From an optimization exercise on the open Yosys and OpenROAD flow, aimed at small area; shortcuts taken in it are not production practice.
At most, simulation tests tie the RTL to the original design; equivalence was not proved.
The series may have gaps, and a smaller design here may also do less where the tests do not look.
For runs 2, 3 and 9, only the layout was checked, not whether the RTL still works.

==> flow/design.v <==
module ALU(input [31:0] a,b,input [3:0] EXE_CMD,input c,v, output reg [31:0] result, output [3:0] SR);
  reg C,V;
  wire N,Z;
  always@(*)begin
    result=32'b0;
    C=c;
    V=v;
    if(EXE_CMD==4'b0001)
      result=b;
    else if(EXE_CMD==4'b1001)
      result=~b;
    else if(EXE_CMD==4'b0010) begin
      {C,result}=a+b;
      V=(a[31]==b[31])&(a[31]!=result[31]);
    end
    else if(EXE_CMD==4'b0011) begin
      {C,result}=a+b+{31'b0,c};
      V=(a[31]==b[31])&(a[31]!=result[31]);
    end
    else if(EXE_CMD==4'b0100) begin
      {C,result}=a-b;
      V=(a[31]!=b[31])&(a[31]!=result[31]);
    end
    else if(EXE_CMD==4'b0101) begin
      {C,result}=a-b-{31'b0,~c};
      V=(a[31]!=b[31])&(a[31]!=result[31]);
    end
    else if(EXE_CMD==4'b0110)
      result=a&b;
    else if(EXE_CMD==4'b0111)
      result=a|b;
    else if(EXE_CMD==4'b1000)
      result=a^b;
  end
  assign N=result[31];
  assign Z=(result==32'b0);
  assign SR={N,Z,C,V};
endmodule
module ARM(input clk,rst,
           output [31:0] imem_addr,
           input [31:0] imem_rdata,
           output [31:0] dmem_addr,dmem_wdata,
           output dmem_we,
           input [31:0] dmem_rdata);
  wire [3:0] Dest_wb,SR,new_status,src1,src2;
  wire [3:0] ID_Stage_EXE_CMD,ID_Stage_Dest;
  wire [3:0] EXE_Stage_EXE_CMD,EXE_Stage_Dest;
  wire [3:0] MEM_Stage_EXE_CMD,MEM_Stage_Dest;
  wire [11:0] Shift_operand_IN,Shift_operand;
  wire [23:0] Signed_imm_24_IN,Signed_imm_24;
  wire [31:0] ID_Stage_pc,EXE_Stage_pc;
  wire [31:0] IF_Stage_instruction,ID_Stage_instruction_In;
  wire [31:0] Val_Rn_IN,Val_Rm_IN,Val_Rn,Val_Rm,MEM_Stage_Val_Rm;
  wire [31:0] EXE_Stage_ALU_result,MEM_Stage_ALU_result,WB_Stage_ALU_result;
  wire [31:0] BranchAddr;
  wire [31:0] Result_WB;
  wire [31:0] MEM_result,WB_Stage_MEM_result;
  wire [31:0] IF_Stage_pc;
  wire [3:0] SR_cond;
  wire Hazard_Detected,Branch_taken,writeBackEn;
  wire ID_Stage_WB_EN,ID_Stage_MEM_R_EN,ID_Stage_MEM_W_EN,ID_Stage_B,ID_Stage_S;
  wire imm_IN,imm,Two_Src,Rn_is_valid;
  wire EXE_Stage_WB_EN,EXE_Stage_MEM_R_EN,EXE_Stage_MEM_W_EN,EXE_Stage_S;
  wire MEM_Stage_WB_EN,MEM_Stage_MEM_R_EN,MEM_Stage_MEM_W_EN;
  wire WB_Stage_MEM_R_EN;
  assign SR_cond=EXE_Stage_S ? new_status : SR;
  IF_Stage if_stage(.clk(clk),
        .rst(rst),
        .freeze(Hazard_Detected),
        .Branch_taken(Branch_taken),
        .BranchAddr(BranchAddr),
        .imem_rdata(imem_rdata),
        .imem_addr(imem_addr),
        .PC(IF_Stage_pc),
        .Instruction(IF_Stage_instruction));
  IF_Stage_Reg if_stage_reg(.clk(clk),
        .rst(rst),
        .freeze(Hazard_Detected),
        .flush(Branch_taken),
        .PC_in(IF_Stage_pc),
        .Instruction_in(IF_Stage_instruction),
        .PC(ID_Stage_pc),
        .Instruction(ID_Stage_instruction_In));
  ID_Stage id_stage(.clk(clk),
        .rst(rst),
        .Instruction(ID_Stage_instruction_In),
        .Result_WB(Result_WB),
        .writeBackEn(writeBackEn),
        .Dest_wb(Dest_wb),
        .hazard(Hazard_Detected),
        .SR(SR_cond),
        .WB_EN(ID_Stage_WB_EN),
        .MEM_R_EN(ID_Stage_MEM_R_EN),
        .MEM_W_EN(ID_Stage_MEM_W_EN),
        .B(ID_Stage_B),
        .S(ID_Stage_S),
        .EXE_CMD(ID_Stage_EXE_CMD),
        .Val_Rn(Val_Rn_IN),
        .Val_Rm(Val_Rm_IN),
        .imm(imm_IN),
        .Shift_operand(Shift_operand_IN),
        .Signed_imm_24(Signed_imm_24_IN),
        .Dest(ID_Stage_Dest),
        .src1(src1),
        .src2(src2),
        .Two_src(Two_Src),
        .Rn_is_valid(Rn_is_valid));
  ID_Stage_Reg id_stage_reg(.clk(clk),
        .rst(rst),
        .flush(Branch_taken),
        .WB_EN_IN(ID_Stage_WB_EN),
        .MEM_R_EN_IN(ID_Stage_MEM_R_EN),
        .MEM_W_EN_IN(ID_Stage_MEM_W_EN),
        .B_IN(ID_Stage_B),
        .S_IN(ID_Stage_S),
        .EXE_CMD_IN(ID_Stage_EXE_CMD),
        .PC_IN(ID_Stage_pc),
        .Val_Rn_IN(Val_Rn_IN),
        .Val_Rm_IN(Val_Rm_IN),
        .imm_IN(imm_IN),
        .Shift_operand_IN(Shift_operand_IN),
        .Signed_imm_24_IN(Signed_imm_24_IN),
        .Dest_IN(ID_Stage_Dest),
        .WB_EN(EXE_Stage_WB_EN),
        .MEM_R_EN(EXE_Stage_MEM_R_EN),
        .MEM_W_EN(EXE_Stage_MEM_W_EN),
        .B(Branch_taken),
        .S(EXE_Stage_S),
        .EXE_CMD(EXE_Stage_EXE_CMD),
        .PC(EXE_Stage_pc),
        .Val_Rn(Val_Rn),
        .Val_Rm(Val_Rm),
        .imm(imm),
        .Shift_operand(Shift_operand),
        .Signed_imm_24(Signed_imm_24),
        .Dest(EXE_Stage_Dest));
  EXE_Stage exe_stage(.clk(clk),
        .EXE_CMD(EXE_Stage_EXE_CMD),
        .MEM_R_EN(EXE_Stage_MEM_R_EN),
        .MEM_W_EN(EXE_Stage_MEM_W_EN),
        .PC(EXE_Stage_pc),
        .Val_Rn(Val_Rn),
        .Val_Rm(Val_Rm),
        .imm(imm),
        .Shift_operand(Shift_operand),
        .Signed_imm_24(Signed_imm_24),
        .SR(SR),
        .ALU_result(EXE_Stage_ALU_result),
        .Br_addr(BranchAddr),
        .status(new_status));
  EXE_Stage_Reg exe_stage_reg(.clk(clk),
        .rst(rst),
        .WB_en_in(EXE_Stage_WB_EN),
        .MEM_R_EN_in(EXE_Stage_MEM_R_EN),
        .MEM_W_EN_in(EXE_Stage_MEM_W_EN),
        .ALU_result_in(EXE_Stage_ALU_result),
        .ST_val_in(Val_Rm),
        .Dest_in(EXE_Stage_Dest),
        .WB_en(MEM_Stage_WB_EN),
        .MEM_R_EN(MEM_Stage_MEM_R_EN),
        .MEM_W_EN(MEM_Stage_MEM_W_EN),
        .ALU_result(MEM_Stage_ALU_result),
        .ST_val(MEM_Stage_Val_Rm),
        .Dest(MEM_Stage_Dest));
  assign dmem_addr=MEM_Stage_ALU_result;
  assign dmem_wdata=MEM_Stage_Val_Rm;
  assign dmem_we=MEM_Stage_MEM_W_EN;
  assign MEM_result=dmem_rdata;
  MEM_reg mem_reg(.clk(clk),
        .rst(rst),
        .WB_en_in(MEM_Stage_WB_EN),
        .MEM_R_en_in(MEM_Stage_MEM_R_EN),
        .ALU_result_in(MEM_Stage_ALU_result),
        .Mem_read_value_in(MEM_result),
        .Dest_in(MEM_Stage_Dest),
        .WB_en(writeBackEn),
        .MEM_R_en(WB_Stage_MEM_R_EN),
        .ALU_result(WB_Stage_ALU_result),
        .Mem_read_value(WB_Stage_MEM_result),
        .Dest(Dest_wb));
  WB_Stage wb_stage(.ALU_result(WB_Stage_ALU_result),
        .MEM_result(WB_Stage_MEM_result),
        .MEM_R_en(WB_Stage_MEM_R_EN),
        .out(Result_WB));
  HazardDetectionUnit hazard_detection_unit(.src1(src1),
        .src2(src2),
        .Two_Src(Two_Src),
        .Rn_is_valid(Rn_is_valid),
        .Exe_Dest(EXE_Stage_Dest),
        .Exe_WB_EN(EXE_Stage_WB_EN),
        .Mem_Dest(MEM_Stage_Dest),
        .Mem_WB_EN(MEM_Stage_WB_EN),
        .Hazard_Detected(Hazard_Detected));
  StatusRegister status_register(.clk(clk),
        .rst(rst),
        .change_status(EXE_Stage_S),
        .status_in(new_status),
        .status_out(SR));
endmodule
module Adder#(parameter n=32)(input [n-1:0] a,b, output [n-1:0] result);
  assign result = a+b;
endmodule
module ConditionCheck(input [3:0] condition,SR,
                      output reg condition_check_result);
  wire n,z,c,v;
  assign {n,z,c,v}=SR;
  always@(*)begin
    condition_check_result=1'b0;
    if(condition==4'd0)
      condition_check_result=z;
    else if(condition==4'd1)
      condition_check_result=!z;
    else if(condition==4'd2)
      condition_check_result=c;
    else if(condition==4'd3)
      condition_check_result=!c;
    else if(condition==4'd4)
      condition_check_result=n;
    else if(condition==4'd5)
      condition_check_result=!n;
    else if(condition==4'd6)
      condition_check_result=v;
    else if(condition==4'd7)
      condition_check_result=!v;
    else if(condition==4'd8)
      condition_check_result=c&!z;
    else if(condition==4'd9)
      condition_check_result=!c|z;
    else if(condition==4'd10)
      condition_check_result=(n==v);
    else if(condition==4'd11)
      condition_check_result=(n!=v);
    else if(condition==4'd12)
      condition_check_result=!z &(n==v);
    else if(condition==4'd13)
      condition_check_result=z|(n!=v);
    else if(condition==4'd14)
      condition_check_result=1'b1;
  end  
endmodule
module ControlUnit(input [1:0] mode,
                   input [3:0] opcode,
                   input s,
                   output reg [3:0] EXE_CMD,
                   output reg memory_read_en,memory_write_en,WB_Enable,B,S,Rn_is_valid);
  always@(*)begin
    EXE_CMD=4'b0000;
    memory_read_en=1'b0;
    memory_write_en=1'b0;
    WB_Enable=1'b0;
    B=1'b0;
    S=1'b0;
    Rn_is_valid=1'b0;
    if(mode==2'b00) begin
      if(opcode==4'b1101) begin  
        EXE_CMD=4'b0001;
        memory_read_en=1'b0;
        memory_write_en=1'b0;
        WB_Enable=1'b1;
        B=1'b0;
        S=s;
        Rn_is_valid=1'b0;
      end
      else if(opcode==4'b1111) begin
        EXE_CMD=4'b1001;
        memory_read_en=1'b0;
        memory_write_en=1'b0;
        WB_Enable=1'b1;
        B=1'b0;
        S=s;
        Rn_is_valid=1'b0;
      end
      else if(opcode==4'b0100) begin
        EXE_CMD=4'b0010;
        memory_read_en=1'b0;
        memory_write_en=1'b0;
        WB_Enable=1'b1;
        B=1'b0;
        S=s;
        Rn_is_valid=1'b1;
      end
      else if(opcode==4'b0101) begin
        EXE_CMD=4'b0011;
        memory_read_en=1'b0;
        memory_write_en=1'b0;
        WB_Enable=1'b1;
        B=1'b0;
        S=s;
        Rn_is_valid=1'b1;
      end
      else if(opcode==4'b0010) begin
        EXE_CMD=4'b0100;
        memory_read_en=1'b0;
        memory_write_en=1'b0;
        WB_Enable=1'b1;
        B=1'b0;
        S=s;
        Rn_is_valid=1'b1;
      end
      else if(opcode==4'b0110) begin
        EXE_CMD=4'b0101;
        memory_read_en=1'b0;
        memory_write_en=1'b0;
        WB_Enable=1'b1;
        B=1'b0;
        S=s;
        Rn_is_valid=1'b1;
      end
      else if(opcode==4'b0000) begin
        EXE_CMD=4'b0110;
        memory_read_en=1'b0;
        memory_write_en=1'b0;
        WB_Enable=1'b1;
        B=1'b0;
        S=s;
        Rn_is_valid=1'b1;
      end
      else if(opcode==4'b1100) begin
        EXE_CMD=4'b0111;
        memory_read_en=1'b0;
        memory_write_en=1'b0;
        WB_Enable=1'b1;
        B=1'b0;
        S=s;
        Rn_is_valid=1'b1;
      end
      else if(opcode==4'b0001) begin
        EXE_CMD=4'b1000;
        memory_read_en=1'b0;
        memory_write_en=1'b0;
        WB_Enable=1'b1;
        B=1'b0;
        S=s;
        Rn_is_valid=1'b1;
      end
      else if(opcode==4'b1010) begin
        EXE_CMD=4'b0100;
        memory_read_en=1'b0;
        memory_write_en=1'b0;
        WB_Enable=1'b0;
        B=1'b0;
        S=1'b1;
        Rn_is_valid=1'b1;
      end
      else if(opcode==4'b1000) begin
        EXE_CMD=4'b0110;
        memory_read_en=1'b0;
        memory_write_en=1'b0;
        WB_Enable=1'b0;
        B=1'b0;
        S=1'b1;
        Rn_is_valid=1'b1;
      end
    end
    else if(mode==2'b01 && opcode==4'b0100) begin
      if(s==1'b1) begin
        EXE_CMD=4'b0010;
        memory_read_en=1'b1;
        memory_write_en=1'b0;
        WB_Enable=1'b1;
        B=1'b0;
        S=1'b0;
        Rn_is_valid=1'b1;
      end
      else if(s==1'b0) begin
        EXE_CMD=4'b0010;
        memory_read_en=1'b0;
        memory_write_en=1'b1;
        WB_Enable=1'b0;
        B=1'b0;
        S=1'b0;
        Rn_is_valid=1'b1;
      end
    end
    else if(mode==2'b10) begin
      memory_read_en=1'b0;
      memory_write_en=1'b0;
      WB_Enable=1'b0;
      B=1'b1;
      S=1'b0;
      Rn_is_valid=1'b0;
    end
  end
endmodule
module EXE_Stage(input clk,
                input [3:0] EXE_CMD,
                input MEM_R_EN,MEM_W_EN,
                input [31:0] PC,Val_Rn,Val_Rm,
                input imm,
                input [11:0] Shift_operand,
                input [23:0] Signed_imm_24,
                input [3:0] SR,
                output [31:0] ALU_result,Br_addr,
                output [3:0] status);
  wire [31:0] alu_b;
  wire [31:0] branch_immediate;
  assign branch_immediate={{8{Signed_imm_24[23]}},Signed_imm_24}<<2;
  wire memory_type_instruction;
  or _or(memory_type_instruction,MEM_R_EN,MEM_W_EN);
  ALU alu(.a(Val_Rn),
        .b(alu_b),
        .EXE_CMD(EXE_CMD),
        .c(SR[1]),
        .v(SR[0]),
        .result(ALU_result),
        .SR(status));
  Shifter shifter(.Val_Rm(Val_Rm),
        .Shift_operand(Shift_operand),
        .imm(imm),
        .memory_type_instruction(memory_type_instruction),
        .alu_b(alu_b));
  Adder #(32) adder(.a(PC),
        .b(branch_immediate),
        .result(Br_addr));
endmodule
module EXE_Stage_Reg(
                input clk,rst,WB_en_in,MEM_R_EN_in,MEM_W_EN_in,
                input [31:0] ALU_result_in,ST_val_in,
                input [3:0] Dest_in,
                output reg WB_en,MEM_R_EN,MEM_W_EN,
                output reg [31:0] ALU_result,ST_val,
                output reg [3:0] Dest);
  always@(posedge clk,posedge rst)begin
    if(rst) begin
      WB_en<=1'b0;
      MEM_R_EN<=1'b0;
      MEM_W_EN<=1'b0;
      ALU_result<=32'd0;
      ST_val<=32'd0;
      Dest<=4'd0;
    end
    else begin
    WB_en<=WB_en_in;
    MEM_R_EN<=MEM_R_EN_in;
    MEM_W_EN<=MEM_W_EN_in;
    ALU_result<=ALU_result_in;
    ST_val<=ST_val_in;
    Dest<=Dest_in; 
    end
  end
endmodule
module HazardDetectionUnit(input [3:0] src1,src2,
                            input Two_Src,Rn_is_valid,
                            input [3:0] Exe_Dest,
                            input Exe_WB_EN,
                            input [3:0] Mem_Dest,
                            input Mem_WB_EN,
                            output Hazard_Detected);
  reg execution_stage_hazard,memory_stage_hazard;
  always@(*) begin
    execution_stage_hazard=1'b0;
    memory_stage_hazard=1'b0;
    if(Exe_WB_EN) begin
      if((src1==Exe_Dest && Rn_is_valid) || (src2==Exe_Dest && Two_Src))
        execution_stage_hazard=1'b1;
    end
    if(Mem_WB_EN) begin
      if((src1==Mem_Dest && Rn_is_valid) || (src2==Mem_Dest && Two_Src))
        memory_stage_hazard=1'b1;
    end
  end
  or _or(Hazard_Detected,execution_stage_hazard,memory_stage_hazard);
endmodule
module ID_Stage(input clk,rst,
                input [31:0] Instruction,Result_WB,
                input writeBackEn,
                input [3:0] Dest_wb,
                input hazard,
                input [3:0] SR,
                output WB_EN,MEM_R_EN,MEM_W_EN,B,S,
                output [3:0] EXE_CMD,
                output [31:0] Val_Rn,Val_Rm,
                output imm,
                output [11:0] Shift_operand,
                output [23:0] Signed_imm_24,
                output [3:0] Dest,src1,src2,
                output Two_src,Rn_is_valid);
    wire [3:0] pre_EXE_CMD;
    wire s,pre_MEM_R_EN,pre_MEM_W_EN,pre_WB_EN,pre_B,pre_S;
    wire condition_check_result,imm_not,control_signal_selector;
    assign Dest=Instruction[15:12];
    assign s=Instruction[20];
    assign imm=Instruction[25];
    assign Shift_operand=Instruction[11:0];
    assign Signed_imm_24=Instruction[23:0];
    assign src1=Instruction[19:16];
    RegisterFile register_file(.clk(clk),
          .rst(rst),
          .src1(src1),
          .src2(src2),
          .Dest_wb(Dest_wb),
          .Result_WB(Result_WB),
          .writeBackEn(writeBackEn),
          .reg1(Val_Rn),
          .reg2(Val_Rm));
    ControlUnit control_unit(.mode(Instruction[27:26]),
          .opcode(Instruction[24:21]),
          .s(s),
          .EXE_CMD(pre_EXE_CMD),
          .memory_read_en(pre_MEM_R_EN),
          .memory_write_en(pre_MEM_W_EN),
          .WB_Enable(pre_WB_EN),
          .B(pre_B),
          .S(pre_S),
          .Rn_is_valid(Rn_is_valid));
    ConditionCheck condition_check(.condition(Instruction[31:28]),
          .SR(SR),
          .condition_check_result(condition_check_result));
    not _not(imm_not,imm);
    or _or(Two_src,imm_not,pre_MEM_W_EN); 
    and _and(control_signal_selector,condition_check_result,!hazard);
    Mux#(4) _mux1(.a(Instruction[3:0]),
          .b(Dest),
          .selector(pre_MEM_W_EN),
          .result(src2));
    Mux#(9) _mux2(.a(9'b000000000),
          .b({pre_EXE_CMD,pre_MEM_R_EN,pre_MEM_W_EN,pre_WB_EN,pre_B,pre_S}),
          .selector(control_signal_selector),
          .result({EXE_CMD,MEM_R_EN,MEM_W_EN,WB_EN,B,S}));
endmodule
module ID_Stage_Reg(input clk,rst,flush,
                input WB_EN_IN,MEM_R_EN_IN,MEM_W_EN_IN,
                input B_IN,S_IN,
                input [3:0] EXE_CMD_IN,
                input [31:0] PC_IN,
                input [31:0] Val_Rn_IN,Val_Rm_IN,
                input imm_IN,
                input [11:0] Shift_operand_IN,
                input [23:0] Signed_imm_24_IN,
                input [3:0] Dest_IN,
                output reg WB_EN,MEM_R_EN,MEM_W_EN,B,S,
                output reg [3:0] EXE_CMD,
                output reg [31:0] PC,
                output reg [31:0] Val_Rn,Val_Rm,
                output reg imm,
                output reg [11:0] Shift_operand,
                output reg [23:0] Signed_imm_24,
                output reg [3:0] Dest);
  always@(posedge clk,posedge rst)begin
    if(rst)begin
      WB_EN<=1'b0;
      MEM_R_EN<=1'b0;
      MEM_W_EN<=1'b0;
      B<=1'b0;
      S<=1'b0;
      EXE_CMD<=4'd0;
      PC<=32'd0;
      Val_Rn<=32'd0;
      Val_Rm<=32'd0;
      imm<=1'b0;
      Shift_operand<=12'd0;
      Signed_imm_24<=24'd0;
      Dest<=4'd0;
    end
    else if(flush)begin
      WB_EN<=1'b0;
      MEM_R_EN<=1'b0;
      MEM_W_EN<=1'b0;
      B<=1'b0;
      S<=1'b0;
      EXE_CMD<=4'd0;
      PC<=32'd0;
      Val_Rn<=32'd0;
      Val_Rm<=32'd0;
      imm<=1'b0;
      Shift_operand<=12'd0;
      Signed_imm_24<=24'd0;
      Dest<=4'd0;
    end
    else begin
      WB_EN<=WB_EN_IN;
      MEM_R_EN<=MEM_R_EN_IN;
      MEM_W_EN<=MEM_W_EN_IN;
      B<=B_IN;
      S<=S_IN;
      EXE_CMD<=EXE_CMD_IN;
      PC<=PC_IN;
      Val_Rn<=Val_Rn_IN;
      Val_Rm<=Val_Rm_IN;
      imm<=imm_IN;
      Shift_operand<=Shift_operand_IN;
      Signed_imm_24<=Signed_imm_24_IN;
      Dest<=Dest_IN;
    end
  end
endmodule
module IF_Stage(input clk,rst,freeze,Branch_taken,
                input [31:0] BranchAddr,
                input [31:0] imem_rdata,
                output [31:0] imem_addr,
                output [31:0] PC,Instruction);
  wire [31:0] buffered_pc;
  assign imem_addr=buffered_pc;
  assign Instruction=imem_rdata;
  PC_Handler pc_handler(.clk(clk),
        .rst(rst),
        .freeze(freeze),
        .Branch_taken(Branch_taken),
        .BranchAddr(BranchAddr),
        .buffered_pc(buffered_pc));
  Adder #(32) adder(.a(buffered_pc),
        .b(32'd4),
        .result(PC));
endmodule
module IF_Stage_Reg(input clk,rst,freeze,flush,
                input [31:0] PC_in,Instruction_in,
                output reg [31:0] PC,Instruction);
  always@(posedge clk,posedge rst)begin
    if(rst) begin
      PC<=32'd0;
      Instruction<=32'd0;
    end
    else if(flush) begin
      PC<=32'd0;
      Instruction<=32'd0;
    end
    else begin
      if(freeze) begin
        PC<=PC;
        Instruction<=Instruction;
      end
      else begin
        PC<=PC_in;
        Instruction<=Instruction_in;
      end
    end
  end
endmodule
module MEM_reg(input clk,rst,WB_en_in,MEM_R_en_in,
               input [31:0] ALU_result_in, Mem_read_value_in,
               input [3:0] Dest_in,
               output reg WB_en,MEM_R_en,
               output reg [31:0] ALU_result,Mem_read_value,
               output reg [3:0] Dest);
  always@(posedge clk,posedge rst)begin
    if(rst) begin
      WB_en<=1'b0;
      MEM_R_en<=1'b0;
      Dest<=4'd0;
      ALU_result<=32'd0;
      Mem_read_value<=32'd0;
    end
    else begin
    WB_en<=WB_en_in;
    MEM_R_en<=MEM_R_en_in;
    Dest<=Dest_in;
    ALU_result<=ALU_result_in;
    Mem_read_value<=Mem_read_value_in;
    end
  end
endmodule
module Mux#(parameter n=9)(input [n-1:0] a,b,input selector,output [n-1:0]result);
  assign result = selector?b:a;
endmodule
module PC_Handler(input clk,rst,freeze,Branch_taken,
                  input [31:0] BranchAddr,
                  output [31:0] buffered_pc);
  reg [31:0] pc;
  always@(posedge clk,posedge rst)begin
    if(rst) begin
      pc<=32'b0;
    end
    else if(Branch_taken)
      pc<=BranchAddr;
    else begin
      if(freeze)
        pc<=pc;
      else
        pc<=pc+32'd4;
    end
  end
  assign buffered_pc=pc;
endmodule
module RegisterFile(input clk,rst,
                    input [3:0] src1,src2,Dest_wb,
                    input [31:0] Result_WB,
                    input writeBackEn,
                    output [31:0] reg1,reg2);
  reg [31:0] registers[0:14];
  integer i;
  always@(posedge clk,posedge rst)begin
    if(rst) begin
      for(i=0;i<15;i=i+1)
        registers[i]<=i;
    end
    else if(writeBackEn && Dest_wb!=4'd15)
      registers[Dest_wb]<=Result_WB;
  end
  assign reg1=(src1==4'd15) ? 32'd0 :
              (writeBackEn && Dest_wb==src1) ? Result_WB : registers[src1];
  assign reg2=(src2==4'd15) ? 32'd0 :
              (writeBackEn && Dest_wb==src2) ? Result_WB : registers[src2];
endmodule
module Shifter(input [31:0] Val_Rm,
               input [11:0] Shift_operand,
               input imm,memory_type_instruction,
               output reg [31:0] alu_b);
  reg [4:0] rotate_imm;
  reg [39:0] immed,first_pre_value;
  reg [63:0] second_pre_value;
  always@(*)begin
    alu_b=Val_Rm;
    rotate_imm=5'b0;
    first_pre_value=40'b0;
    second_pre_value=64'b0;
    if(memory_type_instruction)
      alu_b={{20{Shift_operand[11]}},Shift_operand};
    else if(imm) begin
      rotate_imm={Shift_operand[11:8],1'b0};
      first_pre_value = {Shift_operand[7:0],24'b000000000000000000000000,Shift_operand[7:0]}>>rotate_imm;
      alu_b=first_pre_value[31:0];
    end
    else if(Shift_operand[4]==0) begin
      if(Shift_operand[6:5]==2'b00)
        alu_b=Val_Rm<<Shift_operand[11:7];
      if(Shift_operand[6:5]==2'b01)
        alu_b=Val_Rm>>Shift_operand[11:7];
      if(Shift_operand[6:5]==2'b10)
        alu_b=$signed(Val_Rm)>>>Shift_operand[11:7];
      if(Shift_operand[6:5]==2'b11) begin
        second_pre_value={Val_Rm,Val_Rm}>>Shift_operand[11:7];
        alu_b=second_pre_value[31:0];
      end
    end
  end 
endmodule
module StatusRegister(input clk,rst,change_status,
                      input [3:0] status_in,
                      output reg [3:0] status_out);
  always@(posedge clk,posedge rst)begin
    if(rst)
	    status_out<=4'b0000;
    else if(change_status)
      status_out<=status_in;
  end
endmodule
module WB_Stage(input [31:0] ALU_result,MEM_result,
                input MEM_R_en,
                output [31:0] out);
  Mux #(32) _mux(.a(ALU_result),
        .b(MEM_result),
        .selector(MEM_R_en),
        .result(out));
endmodule
==> flow/run.sh <==
#!/bin/bash
# synth_recipe.tcl (not shown) runs the flow's synth.tcl, then flattens the netlist and writes it again
# the make line also repeats each setting of config.mk as NAME=value (left out here)
make -C /OpenROAD-flow-scripts/flow DESIGN_CONFIG=/design/flow/config.mk WORK_HOME=/design/flow/orfs CLKGATE_MAP_FILE= SYNTH_SCRIPT=/design/flow/synth_recipe.tcl finish
==> flow/config.mk <==
export PLATFORM = sky130hd
export DESIGN_NAME = ARM
export DESIGN_NICKNAME = ARM
export VERILOG_FILES = /design/flow/design.v
export SDC_FILE = /design/flow/constraint.sdc
export NUM_CORES = 4
export LEC_CHECK = 0
export CAP_MARGIN = 20
export CORE_MARGIN = 2
export CORE_UTILIZATION = 40
export PLACE_DENSITY = 0.6
export SLEW_MARGIN = 20
==> flow/constraint.sdc <==
create_clock -name core_clock -period 12.0 [get_ports {clk}]
set_input_delay 2.4000 -clock core_clock [delete_from_list [all_inputs] [get_ports {clk}]]
set_output_delay 2.4000 -clock core_clock [all_outputs]
set_load 0.01 [all_outputs]
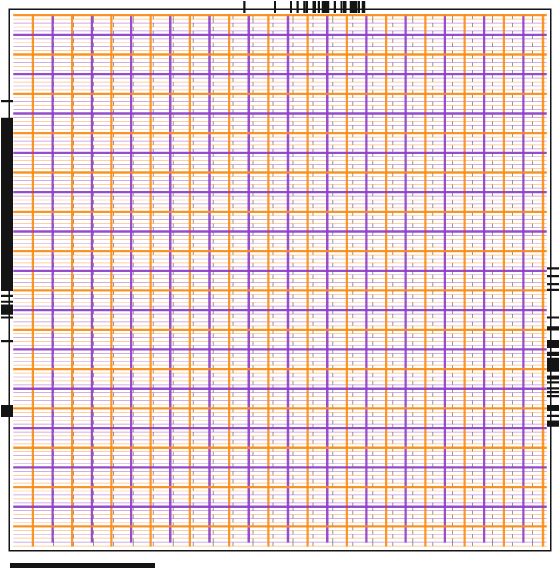
Run 1: power grid
The bar under the picture is 100 um long. Pins as bars on the die edge. Tap cells in grey.
Key: VSS = orange; VDD = purple
1781 tap cells. 136 met1 rails follow the rows. The core has 135 rows.

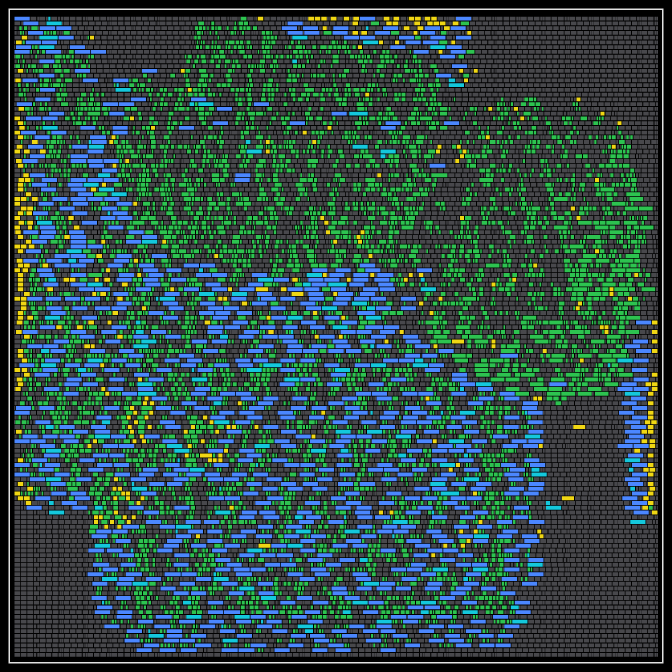
Run 1: placed cells, one colour a class
Fill, decap, tap and diode cells in grey.
Key: combinational and other logic = green [cells 4894]; remaining buffers and delay cells = yellow [cells 355]; sequential cells = blue [cells 851]; clock drivers and dummy loads = cyan [cells 176]

==> flow_metrics.env, run 1 <==
export IMPL_yosysUniqueCellTypes=103
export IMPL_final_min_clock_period_ps=10460
export IMPL_worstReg2RegEnd="id_stage_reg.MEM_R_EN$_DFF_PP0_"
export IMPL_ioPinCount=163
export IMPL_ys_seq_area_share_pct=39.1
export IMPL_synthDominantAreaCellType="sky130_fd_sc_hd__dfrtp_1"
export IMPL_min_delay_path_depth=0
export IMPL_first_global_vias=51600
export IMPL_netlist_area_um2=54600
export IMPL_headroom_to_the_max_slew_limit_pct=14.3
export IMPL_unrepaired_setup_endpoints_after_global_routing="false"
export IMPL_hold_path_class="reg2reg"
export IMPL_layout_common_cells="sky130_fd_sc_hd__dfrtp_1 (814), sky130_fd_sc_hd__nor2_1 (697), sky130_fd_sc_hd__a21oi_1 (645)"
export IMPL_share_of_async_settable_or_async_resettable_flops_after_synthesis_pct=100
export IMPL_number_of_design_rule_violations_left_by_the_first_detailed_router_iteration=8337
export IMPL_netlist_top_cells_count="sky130_fd_sc_hd__dfrtp_1 (823), sky130_fd_sc_hd__nor2_1 (730), sky130_fd_sc_hd__a21oi_1 (645)"
export IMPL_pre_antenna_drt_iters=12
export IMPL_timing_hold_violations_final=0
export IMPL_cpPeakStageDelay_ps=840
export IMPL_vias_per_cell=6.74
export IMPL_synth_top_flop_cell="sky130_fd_sc_hd__dfrtp_1"
export IMPL_netlist_area_leader_share_pct=37.7
export IMPL_result_of_the_run="complete, no violations"
export IMPL_postCtsHoldBufs=0
export IMPL_die_height_um=374
export IMPL_cp_top_family="simple AND/OR/NAND/NOR gates"
export IMPL_setup_worst_path_start_class="register"
export IMPL_syn_mean_instance_area_um2=8.71
export IMPL_holdPathEnd="mem_reg.MEM_R_en$_DFF_PP0_"
export IMPL_initial_antenna_violation_count=19
export IMPL_ys_warnings_count=13
export IMPL_synth_most_common_cell="sky130_fd_sc_hd__dfrtp_1"
export IMPL_r2r_cells=26
export IMPL_place_gp_congestion=1.07
export IMPL_report_final_slew_viol_count=0
export IMPL_cts_buffers=96
export IMPL_detail_route_drc_violations=0
export IMPL_worst_setup_path_type="reg2reg"
export IMPL_nNetsFinal=6397
export IMPL_drtAntennaViolNets=0
export IMPL_dpl_cell_area_um2=58500
export IMPL_clk_root_buffer_cell="sky130_fd_sc_hd__clkbuf_16"
export IMPL_grt_first_pass_wirelength_um=370000
export IMPL_worstPathMaxFanout=38
export IMPL_worst_pin_slew_ps=1270
export IMPL_cts_sinks=851
export IMPL_cts_tree="built"
export IMPL_cts_setup_buffers=0
export IMPL_effective_utilization_at_floorplan_pct=40.3
export IMPL_finalSetupViolCount=0
export IMPL_ys_top_cells_by_area="sky130_fd_sc_hd__dfrtp_1 (38%), sky130_fd_sc_hd__a21oi_1 (5.9%), sky130_fd_sc_hd__nor2_1 (5.0%)"
export IMPL_post_synth_edffs=0
export IMPL_floorplan_die_area_um2=140000
export IMPL_clock_fmax_mhz=95.6
export IMPL_whs_ps=348
export IMPL_min_period_over_period_pct=87.1
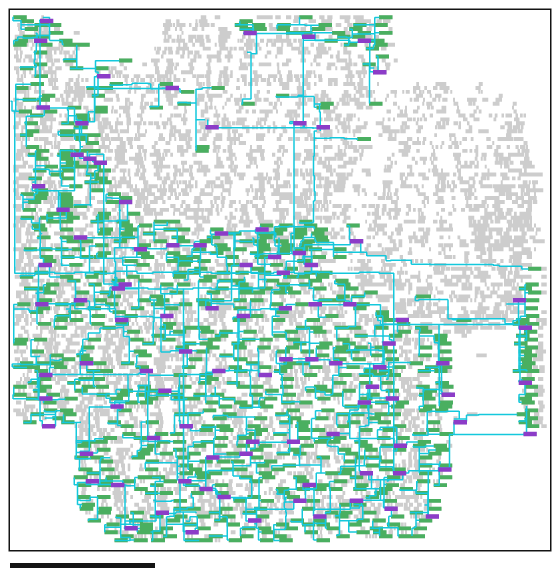
Run 1: routed clock nets over the placement
The bar under the picture is 100 um long.
Key: clock drivers = purple [count 96]; flip-flops = green [count 851]; clock wires = cyan [length 12000 um]
There are 97 routed clock nets. Position of the flops: widely spread.
Clock Latency Late Sink: 750 ps
worst setup skew after layout: 66.7 ps

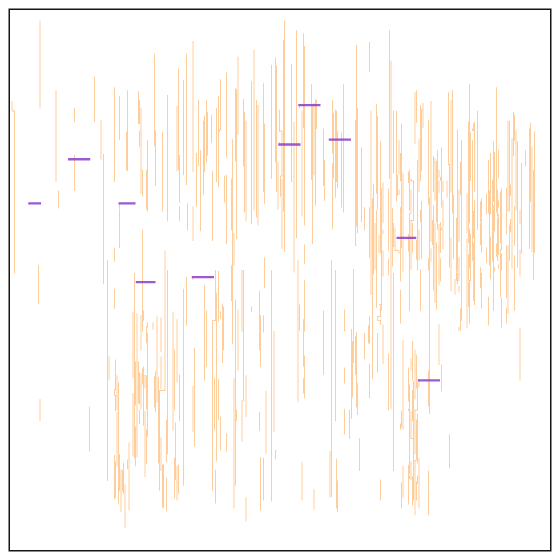
Run 1: routed metal, one colour a layer
Only two layers are drawn.
Key: metal 4 = orange [wire length 18800 um]; metal 5 = purple [wire length 124 um]
total number of vias: 54300
total detailed-routing wirelength: 258000 um
post-DR wirelength/cell: 32.0 um
gr usage total: 36.0%

run 1: kinds of logic (layout without fill, tap and decap cells):
group | after synthesis | after routing | synth area share, %
AO/OA/AOI/OAI | 2053 | 2053 | 24.4
AND/OR/NAND/NOR | 2043 | 2043 | 17.5
flip-flops | 851 | 851 | 39.1
buffers and inverters | 672 | 676 | 4.72
multiplexers | 341 | 341 | 8.39
XOR/XNOR | 179 | 179 | 2.87
adder cells (fa/ha/maj) | 133 | 133 | 3.09
other | 0 | 6 | 0
run 1: state kept, by name, indices dropped and copies added, names as in the netlist, 11 cells and up:
register,cells
id_stage_reg.Signed_imm_24,13
mem_reg.ALU_result,32
id_stage_reg.Val_Rn,32
if_stage_reg.Instruction,32
exe_stage_reg.ALU_result,32
id_stage_reg.PC,32
id_stage.register_file.registers,480
id_stage_reg.Shift_operand,11
exe_stage_reg.ST_val,32
mem_reg.Mem_read_value,32
if_stage.pc_handler.pc,32
id_stage_reg.Val_Rm,32
if_stage_reg.PC,32
run 1: metrics by stage:
| step | TNS (ps) | worst slack (ps) |
|---|---|---|
| 2_1_floorplan | -1704620 | -2070 |
| 4_1_cts | 0 | 2190 |
| 3_3_place_gp | 0 | 2290 |
| 3_5_place_dp | 0 | 2290 |
| 5_1_grt | 0 | 987 |
| 6_report | 0 | 1540 |
run 1: area by class of cell:
class / instances / area (um2) / share of cell area, %
well taps: 1781 / 2230 / 3.61
clock inverters: 39 / 415 / 0.673
multi-input cells: 4749 / 31200 / 50.5
inverters: 145 / 548 / 0.888
clock buffers: 137 / 2830 / 4.58
flip-flops and latches: 851 / 21400 / 34.6
repair buffers: 355 / 3160 / 5.12
diodes: 6 / 15.0 / 0.0243
run 1: per-layer routing:
metal / part of all wire [%] / track usage (%)
met2: 41 / 51.7
met3: 13 / 11.9
met5: 0.048 / 0
met4: 7.3 / 22.1
met1: 38 / 46.7
==> run 2: a larger rewrite; changed files in full <==
==> flow/design.v <==
module ALU(input [7:0] a,b,
           input [3:0] op,          
           input cin,
           output reg [7:0] result,
           output cout,
           output [7:0] bx);
  wire sub = (op==4'b0010)|(op==4'b0110)|(op==4'b1010);
  assign bx = b ^ {8{sub}};
  wire [8:0] sum = a + bx + cin;
  assign cout = sum[8];
  always@(*) begin
    case(op)
      4'b1101: result=b;
      4'b1111: result=~b;
      4'b0000,4'b1000: result=a&b;
      4'b1100: result=a|b;
      4'b0001: result=a^b;
      default: result=sum[7:0];
    endcase
  end
endmodule
module ARM(input clk,rst,
           output [31:0] imem_addr,
           input [31:0] imem_rdata,
           output [31:0] dmem_addr,dmem_wdata,
           output dmem_we,
           input [31:0] dmem_rdata);
  reg [1:0] ph;
  reg init, second, st_pend;
  reg [31:2] pc;
  reg N,Z,C,V;
  reg cy, zacc;
  reg [31:0] line;
  reg [31:0] addr;
  wire last = (ph==2'd3);
  wire first = ~init & ~second;
  wire [31:0] ins = imem_rdata;
  wire [1:0] mode = ins[27:26];
  wire I = ins[25];
  wire [3:0] opc = ins[24:21];
  wire S = ins[20];
  wire [3:0] Rn = ins[19:16];
  wire [3:0] Rd = ins[15:12];
  wire [11:0] op12 = ins[11:0];
  wire exec;
  ConditionCheck condition_check(.condition(ins[31:28]), .SR({N,Z,C,V}),
        .condition_check_result(exec));
  reg dp_ok, dp_wb, dp_flags;
  always@(*) begin
    dp_ok=1'b1; dp_wb=1'b1; dp_flags=S;
    case(opc)
      4'b1101,4'b1111,4'b0100,4'b0101,4'b0010,4'b0110,4'b0000,4'b1100,4'b0001: ;
      4'b1010,4'b1000: begin dp_wb=1'b0; dp_flags=1'b1; end
      default: begin dp_ok=1'b0; dp_wb=1'b0; dp_flags=1'b0; end
    endcase
  end
  wire dp = (mode==2'b00) & dp_ok;
  wire ldst = (mode==2'b01) & (opc==4'b0100);
  wire ld = ldst & S;
  wire st = ldst & ~S;
  wire br = (mode==2'b10);
  wire two_round = exec & (dp | ldst);
  wire stageA = first & exec & (dp | st);                   
  wire addr_round = (first & exec & ld) | (second & st);    
  wire exe_round = second & dp;                              
  wire wb_round = second & ld;                               
  wire [3:0] ra = stageA ? (st ? Rd : op12[3:0]) : Rn;
  wire [7:0] rdat;
  wire [7:0] res;
  wire [7:0] dslice = (ph==2'd0) ? dmem_rdata[7:0] :
                      (ph==2'd1) ? dmem_rdata[15:8] :
                      (ph==2'd2) ? dmem_rdata[23:16] : dmem_rdata[31:24];
  RegisterFile register_file(.clk(clk), .ph(ph), .init(init),
        .we((exe_round & dp_wb) | wb_round),
        .wa(Rd),
        .wd(wb_round ? dslice : res),
        .ra(ra),
        .rd(rdat));
  wire [7:0] streamA = (dp & I) ? ((ph==2'd0) ? op12[7:0] : 8'd0) : rdat;
  wire [4:0] amount = I ? {op12[11:8],1'b0} : (op12[4] ? 5'd0 : op12[11:7]);
  wire [1:0] kind = I ? 2'b11 : op12[6:5];
  wire [7:0] op2;
  Shifter shifter(.L(line), .ph(ph), .amount(amount), .kind(kind), .out(op2));
  wire [7:0] imm12 = (ph==2'd0) ? op12[7:0] :
                     (ph==2'd1) ? {{4{op12[11]}},op12[11:8]} : {8{op12[11]}};
  wire [3:0] aop = addr_round ? 4'b0100 : opc;
  wire usec = ~addr_round & ((opc==4'b0101)|(opc==4'b0110));
  wire subop = ~addr_round & ((opc==4'b0010)|(opc==4'b0110)|(opc==4'b1010));
  wire cin = (ph==2'd0) ? (usec ? C : subop) : cy;
  wire cout;
  wire [7:0] bx;
  ALU alu(.a(rdat), .b(addr_round ? imm12 : op2), .op(aop), .cin(cin),
        .result(res), .cout(cout), .bx(bx));
  wire arith = (opc==4'b0100)|(opc==4'b0101)|(opc==4'b0010)|(opc==4'b0110)|(opc==4'b1010);
  wire znow = ((ph==2'd0) | zacc) & (res==8'd0);
  always@(posedge clk) begin
    cy <= cout;
    zacc <= znow;
    line <= {stageA ? streamA : line[7:0], line[31:8]};
    if(addr_round)
      addr <= {res, addr[31:8]};
  end
  wire [29:0] boff = (br & exec) ? {{6{ins[23]}},ins[23:0]} : 30'd0;
  wire [30:0] pc_next = {pc,1'b1} + {boff,1'b1};
  always@(posedge clk,posedge rst) begin
    if(rst) begin
      ph <= 2'd0;
      init <= 1'b1;
      second <= 1'b0;
      st_pend <= 1'b0;
      pc <= 30'd0;
      {N,Z,C,V} <= 4'd0;
    end
    else begin
      ph <= ph + 2'd1;
      st_pend <= last & second & st;
      if(last) begin
        init <= 1'b0;
        second <= first & two_round;
        if(~init & (second | ~two_round))
          pc <= pc_next[30:1];
        if(exe_round & dp_flags) begin
          N <= res[7];
          Z <= znow;
          if(arith) begin
            C <= cout ^ subop;
            V <= (rdat[7]==bx[7]) & (rdat[7]!=res[7]);
          end
        end
      end
    end
  end
  assign imem_addr = {pc,2'b00};
  assign dmem_addr = {addr[31:2],2'b00};
  assign dmem_wdata = line;
  assign dmem_we = st_pend;
endmodule
module ConditionCheck(input [3:0] condition,SR,
                      output reg condition_check_result);
  wire n,z,c,v;
  assign {n,z,c,v}=SR;
  always@(*)begin
    case(condition)
      4'd0: condition_check_result=z;
      4'd1: condition_check_result=!z;
      4'd2: condition_check_result=c;
      4'd3: condition_check_result=!c;
      4'd4: condition_check_result=n;
      4'd5: condition_check_result=!n;
      4'd6: condition_check_result=v;
      4'd7: condition_check_result=!v;
      4'd8: condition_check_result=c&!z;
      4'd9: condition_check_result=!c|z;
      4'd10: condition_check_result=(n==v);
      4'd11: condition_check_result=(n!=v);
      4'd12: condition_check_result=!z&(n==v);
      4'd13: condition_check_result=z|(n!=v);
      4'd14: condition_check_result=1'b1;
      default: condition_check_result=1'b0;
    endcase
  end
endmodule
module RegisterFile(input clk,
                    input [1:0] ph,
                    input init,           
                    input we,
                    input [3:0] wa,
                    input [7:0] wd,
                    input [3:0] ra,
                    output reg [7:0] rd);
  wire [7:0] low [0:15];
  genvar i;
  generate
    for(i=0;i<15;i=i+1) begin : r
      reg [31:0] q;
      wire wen = init | (we && wa==i);
      wire [7:0] wdi = init ? ((ph==2'd0) ? i : 8'd0) : wd;
      always@(posedge clk)
        q <= {wen ? wdi : q[7:0], q[31:8]};
      assign low[i] = q[7:0];
    end
  endgenerate
  assign low[15] = 8'd0;
  always@(*) rd = low[ra];
endmodule
module Shifter(input [31:0] L,
               input [1:0] ph,
               input [4:0] amount,
               input [1:0] kind,           
               output [7:0] out);
  wire lsl = (kind==2'd0);
  wire [4:0] sr = lsl ? (5'd0-amount) : amount;
  wire [22:0] t1;
  wire [14:0] t2;
  wire [10:0] t3;
  wire [8:0] t4;
  wire [7:0] rot;
  genvar i;
  generate
    for(i=0;i<23;i=i+1) begin : s16
      assign t1[i] = sr[4] ? L[(i+16)%32] : L[i];
    end
    for(i=0;i<15;i=i+1) begin : s8
      assign t2[i] = sr[3] ? t1[i+8] : t1[i];
    end
    for(i=0;i<11;i=i+1) begin : s4
      assign t3[i] = sr[2] ? t2[i+4] : t2[i];
    end
    for(i=0;i<9;i=i+1) begin : s2
      assign t4[i] = sr[1] ? t3[i+2] : t3[i];
    end
    for(i=0;i<8;i=i+1) begin : s1
      assign rot[i] = sr[0] ? t4[i+1] : t4[i];
    end
  endgenerate
  wire [5:0] y = lsl ? {1'b0,amount} : (6'd32-{1'b0,amount});
  wire gt = (y[5:3] > {1'b0,ph});
  wire eq = (y[5:3] == {1'b0,ph});
  reg sign;
  always@(*) case(ph)
    2'd0: sign=L[31];
    2'd1: sign=L[23];
    2'd2: sign=L[15];
    default: sign=L[7];
  endcase
  generate
    for(i=0;i<8;i=i+1) begin : fill
      wire below = gt | (eq & (i < y[2:0]));
      assign out[i] = (kind==2'd3) ? rot[i] :
                      lsl ? (~below & rot[i]) :
                      below ? rot[i] : (kind==2'd2 & sign);
    end
  endgenerate
endmodule
==> flow/config.mk <==
export PLATFORM = sky130hd
export DESIGN_NAME = ARM
export DESIGN_NICKNAME = ARM
export VERILOG_FILES = /design/flow/design.v
export SDC_FILE = /design/flow/constraint.sdc
export NUM_CORES = 4
export LEC_CHECK = 0
export ABC_AREA = 1
export CAP_MARGIN = 20
export CORE_MARGIN = 2
export CORE_UTILIZATION = 60
export CTS_BUF_LIST = sky130_fd_sc_hd__clkbuf_8
export CTS_CLUSTER_DIAMETER = 50
export CTS_CLUSTER_SIZE = 16
export PLACE_DENSITY = 0.75
export SLEW_MARGIN = 20
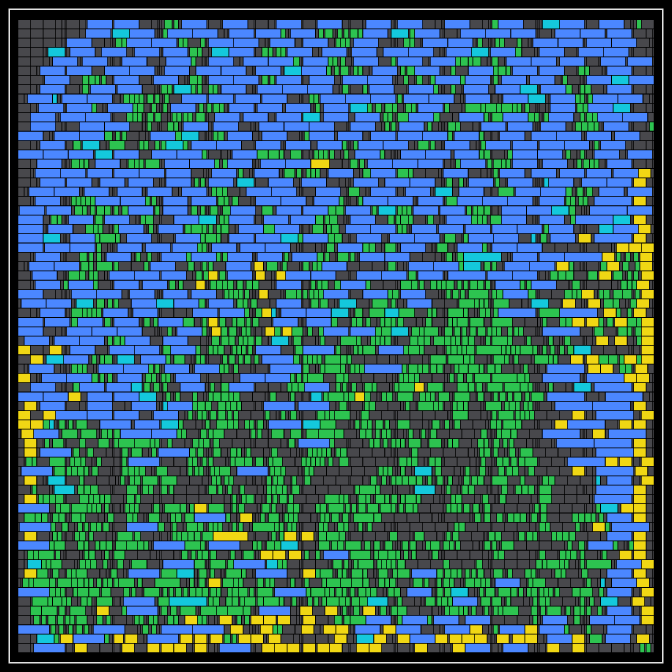
Run 2: placed cells, one colour a class
Fill, decap, tap and diode cells in grey.
Key: combinational and other logic = green [cells 1588]; clock drivers and dummy loads = cyan [cells 69]; remaining buffers and delay cells = yellow [cells 174]; sequential cells = blue [cells 583]

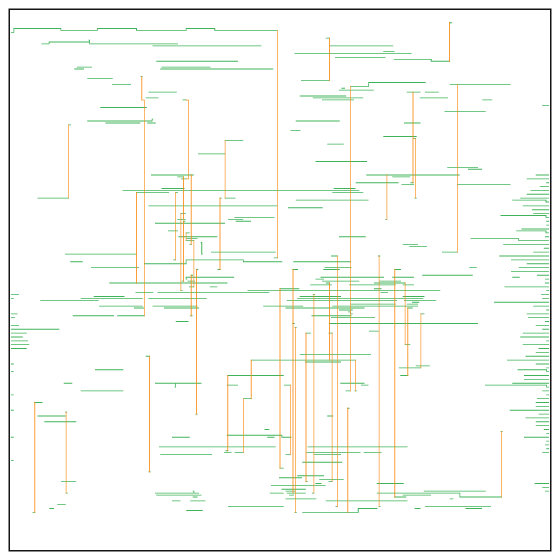
Run 2: routed metal, one colour a layer
Only two layers are drawn.
Key: metal 3 = green [wire length 3340 um]; metal 4 = orange [wire length 1750 um]
post-DR wirelength/cell: 18.2 um
total detailed-routing wirelength: 52100 um
gr usage total: 29.0%
total number of vias: 15600

==> flow_metrics.env, run 2 <==
export IMPL_result_of_the_run="complete, no violations"
export IMPL_netlist_area_leader_share_pct=49.3
export IMPL_worstPathMaxFanout=26
export IMPL_post_synth_edffs=30
export IMPL_unrepaired_setup_endpoints_after_global_routing="false"
export IMPL_synth_most_common_cell="sky130_fd_sc_hd__dfxtp_1"
export IMPL_layout_common_cells="sky130_fd_sc_hd__dfxtp_1 (514), sky130_fd_sc_hd__nand2_1 (513), sky130_fd_sc_hd__inv_1 (169)"
export IMPL_first_global_vias=15100
export IMPL_worst_setup_path_type="in2reg"
export IMPL_synth_top_flop_cell="sky130_fd_sc_hd__dfxtp_1"
export IMPL_ys_top_cells_by_area="sky130_fd_sc_hd__dfxtp_1 (49%), sky130_fd_sc_hd__nand2_1 (9.2%), sky130_fd_sc_hd__dfrtp_1 (4.6%)"
export IMPL_dpl_cell_area_um2=22700
export IMPL_largest_registers="register_file.r.q (480), line (32)"
export IMPL_clk_latency_ps=670
export IMPL_clock_fmax_mhz=123
export IMPL_cts_buffers=48
export IMPL_ys_seq_area_share_pct=58.3
export IMPL_r2r_cells=29
export IMPL_worst_setup_path_startpoint="imem_rdata[4]"
export IMPL_ioPinCount=163
export IMPL_vias_per_cell=5.45
export IMPL_cpPeakStageDelay_ps=530
export IMPL_synthDominantAreaCellType="sky130_fd_sc_hd__dfxtp_1"
export IMPL_grt_first_pass_wirelength_um=81700
export IMPL_cts_resized=0
export IMPL_place_gp_congestion=0.920
export IMPL_clk_root_buffer_cell="sky130_fd_sc_hd__clkbuf_8"
export IMPL_hold_path_class="reg2reg"
export IMPL_report_final_slew_viol_count=0
export IMPL_finalClockSkew_ps=26.0
export IMPL_timing_final_ws_setup_ps=3880
export IMPL_n_antenna_cell=0
export IMPL_syn_mean_instance_area_um2=9.30
export IMPL_worst_ep_arrival_time_ps=8630
export IMPL_min_delay_path_depth=0
export IMPL_netlist_area_um2=20900
export IMPL_ys_warnings_count=5
export IMPL_finalSetupViolCount=0
export IMPL_number_of_design_rule_violations_left_by_the_first_detailed_router_iteration=1232
export IMPL_postCtsHoldBufs=0
export IMPL_share_of_async_settable_or_async_resettable_flops_after_synthesis_pct=6.69
export IMPL_nNetsFinal=2523
export IMPL_worst_pin_slew_ps=1110
export IMPL_drtAntennaViolNets=0
export IMPL_setup_slack_placement_ps=3270
export IMPL_initial_antenna_violation_count=1
export IMPL_timing_hold_violations_final=0
export IMPL_min_period_over_period_pct=67.7
export IMPL_netlist_top_cells_count="sky130_fd_sc_hd__dfxtp_1 (514), sky130_fd_sc_hd__nand2_1 (513), sky130_fd_sc_hd__nand3_1 (163)"
export IMPL_finalSetupTns_ps=0
export IMPL_die_height_um=190
export IMPL_effective_utilization_at_floorplan_pct=60.7
export IMPL_cts_setup_buffers=0
export IMPL_final_min_clock_period_ps=8120
export IMPL_headroom_to_the_max_slew_limit_pct=26.1
export IMPL_largest_register_ffs=480
export IMPL_cts_tree="built"
export IMPL_detail_route_drc_violations=0
export IMPL_pre_antenna_drt_iters=6
export IMPL_floorplan_die_area_um2=36300
run 2: cell type report:
| type | instances | area, um2 |
|---|---|---|
| Clock buffer | 50 | 688 |
| Clock inverter | 19 | 199 |
| Fill cell | 2770 | 10800 |
| Inverter | 183 | 689 |
| Multi-Input combinational cell | 1405 | 7550 |
| Sequential cell | 583 | 12200 |
| Tap cell | 455 | 569 |
| Timing Repair Buffer | 174 | 1730 |
run 2: metrics by stage:
stage	utilization, %	hold WS, ps	instances
2_1_floorplan	-	310	2247
3_3_place_gp	65.9	310	2798
3_5_place_dp	66.0	312	2799
4_1_cts	68.6	321	2868
5_1_grt	68.6	323	2869
6_report	68.6	321	2869
run 2: critical path: cells and delay by family:
family          cells  cell delay [ps]
fa+ha+maj           3             1300
buf+inv             4              790
compound gates      5             1080
simple gates       17             2860
xor+xnor            1              160
run 2: per-layer routing:
layer	GRT usage (%)	vias up	share of wire, %
met3	4.23	101	6.4
li1	-	7621	-
met5	0	-	0
met1	40.4	7361	46
met2	45.6	546	44
met4	11.4	0	3.4
run 2: logic make-up (layout without fill, tap and decap cells):
kind of cell               Yosys count  after routing  share of synthesized area (%)
adders and majority gates           62             62                           3.83
buffers and inverters              259            426                           5.55
AOI/OAI and AO/OA                  364            364                           10.8
DFF                                583            583                           58.3
other                                1              4                         0.0180
xor gates and xnor gates            31             31                           1.30
and+or+nand+nor                    944            944                           20.2
run 2: worst paths after layout:
kind	slack (ps)	endpoint
max	3880	register_file.r[12].q[30]$_DFF_P_
min	320	register_file.r[9].q[17]$_DFF_P_
max reg2reg	5880	register_file.r[12].q[30]$_DFF_P_
min reg2reg	320	register_file.r[9].q[17]$_DFF_P_
max in group asynchronous	9430	init$_DFFE_PP1P_
min in group asynchronous	2190	pc[2]$_DFFE_PP0P_
--- run 3 (diff from run 2) ---
--- a/flow/config.mk
+++ b/flow/config.mk
@@ -9,8 +9,8 @@
 export CAP_MARGIN = 20
 export CORE_MARGIN = 2
-export CORE_UTILIZATION = 60
+export CORE_UTILIZATION = 40
 export CTS_BUF_LIST = sky130_fd_sc_hd__clkbuf_8
-export CTS_CLUSTER_DIAMETER = 50
-export CTS_CLUSTER_SIZE = 16
-export PLACE_DENSITY = 0.75
+export CTS_CLUSTER_DIAMETER = 60
+export CTS_CLUSTER_SIZE = 20
+export PLACE_DENSITY = 0.6
 export SLEW_MARGIN = 20
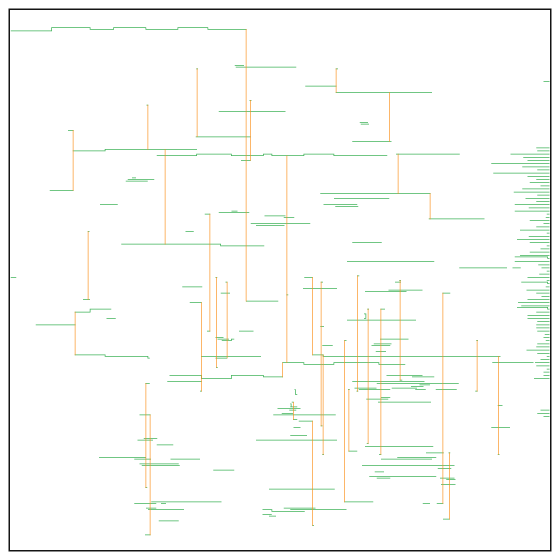
Run 3: routed metal, one colour a layer
Only two layers are drawn.
Key: metal 3 = green [wire length 2640 um]; metal 4 = orange [wire length 1400 um]
total detailed-routing wirelength: 54300 um
total number of vias: 15200

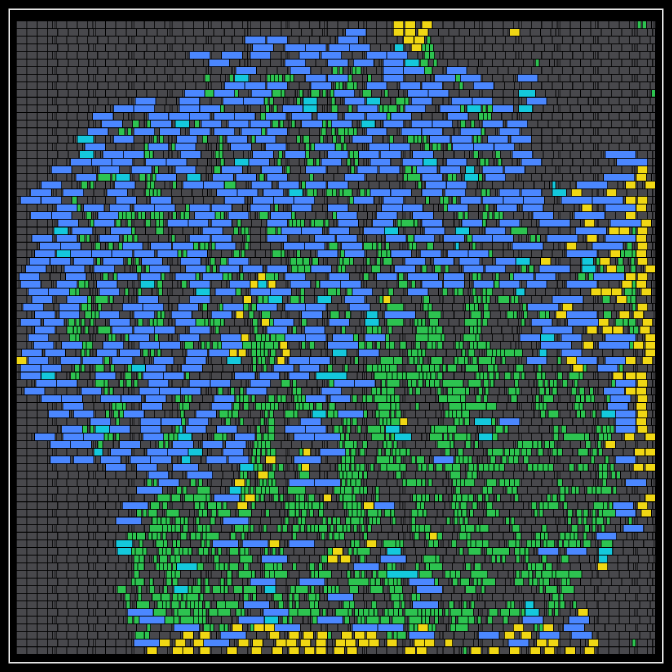
Run 3: placed cells, one colour a class
Fill, decap, tap and diode cells in grey.
Key: combinational and other logic = green [cells 1588]; sequential cells = blue [cells 583]; clock drivers and dummy loads = cyan [cells 71]; remaining buffers and delay cells = yellow [cells 177]
cell row count: 83
core box area: 51400 um2
share of the core filled with cells in the final layout: 46.6%
sequential cell area share: 50.8%

==> flow_metrics.env, run 3 <==
export IMPL_worst_path_stages=27
export IMPL_min_delay_path_depth=0
export IMPL_grt_util_all_layers_pct=20.1
export IMPL_synth_most_common_cell="sky130_fd_sc_hd__dfxtp_1"
export IMPL_layout_common_cells="sky130_fd_sc_hd__dfxtp_1 (514), sky130_fd_sc_hd__nand2_1 (513), sky130_fd_sc_hd__inv_1 (163)"
export IMPL_floorplan_die_area_um2=54000
export IMPL_netlist_area_leader_share_pct=49.3
export IMPL_cts_tree="built"
export IMPL_number_of_design_rule_violations_left_by_the_first_detailed_router_iteration=1005
export IMPL_detail_route_drc_violations=0
export IMPL_cp_top_family="simple AND/OR/NAND/NOR gates"
export IMPL_syn_mean_instance_area_um2=9.30
export IMPL_final_min_clock_period_ps=8020
export IMPL_vias_per_cell=4.89
export IMPL_post_drt_wl_per_cell_um=17.5
export IMPL_worst_setup_path_type="in2reg"
export IMPL_place_gp_congestion=0.924
export IMPL_finalClockSkew_ps=45.5
export IMPL_timing_hold_violations_final=0
export IMPL_synth_top_flop_cell="sky130_fd_sc_hd__dfxtp_1"
export IMPL_nNetsFinal=2523
export IMPL_grt_first_pass_wirelength_um=84300
export IMPL_worst_pin_slew_ps=992
export IMPL_ys_top_cells_by_area="sky130_fd_sc_hd__dfxtp_1 (49%), sky130_fd_sc_hd__nand2_1 (9.2%), sky130_fd_sc_hd__dfrtp_1 (4.6%)"
export IMPL_netlist_area_um2=20900
export IMPL_cts_buffers=45
export IMPL_drtAntennaViolNets=0
export IMPL_largest_register_ffs=480
export IMPL_place_inst=3028
export IMPL_synthXorXnorAreaFrac_pct=1.30
export IMPL_cts_sinks=583
export IMPL_effective_utilization_at_floorplan_pct=40.6
export IMPL_initial_antenna_violation_count=3
export IMPL_worst_ep_arrival_time_ps=8560
export IMPL_result_of_the_run="complete, no violations"
export IMPL_clk_latency_ps=670
export IMPL_setup_worst_path_start_class="input pin"
export IMPL_netlist_top_cells_count="sky130_fd_sc_hd__dfxtp_1 (514), sky130_fd_sc_hd__nand2_1 (513), sky130_fd_sc_hd__nand3_1 (163)"
export IMPL_synthMuxAreaShare_pct=0
export IMPL_cpPeakStageDelay_ps=680
export IMPL_headroom_to_the_max_slew_limit_pct=33.9
export IMPL_synth_compound_gate_area_share_pct=10.8
export IMPL_yosysUniqueCellTypes=68
export IMPL_cts_resized=0
export IMPL_worst_r2r_setup_slack_ps=6050
## run 3: stage by stage
stage          instance area (um2)  utilization [%]  setup slack, ps  hold slack (ps)
2_1_floorplan                20900                -             5020              310
3_3_place_gp                 23000             44.7             3440              310
3_5_place_dp                 23000             44.7             3290              312
4_1_cts                      23900             46.6             4030              306
5_1_grt                      23900             46.6             3490              294
6_report                     23900             46.6             3980              310
## run 3: path summary, 6_finish.rpt
| check | startpoint | to |
|---|---|---|
| setup / recovery | imem_rdata[4] | register_file.r[11].q[30]$_DFF_P_ |
| hold / removal | register_file.r[0].q[22]$_DFF_P_ | register_file.r[0].q[14]$_DFF_P_ |
| setup reg to reg | N$_DFFE_PP0P_ | register_file.r[11].q[30]$_DFF_P_ |
| hold reg to reg | register_file.r[0].q[22]$_DFF_P_ | register_file.r[0].q[14]$_DFF_P_ |
| max in group asynchronous | rst | V$_DFFE_PP0P_ |
| min in group asynchronous | rst | pc[15]$_DFFE_PP0P_ |
## run 3: area by class of cell
type                    instances  area, um2  share of cell area [%]
inverters                     183        689                    2.88
clock inverters                24        295                    1.23
well taps                     680        851                    3.55
multi-input cells            1405       7560                    31.6
flip-flops and latches        583      12200                    50.8
clock buffers                  47        647                    2.70
repair buffers                177       1720                    7.20
diodes                          3       7.51                  0.0314
## run 3: layer usage
layer  track usage, %  share of wire (%)
met5                0                  0
met3             2.94                4.9
met4             6.13                2.6
met2             33.1                 46
met1             27.3                 47
## run 3: cells by family (layout without fill, tap and decap cells)
kind of cell               after synthesis  after routing
DFF                                    583            583
adders and majority gates               62             62
AOI/OAI and AO/OA                      364            364
xor gates and xnor gates                31             31
other                                    1              7
and+or+nand+nor                        944            944
buffers and inverters                  259            431
--- run 4 (diff from run 3) ---
--- a/flow/design.v
+++ b/flow/design.v
@@ -101,6 +101,4 @@
       addr <= {res, addr[31:8]};
   end
-  wire [29:0] boff = (br & exec) ? {{6{ins[23]}},ins[23:0]} : 30'd0;
-  wire [30:0] pc_next = {pc,1'b1} + {boff,1'b1};
   always@(posedge clk,posedge rst) begin
     if(rst) begin
@@ -119,5 +117,5 @@
         second <= first & two_round;
         if(~init & (second | ~two_round))
-          pc <= pc_next[30:1];
+          pc <= pc + 30'd1 + ((br & exec) ? {{6{ins[23]}},ins[23:0]} : 30'd0);
         if(exe_round & dp_flags) begin
           N <= res[7];
@@ -189,32 +187,8 @@
                input [1:0] kind,           
                output [7:0] out);
-  wire lsl = (kind==2'd0);
-  wire [4:0] sr = lsl ? (5'd0-amount) : amount;
-  wire [22:0] t1;
-  wire [14:0] t2;
-  wire [10:0] t3;
-  wire [8:0] t4;
-  wire [7:0] rot;
-  genvar i;
-  generate
-    for(i=0;i<23;i=i+1) begin : s16
-      assign t1[i] = sr[4] ? L[(i+16)%32] : L[i];
-    end
-    for(i=0;i<15;i=i+1) begin : s8
-      assign t2[i] = sr[3] ? t1[i+8] : t1[i];
-    end
-    for(i=0;i<11;i=i+1) begin : s4
-      assign t3[i] = sr[2] ? t2[i+4] : t2[i];
-    end
-    for(i=0;i<9;i=i+1) begin : s2
-      assign t4[i] = sr[1] ? t3[i+2] : t3[i];
-    end
-    for(i=0;i<8;i=i+1) begin : s1
-      assign rot[i] = sr[0] ? t4[i+1] : t4[i];
-    end
-  endgenerate
-  wire [5:0] y = lsl ? {1'b0,amount} : (6'd32-{1'b0,amount});
-  wire gt = (y[5:3] > {1'b0,ph});
-  wire eq = (y[5:3] == {1'b0,ph});
+  wire [4:0] sr = (kind==2'd0) ? (5'd0-amount) : amount;
+  wire [63:0] dbl = {L,L} >> sr;
+  wire [7:0] rot = dbl[7:0];
+  wire [5:0] base = {1'b0,ph,3'b000};
   reg sign;
   always@(*) case(ph)
@@ -224,10 +198,12 @@
     default: sign=L[7];
   endcase
+  genvar b;
   generate
-    for(i=0;i<8;i=i+1) begin : fill
-      wire below = gt | (eq & (i < y[2:0]));
-      assign out[i] = (kind==2'd3) ? rot[i] :
-                      lsl ? (~below & rot[i]) :
-                      below ? rot[i] : (kind==2'd2 & sign);
+    for(b=0;b<8;b=b+1) begin : bit_
+      wire in_r = (base + b + amount) < 6'd32;    
+      wire in_l = (base + b) >= {1'b0,amount};    
+      assign out[b] = (kind==2'd3) ? rot[b] :
+                      (kind==2'd0) ? (in_l & rot[b]) :
+                      in_r ? rot[b] : (kind==2'd2 & sign);
     end
   endgenerate
==> flow/config.mk (replaced) <==
export PLATFORM = sky130hd
export DESIGN_NAME = ARM
export DESIGN_NICKNAME = ARM
export VERILOG_FILES = /design/flow/design.v
export SDC_FILE = /design/flow/constraint.sdc
export NUM_CORES = 4
export LEC_CHECK = 0
export CAP_MARGIN = 20
export CORE_MARGIN = 2
export CORE_UTILIZATION = 40
export PLACE_DENSITY = 0.6
export SLEW_MARGIN = 20
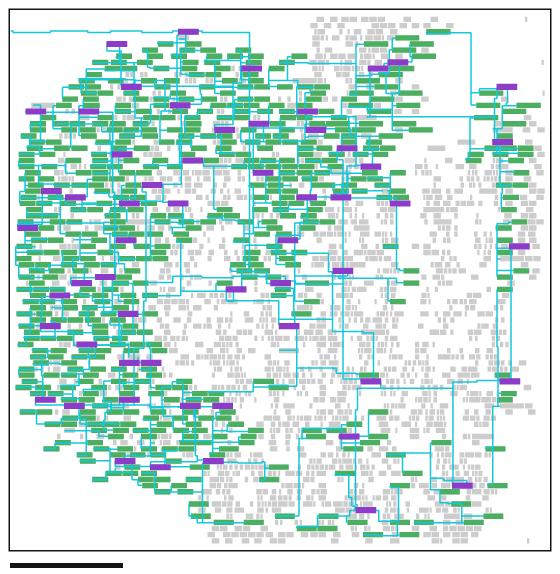
Run 4: routed clock nets over the placement
The bar under the picture is 50 um long.
Key: clock drivers = purple [count 57]; flip-flops = green [count 583]; clock wires = cyan [length 6860 um]
Position of the flops: widely spread. There are 58 routed clock nets.

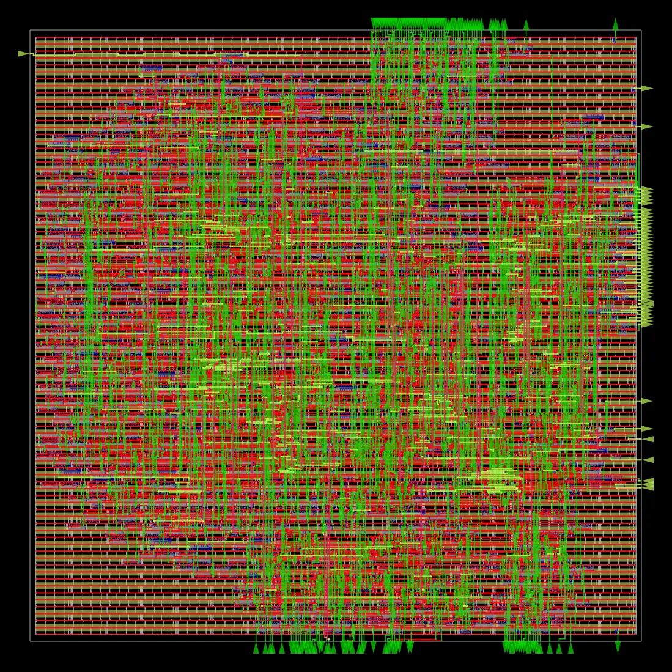
Run 4: signal routing as the flow saved it
DR WL met2: 32000 um
length of routed met3 wiring: 3160 um
M1 wire length: 30000 um

==> flow_metrics.env, run 4 <==
export IMPL_layout_common_cells="sky130_fd_sc_hd__dfxtp_1 (514), sky130_fd_sc_hd__o21ai_0 (184), sky130_fd_sc_hd__nand2_1 (158), sky130_fd_sc_hd__clkdlybuf4s50_1 (158), sky130_fd_sc_hd__nor2_1 (140)"
export IMPL_number_of_design_rule_violations_left_by_the_first_detailed_router_iteration=1973
export IMPL_finalClockSkew_ps=38.8
export IMPL_detail_route_drc_violations=0
export IMPL_min_delay_path_depth=0
export IMPL_worst_ep_arrival_time_ps=10210
export IMPL_postCtsHoldBufs=0
export IMPL_effective_utilization_at_floorplan_pct=40.3
export IMPL_ys_seq_area_share_pct=54.9
export IMPL_synthDominantAreaCellType="sky130_fd_sc_hd__dfxtp_1"
export IMPL_clk_latency_ps=640
export IMPL_grt_first_pass_wirelength_um=102000
export IMPL_worst_pin_slew_ps=1040
export IMPL_yosysUniqueCellTypes=103
export IMPL_post_drt_wl_per_cell_um=22.0
export IMPL_detail_route_wirelength_um=68100
export IMPL_synth_most_common_cell="sky130_fd_sc_hd__dfxtp_1"
export IMPL_post_synth_edffs=30
export IMPL_n_antenna_cell=0
export IMPL_setup_worst_path_start_class="input pin"
export IMPL_postLayoutCoreUtil_pct=47.9
export IMPL_rows=86
export IMPL_core_area_um2=55000
export IMPL_ys_top_cells_by_area="sky130_fd_sc_hd__dfxtp_1 (46%), sky130_fd_sc_hd__mux2i_1 (5.1%), sky130_fd_sc_hd__dfrtp_1 (4.3%)"
export IMPL_vias_per_cell=5.49
export IMPL_worst_setup_path_startpoint="imem_rdata[22]"
export IMPL_report_final_slew_viol_count=0
export IMPL_ioPinCount=163
export IMPL_worstReg2RegEnd="Z$_DFFE_PP0P_"
export IMPL_netlist_area_um2=22200
export IMPL_worst_r2r_setup_slack_ps=4690
export IMPL_whs_ps=290
export IMPL_final_min_clock_period_ps=9690
export IMPL_largest_register_ffs=480
export IMPL_largest_registers="register_file.r.q (480), line (32)"
export IMPL_min_period_over_period_pct=80.7
export IMPL_netlist_area_leader_share_pct=46.4
export IMPL_unrepaired_setup_endpoints_after_global_routing="false"
export IMPL_pre_antenna_drt_iters=6
export IMPL_result_of_the_run="complete, no violations"
export IMPL_cts_buffers=57
export IMPL_num_vias=17000
export IMPL_nNetsFinal=2431
export IMPL_die_height_um=239
export IMPL_grt_util_all_layers_pct=23.6
export IMPL_cts_setup_buffers=0
export IMPL_worstHoldStart="register_file.r[8].q[9]$_DFF_P_"
export IMPL_first_global_vias=16600
export IMPL_cpPeakStageDelay_ps=890
[run 4: cell families after synthesis]
family | share of synthesized area (%)
multiplexers | 6.34
other | 0.0169
buffers and inverters | 3.99
AND/OR/NAND/NOR | 13.4
flip-flops | 54.9
AO/OA/AOI/OAI | 16.2
XOR/XNOR | 1.34
adder cells (fa/ha/maj) | 3.88
[run 4: metrics by stage]
step           std cells  setup WS [ps]  instance area [um2]
2_1_floorplan       2180           3520                22200
3_3_place_gp        2985           1950                24300
3_5_place_dp        2985           1630                24300
4_1_cts             3093           2280                26300
5_1_grt             3095           1820                26400
6_report            3095           2310                26400
[run 4: worst max-delay path by stage]
stage / to / slack, ps / cells past startpoint
after floorplan: Z$_DFFE_PP0P_ / 3520 / 28
after global placement: register_file.r[10].q[30]$_DFF_P_ / 1950 / 25
after detailed placement: register_file.r[14].q[30]$_DFF_P_ / 1630 / 25
after CTS: register_file.r[2].q[30]$_DFF_P_ / 2280 / 25
after global routing: Z$_DFFE_PP0P_ / 1820 / 22
final: Z$_DFFE_PP0P_ / 2310 / 25
[run 4: final cells by class]
cell class	instances	area [um2]
multi-input combinational	1402	9170
sequential	583	12200
fill	5085	28600
tap	748	936
clock inverter	21	329
timing repair buffer	188	1810
inverter	66	253
clock buffer	87	1690
[run 4: routing by layer]
| metal | vias to the layer above | GRT usage [%] | routed length [um] |
|---|---|---|---|
| met1 | 8235 | 31.0 | 30000 |
| met3 | 145 | 2.51 | 3160 |
| met2 | 570 | 39.1 | 32000 |
| met5 | - | 0 | 0 |
| met4 | 0 | 10.7 | 2960 |
| li1 | 8027 | - | - |
[run 4: worst max-delay path: cells and delay by family]
family | cells | cell delay [ps]
AO/OA/AOI/OAI | 10 | 2800
AND/OR/NAND/NOR | 9 | 2760
buffers and inverters | 3 | 1240
adder cells (fa/ha/maj) | 2 | 880
XOR/XNOR | 1 | 120
==> run 5: a larger rewrite; changed files in full <==
==> flow/design.v <==
module ALU(input [7:0] a,b,
           input [3:0] op,          
           input cin,
           output reg [7:0] result,
           output cout,
           output [7:0] bx);
  wire sub = (op==4'b0010)|(op==4'b0110)|(op==4'b1010);
  assign bx = b ^ {8{sub}};
  wire [8:0] c;
  wire [7:0] sum;
  assign c[0] = cin;
  genvar i;
  generate for(i=0;i<8;i=i+1) begin : rc
    assign sum[i] = a[i] ^ bx[i] ^ c[i];
    assign c[i+1] = (a[i] & bx[i]) | (c[i] & (a[i] ^ bx[i]));
  end endgenerate
  assign cout = c[8];
  always@(*) begin
    case(op)
      4'b1101: result=b;
      4'b1111: result=~b;
      4'b0000,4'b1000: result=a&b;
      4'b1100: result=a|b;
      4'b0001: result=a^b;
      default: result=sum[7:0];
    endcase
  end
endmodule
module ARM(input clk,rst,
           output [31:0] imem_addr,
           input [31:0] imem_rdata,
           output [31:0] dmem_addr,dmem_wdata,
           output dmem_we,
           input [31:0] dmem_rdata);
  reg [1:0] ph;
  reg [3:0] icnt;                
  reg second, st_pend;
  reg [31:2] pc;
  reg N,Z,C,V;
  reg cy, zacc;
  reg [31:0] line;
  reg [31:0] addr;
  wire last = (ph==2'd3);
  wire init = (icnt!=4'd15);
  wire first = ~init & ~second;
  wire [31:0] ins = imem_rdata;
  wire [1:0] mode = ins[27:26];
  wire I = ins[25];
  wire [3:0] opc = ins[24:21];
  wire S = ins[20];
  wire [3:0] Rn = ins[19:16];
  wire [3:0] Rd = ins[15:12];
  wire [11:0] op12 = ins[11:0];
  wire exec;
  ConditionCheck condition_check(.condition(ins[31:28]), .SR({N,Z,C,V}),
        .condition_check_result(exec));
  reg dp_ok, dp_wb, dp_flags;
  always@(*) begin
    dp_ok=1'b1; dp_wb=1'b1; dp_flags=S;
    case(opc)
      4'b1101,4'b1111,4'b0100,4'b0101,4'b0010,4'b0110,4'b0000,4'b1100,4'b0001: ;
      4'b1010,4'b1000: begin dp_wb=1'b0; dp_flags=1'b1; end
      default: begin dp_ok=1'b0; dp_wb=1'b0; dp_flags=1'b0; end
    endcase
  end
  wire dp = (mode==2'b00) & dp_ok;
  wire ldst = (mode==2'b01) & (opc==4'b0100);
  wire ld = ldst & S;
  wire st = ldst & ~S;
  wire br = (mode==2'b10);
  wire two_round = exec & (dp | ldst);
  wire stageA = first & exec & (dp | st);                   
  wire addr_round = (first & exec & ld) | (second & st);    
  wire exe_round = second & dp;                              
  wire wb_round = second & ld;                               
  wire [3:0] ra = stageA ? (st ? Rd : op12[3:0]) : Rn;
  wire [7:0] rdat;
  wire [7:0] res;
  wire [7:0] dslice = (ph==2'd0) ? dmem_rdata[7:0] :
                      (ph==2'd1) ? dmem_rdata[15:8] :
                      (ph==2'd2) ? dmem_rdata[23:16] : dmem_rdata[31:24];
  wire [7:0] wd = init ? ((ph==2'd0) ? {4'd0,icnt} : 8'd0) : (wb_round ? dslice : res);
  RegisterFile register_file(.clk(clk),
        .we(init | (exe_round & dp_wb) | wb_round),
        .wa(init ? icnt : Rd),
        .wd(wd),
        .ra(ra),
        .rd(rdat));
  wire [7:0] streamA = (dp & I) ? ((ph==2'd0) ? op12[7:0] : 8'd0) : rdat;
  wire [4:0] amount = I ? {op12[11:8],1'b0} : (op12[4] ? 5'd0 : op12[11:7]);
  wire [1:0] kind = I ? 2'b11 : op12[6:5];
  wire [7:0] op2;
  Shifter shifter(.L(line), .ph(ph), .amount(amount), .kind(kind), .out(op2));
  wire [7:0] imm12 = (ph==2'd0) ? op12[7:0] :
                     (ph==2'd1) ? {{4{op12[11]}},op12[11:8]} : {8{op12[11]}};
  wire [3:0] aop = addr_round ? 4'b0100 : opc;
  wire usec = ~addr_round & ((opc==4'b0101)|(opc==4'b0110));
  wire subop = ~addr_round & ((opc==4'b0010)|(opc==4'b0110)|(opc==4'b1010));
  wire cin = (ph==2'd0) ? (usec ? C : subop) : cy;
  wire cout;
  wire [7:0] bx;
  ALU alu(.a(rdat), .b(addr_round ? imm12 : op2), .op(aop), .cin(cin),
        .result(res), .cout(cout), .bx(bx));
  wire arith = (opc==4'b0100)|(opc==4'b0101)|(opc==4'b0010)|(opc==4'b0110)|(opc==4'b1010);
  wire znow = ((ph==2'd0) | zacc) & (res==8'd0);
  always@(posedge clk) begin
    cy <= cout;
    zacc <= znow;
    line <= {stageA ? streamA : line[7:0], line[31:8]};
    if(addr_round)
      addr <= {res, addr[31:8]};
  end
  wire pc_step = last & ~init & (second | ~two_round);
  wire [29:0] boff = (pc_step & br & exec) ? {{6{ins[23]}},ins[23:0]} : 30'd0;
  wire [30:0] pcc;
  wire [29:0] pc_next;
  assign pcc[0] = pc_step;
  genvar gi;
  generate
    for(gi=0;gi<30;gi=gi+1) begin : pc_add
      assign pc_next[gi] = pc[gi+2] ^ boff[gi] ^ pcc[gi];
      assign pcc[gi+1] = (pc[gi+2] & boff[gi]) | (pcc[gi] & (pc[gi+2] ^ boff[gi]));
    end
  endgenerate
  always@(posedge clk,posedge rst) begin
    if(rst) begin
      ph <= 2'd0;
      icnt <= 4'd0;
      second <= 1'b0;
      st_pend <= 1'b0;
      pc <= 30'd0;
      {N,Z,C,V} <= 4'd0;
    end
    else begin
      ph <= ph + 2'd1;
      pc <= pc_next;
      st_pend <= last & second & st;
      if(last) begin
        if(init)
          icnt <= icnt + 4'd1;
        second <= first & two_round;
        if(exe_round & dp_flags) begin
          N <= res[7];
          Z <= znow;
          if(arith) begin
            C <= cout ^ subop;
            V <= (rdat[7]==bx[7]) & (rdat[7]!=res[7]);
          end
        end
      end
    end
  end
  assign imem_addr = {pc,2'b00};
  assign dmem_addr = {addr[31:2],2'b00};
  assign dmem_wdata = line;
  assign dmem_we = st_pend;
endmodule
module ConditionCheck(input [3:0] condition,SR,
                      output reg condition_check_result);
  wire n,z,c,v;
  assign {n,z,c,v}=SR;
  always@(*)begin
    case(condition)
      4'd0: condition_check_result=z;
      4'd1: condition_check_result=!z;
      4'd2: condition_check_result=c;
      4'd3: condition_check_result=!c;
      4'd4: condition_check_result=n;
      4'd5: condition_check_result=!n;
      4'd6: condition_check_result=v;
      4'd7: condition_check_result=!v;
      4'd8: condition_check_result=c&!z;
      4'd9: condition_check_result=!c|z;
      4'd10: condition_check_result=(n==v);
      4'd11: condition_check_result=(n!=v);
      4'd12: condition_check_result=!z&(n==v);
      4'd13: condition_check_result=z|(n!=v);
      4'd14: condition_check_result=1'b1;
      default: condition_check_result=1'b0;
    endcase
  end
endmodule
module RegisterFile(input clk,
                    input we,
                    input [3:0] wa,
                    input [7:0] wd,
                    input [3:0] ra,
                    output reg [7:0] rd);
  wire [7:0] low [0:15];
  genvar i;
  generate
    for(i=0;i<15;i=i+1) begin : r
      reg [31:0] q;
      wire wen = we && wa==i;
      always@(posedge clk)
        q <= {wen ? wd : q[7:0], q[31:8]};
      assign low[i] = q[7:0];
    end
  endgenerate
  assign low[15] = 8'd0;
  always@(*) rd = low[ra];
endmodule
module Shifter(input [31:0] L,
               input [1:0] ph,
               input [4:0] amount,
               input [1:0] kind,           
               output [7:0] out);
  wire lsl = (kind==2'd0);
  wire [4:0] na = ~amount;
  wire [5:0] nc;
  wire [4:0] neg;
  assign nc[0] = 1'b1;
  genvar i;
  generate
    for(i=0;i<5;i=i+1) begin : ng
      assign neg[i] = na[i] ^ nc[i];
      assign nc[i+1] = na[i] & nc[i];
    end
  endgenerate
  wire [4:0] sr = lsl ? neg : amount;
  wire [22:0] t1;
  wire [14:0] t2;
  wire [10:0] t3;
  wire [8:0] t4;
  wire [7:0] rot;
  generate
    for(i=0;i<23;i=i+1) begin : s16
      assign t1[i] = sr[4] ? L[(i+16)%32] : L[i];
    end
    for(i=0;i<15;i=i+1) begin : s8
      assign t2[i] = sr[3] ? t1[i+8] : t1[i];
    end
    for(i=0;i<11;i=i+1) begin : s4
      assign t3[i] = sr[2] ? t2[i+4] : t2[i];
    end
    for(i=0;i<9;i=i+1) begin : s2
      assign t4[i] = sr[1] ? t3[i+2] : t3[i];
    end
    for(i=0;i<8;i=i+1) begin : s1
      assign rot[i] = sr[0] ? t4[i+1] : t4[i];
    end
  endgenerate
  wire [4:0] t = lsl ? amount : na;
  wire qgt = (ph > t[4:3]);
  wire qeq = (ph == t[4:3]);
  reg sign;
  always@(*) case(ph)
    2'd0: sign=L[31];
    2'd1: sign=L[23];
    2'd2: sign=L[15];
    default: sign=L[7];
  endcase
  generate
    for(i=0;i<8;i=i+1) begin : fill
      wire ge = qgt | (qeq & (i >= t[2:0]));
      wire le = ~qgt & (~qeq | (i <= t[2:0]));
      assign out[i] = (kind==2'd3) ? rot[i] :
                      lsl ? (ge & rot[i]) :
                      le ? rot[i] : (kind==2'd2 & sign);
    end
  endgenerate
endmodule
==> flow/config.mk <==
export PLATFORM = sky130hd
export DESIGN_NAME = ARM
export DESIGN_NICKNAME = ARM
export VERILOG_FILES = /design/flow/design.v
export SDC_FILE = /design/flow/constraint.sdc
export NUM_CORES = 4
export LEC_CHECK = 0
export ABC_AREA = 1
export CAP_MARGIN = 20
export CORE_MARGIN = 2
export CORE_UTILIZATION = 60
export CTS_BUF_LIST = sky130_fd_sc_hd__clkbuf_8
export CTS_CLUSTER_DIAMETER = 50
export CTS_CLUSTER_SIZE = 16
export PLACE_DENSITY = 0.75
export SLEW_MARGIN = 20
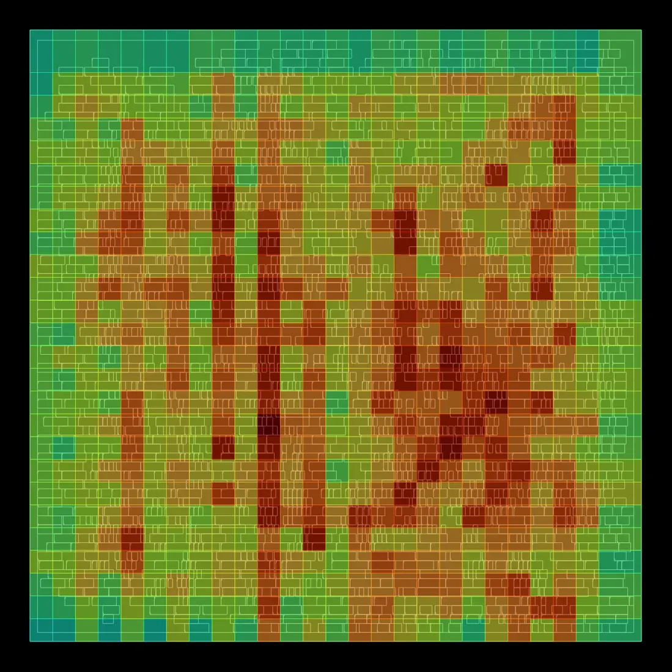
Run 5: routing congestion map
met3 Resource Use GR: 4.78%
share of the core filled with cells in the final layout: 70.5%
gr usage total: 28.6%
GR Util met2: 47.1%
post-DR wirelength/cell: 17.9 um

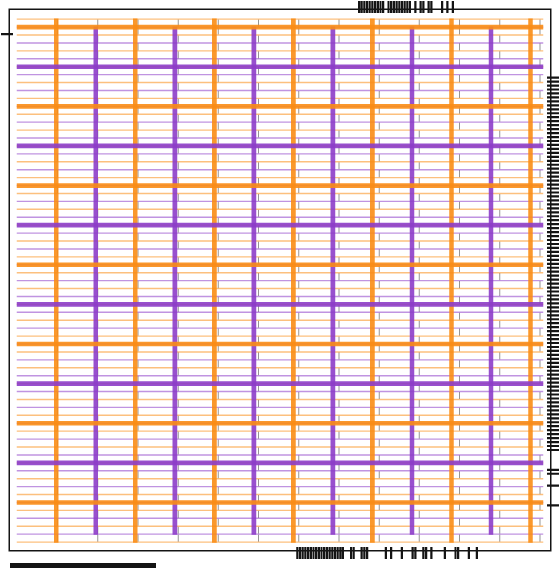
Run 5: power grid
The bar under the picture is 50 um long. Pins as bars on the die edge. Tap cells in grey.
Key: VDD = purple; VSS = orange
13 straps on met4. 163 signal pins sit on the boundary. 442 tap cells. 67 met1 rails follow the rows. The core has 66 rows.

==> flow_metrics.env, run 5 <==
export IMPL_filler_cell_count=2525
export IMPL_clock_fmax_mhz=74.3
export IMPL_timing_final_ws_setup_ps=-1450
export IMPL_finalSetupViolCount=5
export IMPL_headroom_to_the_max_slew_limit_pct=18.6
export IMPL_ys_warnings_count=5
export IMPL_post_synth_edffs=30
export IMPL_place_gp_congestion=0.944
export IMPL_syn_mean_instance_area_um2=9.63
export IMPL_cts_tree="built"
export IMPL_result_of_the_run="finished with violations"
export IMPL_registers_top_by_ff_count="register_file.r.q"
export IMPL_worst_ep_arrival_time_ps=13920
export IMPL_cts_buffers=47
export IMPL_floorplan_die_area_um2=34400
export IMPL_clk_root_buffer_cell="sky130_fd_sc_hd__clkbuf_8"
export IMPL_netlist_area_um2=19700
export IMPL_num_vias=14300
export IMPL_worst_pin_slew_ps=1220
export IMPL_synth_most_common_cell="sky130_fd_sc_hd__nand2_1"
export IMPL_dpl_cell_area_um2=22000
export IMPL_setup_worst_path_start_class="input pin"
export IMPL_synth_top_flop_cell="sky130_fd_sc_hd__dfxtp_1"
export IMPL_pre_antenna_drt_iters=6
export IMPL_rows=66
export IMPL_worst_r2r_setup_slack_ps=10
export IMPL_multiInputGateArea_um2=6650
export IMPL_so_viols="setup timing"
export IMPL_report_final_slew_viol_count=0
export IMPL_min_delay_path_depth=0
export IMPL_share_of_async_settable_or_async_resettable_flops_after_synthesis_pct=7.17
export IMPL_core_area_um2=32500
export IMPL_cts_sinks=586
export IMPL_setup_slack_placement_ps=-2490
export IMPL_synthDominantAreaCellType="sky130_fd_sc_hd__dfxtp_1"
export IMPL_vias_per_cell=5.29
export IMPL_timing_hold_violations_final=0
export IMPL_largest_registers="register_file.r.q (480), line (32)"
export IMPL_detail_route_wirelength_um=48500
export IMPL_nNetsFinal=2381
-- run 5: routing by layer --
metal,GRT usage [%],up-vias,wire [um]
met2,47.1,565,22400
li1,-,6890,-
met3,4.78,132,3430
met4,12.7,0,2050
met5,0,-,0
met1,37.4,6742,20700
-- run 5: kinds of logic (layout without fill, tap and decap cells) --
family                     Yosys count  count (layout)  share of synthesized area [%]
AOI/OAI and AO/OA                  208             208                           6.19
DFF                                586             586                           62.0
buffers and inverters              238             450                           5.24
adders and majority gates           65              65                           5.53
and+or+nand+nor                    941             941                           20.4
other                                1               4                         0.0190
xor gates and xnor gates            12              12                          0.570
-- run 5: final cells by class --
class,instances,area share [%]
repair buffers,200,8.24
inverters,185,3.05
clock inverters,16,0.755
clock buffers,49,2.95
well taps,442,2.42
flip-flops and latches,586,53.5
multi-input cells,1230,29.1
-- run 5: repair_timing --
item / CTS / global route
setup endpoints to repair: 6 / 6
buffers inserted: 3 / 2
endpoints found under the hold margin: 0 / 0
resized for setup: 28 / 19
cloned: 0 / 0
pin swaps: 9 / 4
-- run 5: worst paths after layout --
check	from	end
max reg2reg	V$_DFFE_PP0P_	pc[31]$_DFF_PP0_
max	imem_rdata[31]	pc[31]$_DFF_PP0_
min in group asynchronous	rst	pc[11]$_DFF_PP0_
min	register_file.r[12].q[19]$_DFF_P_	register_file.r[12].q[11]$_DFF_P_
max in group asynchronous	rst	pc[10]$_DFF_PP0_
min reg2reg	register_file.r[12].q[19]$_DFF_P_	register_file.r[12].q[11]$_DFF_P_
-- run 5: metrics by stage --
stage	std cells	hold slack, ps
finish	2708	314
detailed placement	2639	312
global route	2708	321
global placement	2639	310
CTS	2707	324
floorplan	2054	310
-- run 5: worst max-delay path, delay by kind of cell --
kind / cells / cell delay, ps
adders and majority gates: 29 / 10020
buffers and inverters: 2 / 220
and+or+nand+nor: 7 / 590
AOI/OAI and AO/OA: 3 / 350
xor gates and xnor gates: 2 / 330
--- run 6 (diff from run 5) ---
--- a/flow/design.v
+++ b/flow/design.v
@@ -111,16 +111,27 @@
       addr <= {res, addr[31:8]};
   end
-  wire pc_step = last & ~init & (second | ~two_round);
-  wire [29:0] boff = (pc_step & br & exec) ? {{6{ins[23]}},ins[23:0]} : 30'd0;
-  wire [30:0] pcc;
+  wire lastrnd = ~init & (second | ~two_round);     
+  wire pc_step = last & lastrnd;
+  wire [29:0] boff = (br & exec) ? {{6{ins[23]}},ins[23:0]} : 30'd0;
+  wire [29:0] bg = pc_step ? boff : 30'd0;
+  reg c10, c20;
+  wire [30:0] pcc, shc;
   wire [29:0] pc_next;
-  assign pcc[0] = pc_step;
   genvar gi;
   generate
     for(gi=0;gi<30;gi=gi+1) begin : pc_add
-      assign pc_next[gi] = pc[gi+2] ^ boff[gi] ^ pcc[gi];
-      assign pcc[gi+1] = (pc[gi+2] & boff[gi]) | (pcc[gi] & (pc[gi+2] ^ boff[gi]));
-    end
-  endgenerate
+      wire ci = (gi==0) ? pc_step : (gi==10) ? (pc_step & c10) : (gi==20) ? (pc_step & c20) : pcc[gi];
+      assign pc_next[gi] = pc[gi+2] ^ bg[gi] ^ ci;
+      assign pcc[gi+1] = (pc[gi+2] & bg[gi]) | (ci & (pc[gi+2] ^ bg[gi]));
+    end
+    for(gi=0;gi<20;gi=gi+1) begin : pc_carry
+      wire ci = (gi==0) ? 1'b1 : (gi==10) ? c10 : shc[gi];
+      assign shc[gi+1] = (pc[gi+2] & boff[gi]) | (ci & (pc[gi+2] | boff[gi]));
+    end
+  endgenerate
+  always@(posedge clk) begin
+    c10 <= shc[10];
+    c20 <= shc[20];
+  end
   always@(posedge clk,posedge rst) begin
     if(rst) begin
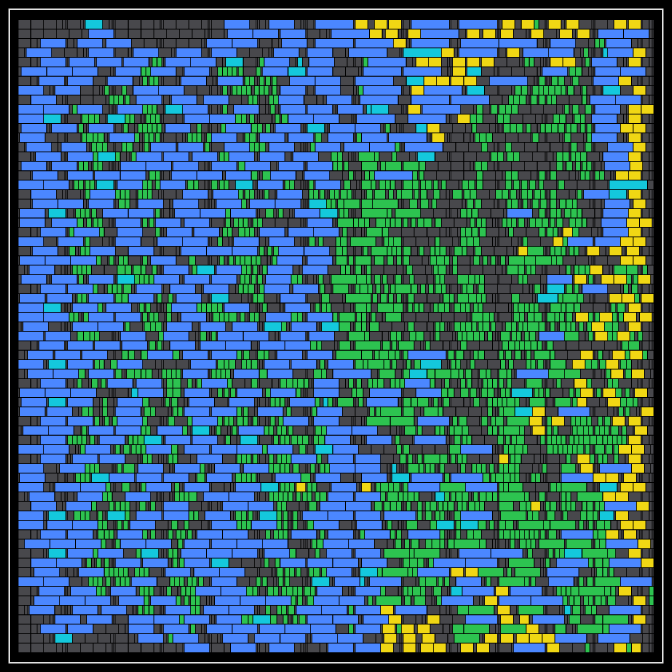
Run 6: placed cells, one colour a class
Fill, decap, tap and diode cells in grey.
Key: combinational and other logic = green [cells 1558]; clock drivers and dummy loads = cyan [cells 69]; sequential cells = blue [cells 588]; remaining buffers and delay cells = yellow [cells 168]

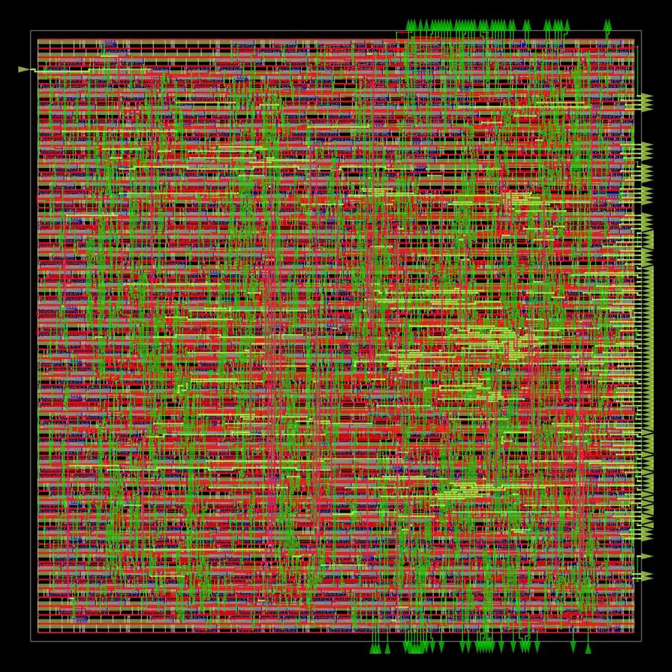
Run 6: signal routing as the flow saved it
M1 wire length: 21000 um
post-DR wirelength/cell: 17.0 um
DR WL met2: 21700 um
total number of vias: 14700

==> flow_metrics.env, run 6 <==
export IMPL_min_period_over_period_pct=84.3
export IMPL_netlist_area_um2=20300
export IMPL_ys_seq_area_share_pct=60.6
export IMPL_synthDominantAreaCellType="sky130_fd_sc_hd__dfxtp_1"
export IMPL_cts_resized=0
export IMPL_filler_cell_count=2712
export IMPL_cts_tree="built"
export IMPL_die_height_um=188
export IMPL_finish_cell_count_without_fillers=2831
export IMPL_core_area_um2=33400
export IMPL_result_of_the_run="complete, no violations"
export IMPL_top_usage_layer="met2"
export IMPL_drtAntennaViolNets=0
export IMPL_finalSetupTns_ps=0
export IMPL_clock_fmax_mhz=98.9
export IMPL_place_inst=2762
export IMPL_netlist_area_leader_share_pct=51.0
export IMPL_ys_top_cells_by_area="sky130_fd_sc_hd__dfxtp_1 (51%), sky130_fd_sc_hd__nand2_1 (12%), sky130_fd_sc_hd__dfrtp_1 (5.2%)"
export IMPL_share_of_async_settable_or_async_resettable_flops_after_synthesis_pct=7.14
export IMPL_multiInputGateArea_um2=6920
export IMPL_uppermost_routed_layer="met4"
export IMPL_holdPathEnd="register_file.r[3].q[6]$_DFF_P_"
export IMPL_grt_first_pass_wirelength_um=76600
export IMPL_registers_top_by_ff_count="register_file.r.q"
export IMPL_grt_util_all_layers_pct=27.6
export IMPL_detail_route_drc_violations=0
export IMPL_unrepaired_setup_endpoints_after_global_routing="false"
export IMPL_finalSetupViolCount=0
export IMPL_worst_pin_slew_ps=1100
export IMPL_place_gp_congestion=0.945
export IMPL_floorplan_die_area_um2=35200
export IMPL_largest_registers="register_file.r.q (480), line (32)"
export IMPL_worstPathMaxFanout=24
export IMPL_r2r_cells=33
export IMPL_largest_register_ffs=480
export IMPL_min_delay_path_depth=0
export IMPL_final_min_clock_period_ps=10110
export IMPL_number_of_design_rule_violations_left_by_the_first_detailed_router_iteration=1051
export IMPL_gr_usage_met1_pct=36.7
export IMPL_layout_common_cells="sky130_fd_sc_hd__nand2_1 (646), sky130_fd_sc_hd__dfxtp_1 (516), sky130_fd_sc_hd__nand3_1 (204)"
export IMPL_initial_antenna_violation_count=0
## run 6: cell count changes in the layout (fill, tap and decap cells not counted), sizes merged, moves of 7 or more
cell	before	now
o211ai	14	3
nand4	14	7
clkdlybuf4s50	150	158
nand2	560	664
or2	3	24
nand3	188	205
o22ai	16	8
inv	190	198
buf	44	10
nor3	2	19
nor2	167	155
## run 6: cell families (layout without fill, tap and decap cells)
family / count (synthesis) / count (layout) / synth area share [%]
and+or+nand+nor: 1084 / 1084 / 22.6
DFF: 588 / 588 / 60.6
buffers and inverters: 251 / 436 / 5.25
AOI/OAI and AO/OA: 188 / 188 / 5.38
adders and majority gates: 63 / 63 / 5.19
xor gates and xnor gates: 18 / 18 / 0.778
muxes: 2 / 2 / 0.105
other: 1 / 4 / 0.0185
## run 6: metrics by stage
stage	setup WS (ps)	hold WS (ps)	cell area, um2
after global routing	1230	324	23100
after detailed placement	1300	312	22200
final	1890	324	23100
after floorplan	3430	310	20300
after global placement	1470	310	22200
after CTS	1990	322	23100
## run 6: how the worst max path moves through the flow
stage	start	end	slack, ps	cells past startpoint
after floorplan	imem_rdata[25]	register_file.r[3].q[31]$_DFF_P_	3430	39
final	imem_rdata[4]	register_file.r[6].q[31]$_DFF_P_	1890	38
after global routing	imem_rdata[4]	register_file.r[9].q[31]$_DFF_P_	1230	39
after detailed placement	imem_rdata[4]	register_file.r[9].q[31]$_DFF_P_	1300	38
after CTS	imem_rdata[4]	register_file.r[6].q[31]$_DFF_P_	1990	38
after global placement	imem_rdata[4]	register_file.r[5].q[31]$_DFF_P_	1470	39
## run 6: layout make-up
cell class / count / area share, %
Timing Repair Buffer: 168 / 7.18
Sequential cell: 588 / 53.3
Multi-Input combinational cell: 1359 / 30.0
Clock buffer: 51 / 3.04
Tap cell: 448 / 2.43
Clock inverter: 18 / 0.819
Inverter: 199 / 3.24
## run 6: worst max-delay path: cells and delay by family
| family | cells | cell delay [ps] |
|---|---|---|
| xor+xnor | 1 | 220 |
| simple gates | 15 | 2470 |
| fa+ha+maj | 11 | 3480 |
| compound gates | 2 | 750 |
| buf+inv | 9 | 1300 |
--- run 7 (diff from run 6) ---
==> flow/flow/run.sh (new file) <==
#!/bin/bash
# Standard layout (standard.sh, with its standard synthesis) with three changes:
#  - after floorplanning, OpenROAD's restructure re-maps the combinational logic for area
#    (flow/restructure.tcl); registers are not touched
#  - the input and output ports get sky130_fd_sc_hd__buf_1 port buffers
#  - clock tree: clkbuf_8 buffers, no dummy loads
set -euo pipefail
export BUFFER_PORTS_ARGS="-buffer_cell sky130_fd_sc_hd__buf_1"
export CTS_ARGS="-sink_clustering_enable -repair_clock_nets -sink_clustering_size 16 -sink_clustering_max_diameter 50 -buf_list sky130_fd_sc_hd__clkbuf_8 -dont_use_dummy_load"
bash standard.sh floorplan > standard_floorplan.log 2>&1
RES=orfs/results/$FLOW_PLATFORM/ARM/base
cp $RES/2_floorplan.odb restructure_in.odb
openroad -no_init -exit flow/restructure.tcl > restructure.log 2>&1
bash standard.sh finish > standard_finish.log 2>&1
==> flow/flow/restructure.tcl (new file) <==
# Re-map the combinational logic of the floorplanned design for area with OpenROAD's
# restructure (ABC); flip-flops and ports stay as they are.
set res orfs/results/$::env(FLOW_PLATFORM)/ARM/base
set lib $::env(FLOW_HOME)/platforms/$::env(FLOW_PLATFORM)/lib/sky130_fd_sc_hd__tt_025C_1v80.lib
read_db restructure_in.odb
read_liberty $lib
read_sdc $res/2_floorplan.sdc
set_dont_use {sky130_fd_sc_hd__probe_p_8 sky130_fd_sc_hd__probec_p_8 sky130_fd_sc_hd__lpflow_*}
report_design_area
file mkdir rmp_work
restructure -target area -liberty_file $lib -tielo_port sky130_fd_sc_hd__conb_1/LO -tiehi_port sky130_fd_sc_hd__conb_1/HI -work_dir rmp_work -abc_logfile rmp_work/abc.log
report_design_area
# refuse cells the platform marks don't-use
foreach inst [[ord::get_db_block] getInsts] {
  set m [[$inst getMaster] getName]
  if {[string match sky130_fd_sc_hd__lpflow_* $m] || [string match sky130_fd_sc_hd__probe* $m]} {
    error "restructure used don't-use cell $m"
  }
}
write_db $res/2_floorplan.odb
==> flow/standard.sh (new file) <==
#!/bin/bash
# synth_recipe.tcl (not shown) runs the flow's synth.tcl, then flattens the netlist and writes it again
# the make line also repeats each setting of config.mk as NAME=value (left out here)
make -C /OpenROAD-flow-scripts/flow DESIGN_CONFIG=/design/flow/config.mk WORK_HOME=/design/flow/orfs CLKGATE_MAP_FILE= SYNTH_SCRIPT=/design/flow/synth_recipe.tcl "${@:-finish}"
removed: flow/run.sh
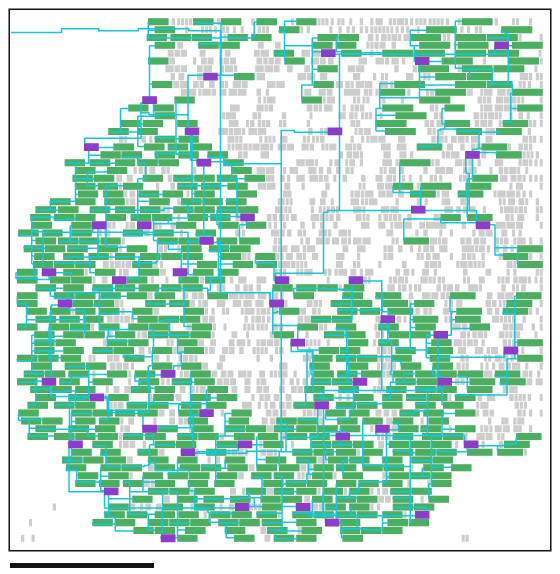
Run 7: routed clock nets over the placement
The bar under the picture is 50 um long.
Key: clock drivers = purple [count 47]; clock wires = cyan [length 5310 um]; flip-flops = green [count 588]
There are 48 routed clock nets. Position of the flops: widely spread.

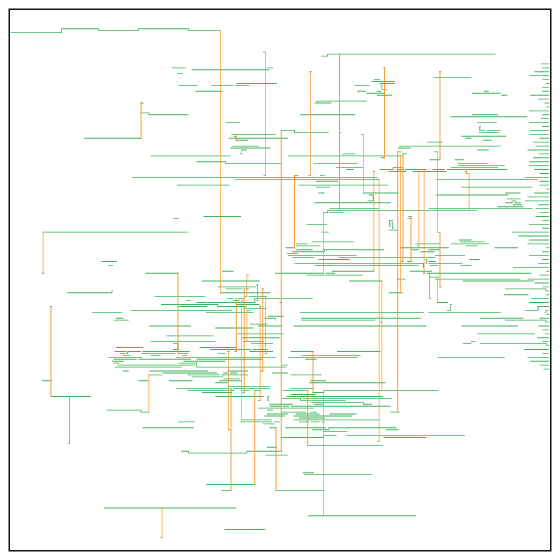
Run 7: routed metal, one colour a layer
Only two layers are drawn.
Key: metal 4 = orange [wire length 1480 um]; metal 3 = green [wire length 4410 um]
gr usage total: 26.5%
total number of vias: 13800
post-DR wirelength/cell: 20.0 um

==> flow_metrics.env, run 7 <==
export IMPL_drtAntennaViolNets=0
export IMPL_r2r_cells=30
export IMPL_finalSetupTns_ps=0
export IMPL_netlist_area_um2=20300
export IMPL_detail_route_drc_violations=0
export IMPL_layout_common_cells="sky130_fd_sc_hd__dfxtp_1 (516), sky130_fd_sc_hd__clkinv_1 (222), sky130_fd_sc_hd__o22ai_1 (192)"
export IMPL_worst_setup_path_startpoint="imem_rdata[31]"
export IMPL_cts_setup_buffers=0
export IMPL_cts_buffers=47
export IMPL_clock_fmax_mhz=109
export IMPL_rows=67
export IMPL_final_min_clock_period_ps=9190
export IMPL_yosysUniqueCellTypes=53
export IMPL_place_gp_congestion=1.01
export IMPL_pre_antenna_drt_iters=6
export IMPL_cpPeakStageDelay_ps=490
export IMPL_r2r_start="icnt[0]$_DFFE_PP0P_"
export IMPL_ys_top_cells_by_area="sky130_fd_sc_hd__dfxtp_1 (51%), sky130_fd_sc_hd__nand2_1 (12%), sky130_fd_sc_hd__dfrtp_1 (5.2%)"
export IMPL_timing_hold_violations_final=0
export IMPL_hold_path_class="reg2reg"
export IMPL_initial_antenna_violation_count=0
export IMPL_synthDominantAreaCellType="sky130_fd_sc_hd__dfxtp_1"
export IMPL_worst_r2r_setup_slack_ps=4080
export IMPL_n_antenna_cell=0
export IMPL_syn_mean_instance_area_um2=9.23
export IMPL_netlist_top_cells_count="sky130_fd_sc_hd__nand2_1 (647), sky130_fd_sc_hd__dfxtp_1 (516), sky130_fd_sc_hd__nand3_1 (204)"
export IMPL_die_height_um=188
export IMPL_setup_worst_path_start_class="input pin"
export IMPL_effective_utilization_at_floorplan_pct=60.7
export IMPL_vias_per_cell=5.77
export IMPL_cts_sinks=588
export IMPL_registers_top_by_ff_count="register_file.r.q"
export IMPL_largest_registers="register_file.r.q (480), line (32)"
export IMPL_ys_seq_area_share_pct=60.6
export IMPL_floorplan_die_area_um2=35200
export IMPL_finalClockSkew_ps=112
export IMPL_post_synth_edffs=30
export IMPL_finish_cell_count_without_fillers=2384
export IMPL_share_of_async_settable_or_async_resettable_flops_after_synthesis_pct=7.14
export IMPL_first_global_vias=12600
export IMPL_number_of_design_rule_violations_left_by_the_first_detailed_router_iteration=1519
export IMPL_critPathCapture="register_file.r[12].q[31]$_DFF_P_"
export IMPL_headroom_to_the_max_slew_limit_pct=30.7
export IMPL_ioPinCount=163
export IMPL_worst_ep_arrival_time_ps=9700
export IMPL_worst_setup_path_type="in2reg"
export IMPL_report_final_slew_viol_count=0
export IMPL_synth_most_common_cell="sky130_fd_sc_hd__nand2_1"
export IMPL_clk_root_buffer_cell="sky130_fd_sc_hd__clkbuf_8"
export IMPL_nNetsFinal=2004
export IMPL_result_of_the_run="complete, no violations"
export IMPL_finalSetupViolCount=0
export IMPL_worstPathMaxFanout=15
export IMPL_place_inst=2337
==> run 7: critical path: cells and delay by family <==
| family | cells | cell delay [ps] |
|---|---|---|
| buffers and inverters | 5 | 1180 |
| AOI/OAI and AO/OA | 17 | 3670 |
| xor gates and xnor gates | 1 | 90 |
| and+or+nand+nor | 10 | 2350 |
==> run 7: worst min path at each step <==
stage               cells past startpoint  slack [ps]                              start                                to
global placement                        0         310  register_file.r[13].q[16]$_DFF_P_  register_file.r[13].q[8]$_DFF_P_
floorplan                               0         310    register_file.r[0].q[8]$_DFF_P_   register_file.r[0].q[0]$_DFF_P_
CTS                                     0         300   register_file.r[2].q[31]$_DFF_P_  register_file.r[2].q[23]$_DFF_P_
detailed placement                      0         310   register_file.r[0].q[18]$_DFF_P_  register_file.r[0].q[10]$_DFF_P_
finish                                  0         300   register_file.r[2].q[31]$_DFF_P_  register_file.r[2].q[23]$_DFF_P_
global route                            0         300   register_file.r[3].q[23]$_DFF_P_  register_file.r[3].q[15]$_DFF_P_
==> run 7: stage by stage <==
stage | utilization (%) | instance area (um2) | setup slack, ps | hold WS (ps)
2_1_floorplan | - | 20300 | 3430 | 310
3_3_place_gp | 58.7 | 19600 | 2760 | 310
3_5_place_dp | 58.7 | 19600 | 2520 | 312
4_1_cts | 60.6 | 20200 | 3110 | 299
5_1_grt | 60.6 | 20200 | 2260 | 297
6_report | 60.6 | 20200 | 2810 | 297
==> run 7: cell type report <==
class,count,area (um2)
fill,2799,13100
sequential,588,12300
multi-input combinational,899,5150
inverter,222,833
timing repair buffer,180,758
clock buffer,47,647
tap,448,561
==> run 7: kinds of logic (layout without fill, tap and decap cells) <==
kind of cell	count (synthesis)	in the layout	share of synthesized area [%]
buffers and inverters	251	449	5.25
DFF	588	588	60.6
AOI/OAI and AO/OA	188	516	5.38
adders and majority gates	63	0	5.19
other	1	8	0.0185
xor gates and xnor gates	18	20	0.778
muxes	2	0	0.105
and+or+nand+nor	1084	355	22.6
==> run 7: metal layers <==
metal | GRT usage [%] | up-vias | part of all wire, %
met1 | 37.7 | 6454 | 44
li1 | - | 6462 | -
met4 | 9.12 | 0 | 3.1
met5 | 0 | - | 0
met3 | 4.45 | 107 | 9.3
met2 | 41.1 | 733 | 44
--- run 8 (diff from run 7) ---
--- a/flow/flow/run.sh
+++ b/flow/flow/run.sh
@@ -11,4 +11,5 @@
 RES=orfs/results/$FLOW_PLATFORM/ARM/base
 cp $RES/2_floorplan.odb restructure_in.odb
+python3 flow/filter_lib.py $FLOW_HOME/platforms/$FLOW_PLATFORM/lib/sky130_fd_sc_hd__tt_025C_1v80.lib restructure_lib.lib 'sky130_fd_sc_hd__lpflow_*' 'sky130_fd_sc_hd__probe*' > filter_lib.log 2>&1
 openroad -no_init -exit flow/restructure.tcl > restructure.log 2>&1
 bash standard.sh finish > standard_finish.log 2>&1
==> flow/flow/filter_lib.py (new file) <==
# Copy a Liberty file without the cells matching the given name patterns (the platform's
# don't-use cells), so that restructure cannot pick them.
import fnmatch, re, sys
src, dst = sys.argv[1], sys.argv[2]
pats = sys.argv[3:]
text = open(src).read()
out = []
pos = 0
for m in re.finditer(r'\n\s*cell\s*\(\s*"?([A-Za-z0-9_]+)"?\s*\)\s*\{', text):
    if m.start() < pos:
        continue
    name = m.group(1)
    if not any(fnmatch.fnmatch(name, p) for p in pats):
        continue
    depth = 0
    i = text.index('{', m.start())
    while True:
        c = text[i]
        if c == '{':
            depth += 1
        elif c == '}':
            depth -= 1
            if depth == 0:
                break
        i += 1
    out.append(text[pos:m.start()])
    pos = i + 1
out.append(text[pos:])
open(dst, 'w').write(''.join(out))
--- a/flow/flow/restructure.tcl
+++ b/flow/flow/restructure.tcl
@@ -5,9 +5,11 @@
 read_db restructure_in.odb
 read_liberty $lib
+# ABC maps onto a copy of the library without the don't-use cells (run.sh writes it)
+set maplib restructure_lib.lib
 read_sdc $res/2_floorplan.sdc
 set_dont_use {sky130_fd_sc_hd__probe_p_8 sky130_fd_sc_hd__probec_p_8 sky130_fd_sc_hd__lpflow_*}
 report_design_area
 file mkdir rmp_work
-restructure -target area -liberty_file $lib -tielo_port sky130_fd_sc_hd__conb_1/LO -tiehi_port sky130_fd_sc_hd__conb_1/HI -work_dir rmp_work -abc_logfile rmp_work/abc.log
+restructure -target area -liberty_file $maplib -tielo_port sky130_fd_sc_hd__conb_1/LO -tiehi_port sky130_fd_sc_hd__conb_1/HI -work_dir rmp_work -abc_logfile rmp_work/abc.log
 report_design_area
 # refuse cells the platform marks don't-use
--- a/flow/config.mk
+++ b/flow/config.mk
@@ -13,4 +13,5 @@
 export CTS_CLUSTER_DIAMETER = 50
 export CTS_CLUSTER_SIZE = 16
+export GPL_TIMING_DRIVEN = 0
 export PLACE_DENSITY = 0.75
 export SLEW_MARGIN = 20
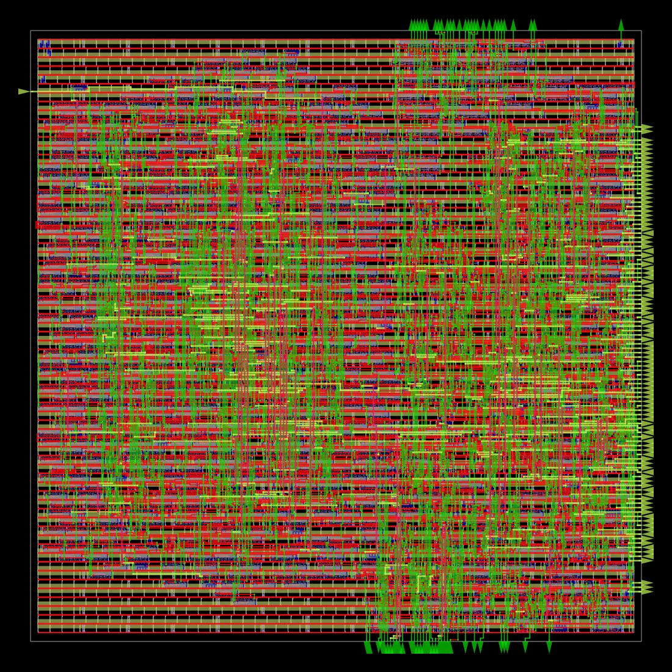
Run 8: signal routing as the flow saved it
total detailed-routing wirelength: 47200 um
post-DR wirelength/cell: 19.8 um

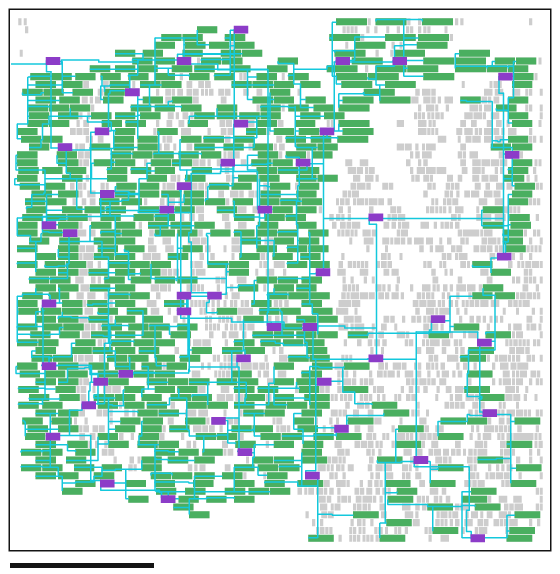
Run 8: routed clock nets over the placement
The bar under the picture is 50 um long.
Key: clock drivers = purple [count 48]; flip-flops = green [count 588]; clock wires = cyan [length 5480 um]
There are 49 routed clock nets.

==> flow_metrics.env, run 8 <==
export IMPL_worst_setup_path_type="in2reg"
export IMPL_timing_final_ws_setup_ps=1360
export IMPL_clock_fmax_mhz=94.0
export IMPL_netlist_top_cells_count="sky130_fd_sc_hd__nand2_1 (647), sky130_fd_sc_hd__dfxtp_1 (516), sky130_fd_sc_hd__nand3_1 (204)"
export IMPL_netlist_area_leader_share_pct=51.0
export IMPL_worst_r2r_setup_slack_ps=3070
export IMPL_r2r_cells=33
export IMPL_num_vias=13600
export IMPL_final_design_area_no_fill_um2=20400
export IMPL_synthDominantAreaCellType="sky130_fd_sc_hd__dfxtp_1"
export IMPL_unrepaired_setup_endpoints_after_global_routing="false"
export IMPL_cts_buffers=48
export IMPL_finalSetupTns_ps=0
export IMPL_largest_registers="register_file.r.q (480), line (32)"
export IMPL_setup_worst_path_start_class="input pin"
export IMPL_critical_path_n_buffers_inverters=8
export IMPL_floorplan_die_area_um2=35200
export IMPL_cts_tree="built"
export IMPL_die_height_um=188
export IMPL_worst_ep_arrival_time_ps=11180
export IMPL_holdPathEnd="register_file.r[3].q[13]$_DFF_P_"
export IMPL_worstReg2RegEnd="register_file.r[4].q[31]$_DFF_P_"
export IMPL_postCtsHoldBufs=0
export IMPL_ys_seq_area_share_pct=60.6
export IMPL_min_period_over_period_pct=88.7
export IMPL_vias_per_cell=5.71
export IMPL_clk_latency_ps=640
export IMPL_effective_utilization_at_floorplan_pct=60.7
export IMPL_nNetsFinal=2003
export IMPL_netlist_area_um2=20300
export IMPL_cts_setup_buffers=0
export IMPL_first_global_vias=13000
export IMPL_grt_first_pass_wirelength_um=71600
export IMPL_synth_top_flop_cell="sky130_fd_sc_hd__dfxtp_1"
export IMPL_worstHoldStart="register_file.r[3].q[21]$_DFF_P_"
export IMPL_syn_mean_instance_area_um2=9.23
export IMPL_initial_antenna_violation_count=0
export IMPL_dpl_cell_area_um2=19700
export IMPL_largest_register_ffs=480
export IMPL_finalSetupViolCount=0
export IMPL_drtAntennaViolNets=0
export IMPL_worstPathMaxFanout=12
export IMPL_setup_slack_placement_ps=1060
export IMPL_result_of_the_run="complete, no violations"
export IMPL_postLayoutCoreUtil_pct=61.1
run 8: area by class of cell:
| class | count | area [um2] |
|---|---|---|
| Tap cell | 448 | 561 |
| Clock buffer | 48 | 661 |
| Multi-Input combinational cell | 899 | 5290 |
| Inverter | 219 | 823 |
| Fill cell | 2827 | 13000 |
| Buffer | 3 | 11.3 |
| Timing Repair Buffer | 178 | 754 |
| Sequential cell | 588 | 12300 |
run 8: routing by layer:
metal | wire length, um | vias up | track usage (%) | part of all wire [%]
li1 | - | 6509 | - | -
met1 | 19900 | 6391 | 33.5 | 42
met2 | 21800 | 570 | 43.3 | 46
met3 | 3010 | 146 | 3.46 | 6.4
met4 | 2450 | 0 | 13.5 | 5.2
met5 | 0 | - | 0 | 0
run 8: worst max path at each step:
stage	startpoint	endpoint	slack, ps	cells after the start
after floorplan	imem_rdata[25]	register_file.r[3].q[31]$_DFF_P_	3430	39
after global placement	imem_rdata[25]	register_file.r[3].q[26]$_DFF_P_	-1640	23
after detailed placement	imem_rdata[25]	Z$_DFFE_PP0P_	1060	31
after CTS	imem_rdata[25]	Z$_DFFE_PP0P_	1570	31
after global routing	imem_rdata[25]	Z$_DFFE_PP0P_	740	30
final	imem_rdata[21]	register_file.r[4].q[31]$_DFF_P_	1360	30
run 8: per-stage QoR:
stage	instances	hold WS [ps]
3_3_place_gp	2315	310
6_report	2383	295
3_5_place_dp	2335	312
5_1_grt	2383	299
2_1_floorplan	2198	310
4_1_cts	2383	283
run 8: kinds of logic after synthesis:
family / Yosys count / synth area share, %
other cells: 1 / 0.0185
buf+inv: 251 / 5.25
compound gates: 188 / 5.38
xor+xnor: 18 / 0.778
simple gates: 1084 / 22.6
flops: 588 / 60.6
mux: 2 / 0.105
fa+ha+maj: 63 / 5.19
run 8: worst register-to-register path, delay by kind of cell, from the launching register on:
family | cells | cell delay [ps]
flops | 1 | 430
simple gates | 6 | 1870
compound gates | 20 | 5110
buf+inv | 7 | 1500
--- run 9 (diff from run 8) ---
--- a/flow/design.v
+++ b/flow/design.v
@@ -39,4 +39,5 @@
   reg N,Z,C,V;
   reg cy, zacc;
+  reg pol;                       
   reg [31:0] line;
   reg [31:0] addr;
@@ -81,5 +82,5 @@
                       (ph==2'd2) ? dmem_rdata[23:16] : dmem_rdata[31:24];
   wire [7:0] wd = init ? ((ph==2'd0) ? {4'd0,icnt} : 8'd0) : (wb_round ? dslice : res);
-  RegisterFile register_file(.clk(clk),
+  RegisterFile register_file(.clk(clk), .pol(pol),
         .we(init | (exe_round & dp_wb) | wb_round),
         .wa(init ? icnt : Rd),
@@ -137,4 +138,5 @@
     if(rst) begin
       ph <= 2'd0;
+      pol <= 1'b0;
       icnt <= 4'd0;
       second <= 1'b0;
@@ -145,4 +147,5 @@
     else begin
       ph <= ph + 2'd1;
+      pol <= pol ^ last;
       pc <= pc_next;
       st_pend <= last & second & st;
@@ -193,10 +196,12 @@
 endmodule
 module RegisterFile(input clk,
+                    input pol,
                     input we,
                     input [3:0] wa,
                     input [7:0] wd,
                     input [3:0] ra,
-                    output reg [7:0] rd);
+                    output [7:0] rd);
   wire [7:0] low [0:15];
+  wire [7:0] wdp = wd ^ {8{~pol}};
   genvar i;
   generate
@@ -205,10 +210,10 @@
       wire wen = we && wa==i;
       always@(posedge clk)
-        q <= {wen ? wd : q[7:0], q[31:8]};
+        q <= {wen ? wdp : ~q[7:0], q[31:8]};
       assign low[i] = q[7:0];
     end
   endgenerate
-  assign low[15] = 8'd0;
-  always@(*) rd = low[ra];
+  assign low[15] = {8{pol}};
+  assign rd = low[ra] ^ {8{pol}};
 endmodule
 module Shifter(input [31:0] L,
--- a/flow/config.mk
+++ b/flow/config.mk
@@ -13,5 +13,4 @@
 export CTS_CLUSTER_DIAMETER = 50
 export CTS_CLUSTER_SIZE = 16
-export GPL_TIMING_DRIVEN = 0
 export PLACE_DENSITY = 0.75
 export SLEW_MARGIN = 20
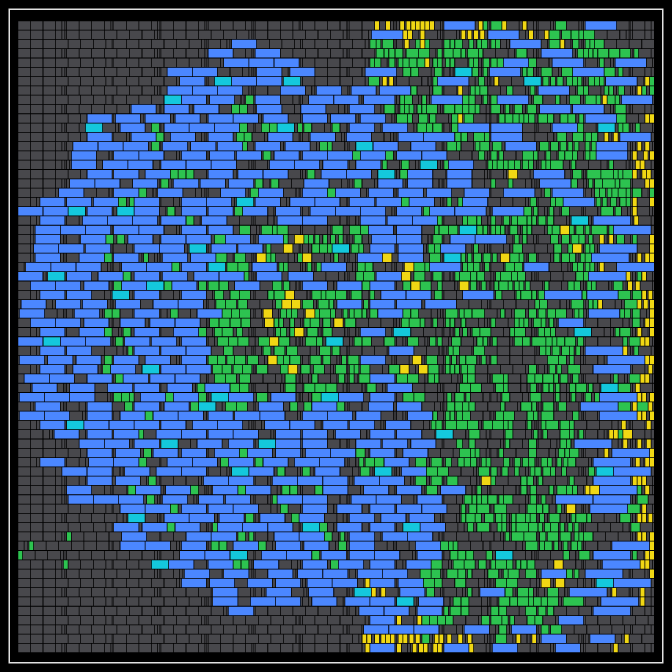
Run 9: placed cells, one colour a class
Fill, decap, tap and diode cells in grey.
Key: sequential cells = blue [cells 589]; clock drivers = cyan [cells 48]; remaining buffers and delay cells = yellow [cells 192]; combinational and other logic = green [cells 1010]
share of the core filled with cells in the final layout: 58.8%
cell row count: 68

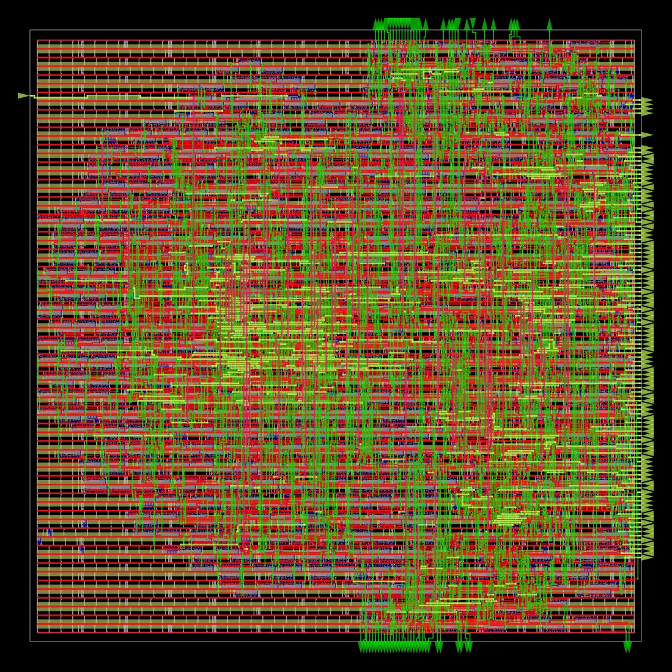
Run 9: signal routing as the flow saved it
DR WL met2: 22700 um
length of routed met3 wiring: 3590 um

==> flow_metrics.env, run 9 <==
export IMPL_netlist_area_leader_share_pct=49.3
export IMPL_register_area_um2=12300
export IMPL_initial_antenna_violation_count=0
export IMPL_report_final_slew_viol_count=0
export IMPL_post_drt_wl_per_cell_um=21.6
export IMPL_ys_warnings_count=5
export IMPL_timing_final_ws_setup_ps=1420
export IMPL_netlist_area_um2=20900
export IMPL_largest_register_ffs=480
export IMPL_core_area_um2=34500
export IMPL_ioPinCount=163
export IMPL_min_delay_path_depth=0
export IMPL_ys_top_cells_by_area="sky130_fd_sc_hd__dfxtp_1 (49%), sky130_fd_sc_hd__nand2_1 (9.5%), sky130_fd_sc_hd__nand3_1 (7.3%)"
export IMPL_hold_path_class="reg2reg"
export IMPL_result_of_the_run="complete, no violations"
export IMPL_vias_per_cell=5.99
export IMPL_cp_top_family="compound AO/OA/AOI/OAI gates"
export IMPL_worst_pin_slew_ps=1100
export IMPL_unrepaired_setup_endpoints_after_global_routing="false"
export IMPL_largest_registers="register_file.r.q (480), line (32)"
export IMPL_finalClockSkew_ps=58.8
export IMPL_n_antenna_cell=0
[run 9: cell count changes after synthesis, moves of 8 or more]
cell	change
sky130_fd_sc_hd__nand2_1	-115
sky130_fd_sc_hd__nand3_1	+100
sky130_fd_sc_hd__or2_2	+71
sky130_fd_sc_hd__o21ai_0	-54
sky130_fd_sc_hd__inv_1	-39
sky130_fd_sc_hd__o21ai_1	+30
sky130_fd_sc_hd__nand3_2	+21
sky130_fd_sc_hd__buf_2	+17
sky130_fd_sc_hd__nor2_1	-17
sky130_fd_sc_hd__nand4_1	+12
sky130_fd_sc_hd__clkinv_1	-10
sky130_fd_sc_hd__nand2_2	+10
sky130_fd_sc_hd__o211ai_1	+10
sky130_fd_sc_hd__o21ai_2	-8
[run 9: cell type report]
| type | count | share of cell area [%] |
|---|---|---|
| sequential | 589 | 60.8 |
| multi-input combinational | 874 | 26.5 |
| timing repair buffer | 192 | 4.19 |
| clock buffer | 48 | 3.26 |
| tap | 455 | 2.81 |
| inverter | 136 | 2.52 |
[run 9: logic make-up after synthesis]
| kind of cell | after synthesis | synth area share (%) |
|---|---|---|
| flops | 589 | 58.8 |
| compound gates | 162 | 4.48 |
| other cells | 1 | 0.0179 |
| buf+inv | 226 | 4.92 |
| mux | 1 | 0.0538 |
| fa+ha+maj | 62 | 4.96 |
| simple gates | 1174 | 26.0 |
| xor+xnor | 19 | 0.794 |
[run 9: worst max path at each step]
| stage | from | end | slack (ps) |
|---|---|---|---|
| after floorplan | imem_rdata[25] | register_file.r[0].q[31]$_DFF_P_ | 3240 |
| after global placement | imem_rdata[31] | register_file.r[2].q[31]$_DFF_P_ | 1600 |
| after detailed placement | imem_rdata[31] | register_file.r[11].q[31]$_DFF_P_ | 1210 |
| after CTS | imem_rdata[31] | register_file.r[11].q[31]$_DFF_P_ | 1810 |
| after global routing | imem_rdata[31] | register_file.r[2].q[31]$_DFF_P_ | 730 |
| final | imem_rdata[31] | register_file.r[11].q[31]$_DFF_P_ | 1420 |
[run 9: per-layer routing]
layer	global-route usage [%]	part of all wire [%]
met5	0	0
met4	13.2	5.6
met3	4.36	7.2
met2	43.7	46
met1	34.4	41

==> screenshots <==
Routed metal, one colour a layer.
Only two layers are drawn.
panel A
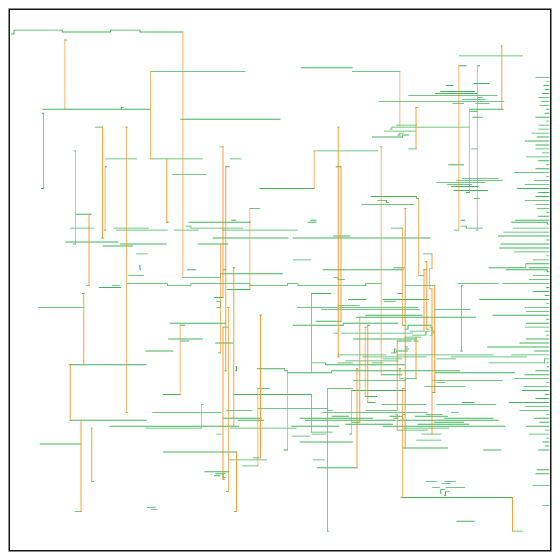
panel B
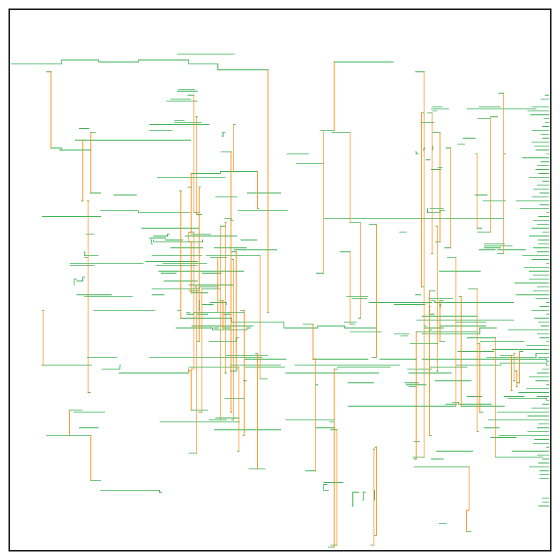
panel C
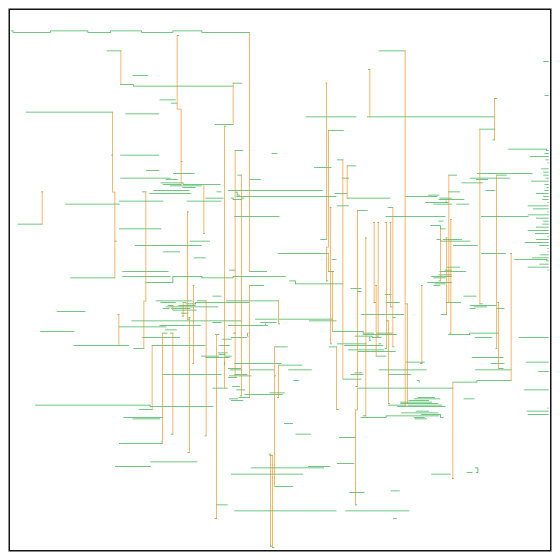
panel D
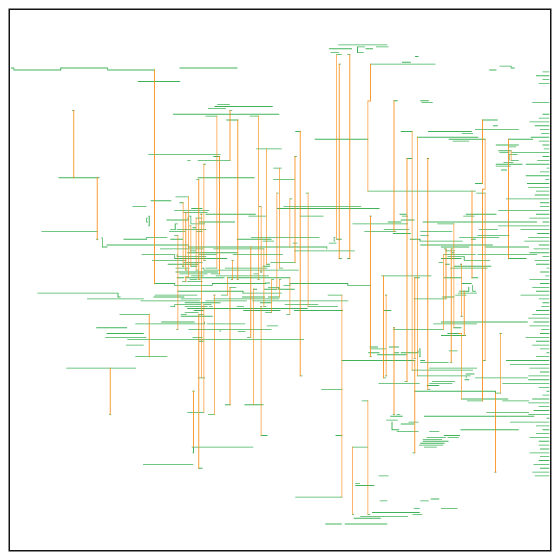
panel E
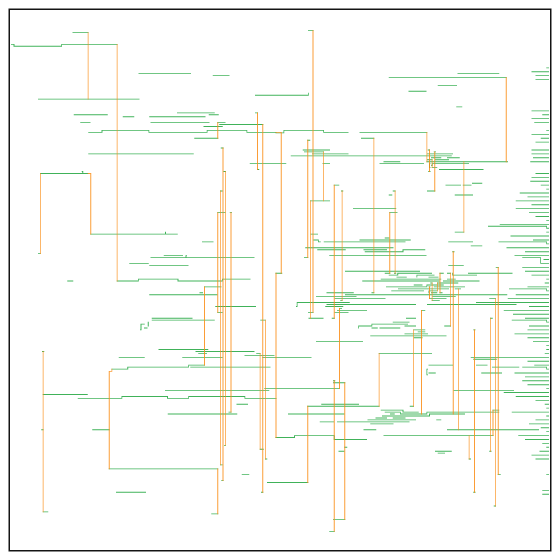
Panel B is run 8.
Panel D is run 9.
Panel C is run 4.
Panel A is run 5.
Panel E is run 6.
Of these, most wire: panel C


==> notes/layouts.md <==
Pictures saved along the way, in no particular order.

Routed clock nets over the placement.
The bar under the picture is 50 um long.
Plate I
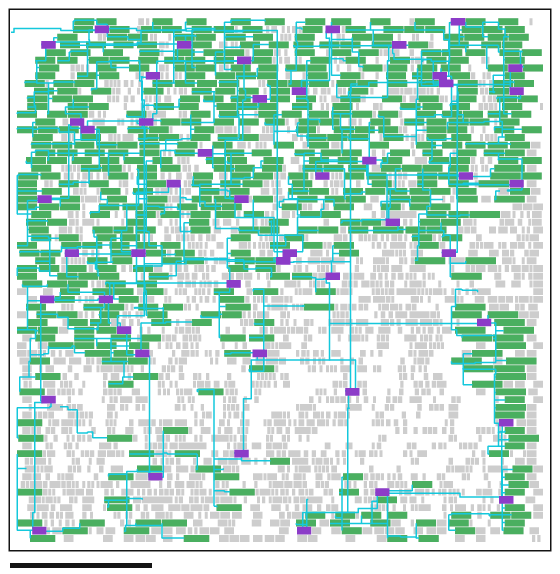
Plate II
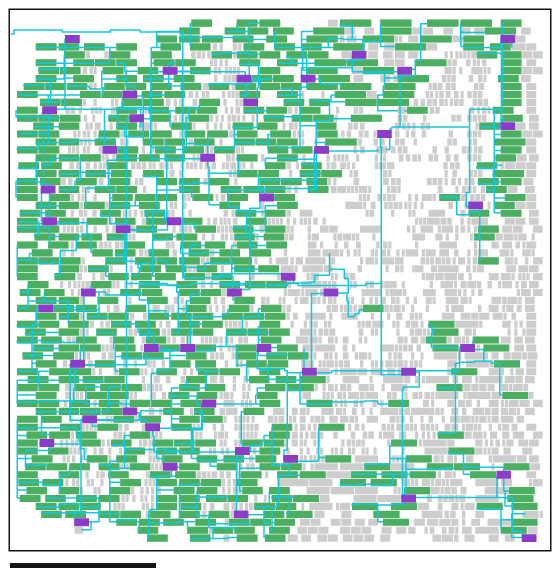
Plate III
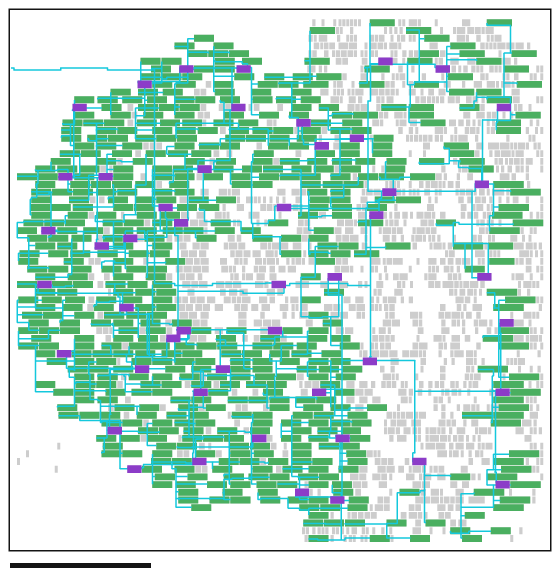
Plate IV
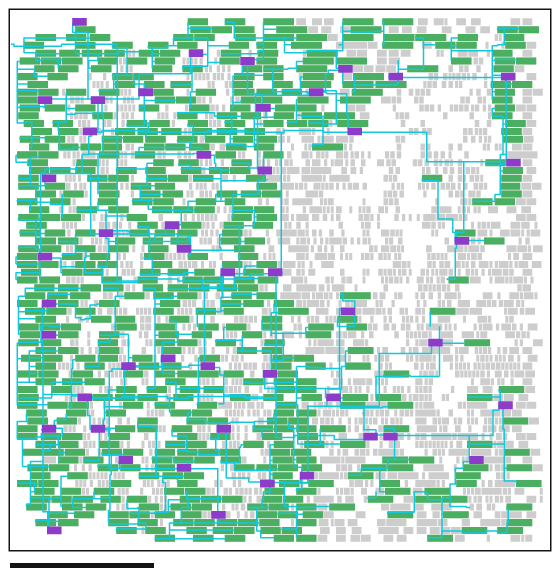
For run 5, see Plate II.
For run 2, see Plate I.
For run 9, see Plate III.
For run 6, see Plate IV.

Key to Plate II:
Key: clock drivers = purple [count 47]; clock wires = cyan [length 5670 um]; flip-flops = green [count 586]
There are 48 routed clock nets. Position of the flops: widely spread.

[port drivers added, routing unchanged]
How much do the figures lean on ideal ports? The routed layouts below were timed once more, with nothing changed but the port constraints. Step 1 assumes that a clkbuf_16 drives the clock port and a buf_2 every other input. Step 2 also shifts input and output timing later by t, the mid clock arrival at the registers, as if the neighbouring blocks saw the same clock. Three values: ideal, step 1, step 2; two values: the first two.
| run | t, ns | setup WS [ns] | slew at the worst register clock pin (ns) |
|---|---|---|---|
| run 1 | 0.790 | 1.543 / 1.543 / 1.543 | 0.09 / 0.09 |
| run 2 | 0.703 | 3.881 / 3.903 / 3.200 | 0.10 / 0.10 |
| run 3 | 0.709 | 3.984 / 4.013 / 3.304 | 0.12 / 0.12 |
| run 4 | 0.676 | 2.311 / 2.326 / 1.650 | 0.07 / 0.07 |
| run 5 | 0.686 | -1.450 / -1.429 / -2.115 | 0.10 / 0.10 |
| run 6 | 0.684 | 1.887 / 1.908 / 1.223 | 0.10 / 0.10 |
| run 7 | 0.630 | 2.806 / 2.835 / 2.205 | 0.10 / 0.10 |
| run 8 | 0.639 | 1.361 / 1.360 / 0.721 | 0.10 / 0.10 |
| run 9 | 0.625 | 1.419 / 1.441 / 0.816 | 0.10 / 0.10 |
For run 2, which loses most, drivers alone change the setup slack by +0.022 ns; drivers and shift together by -0.681 ns.
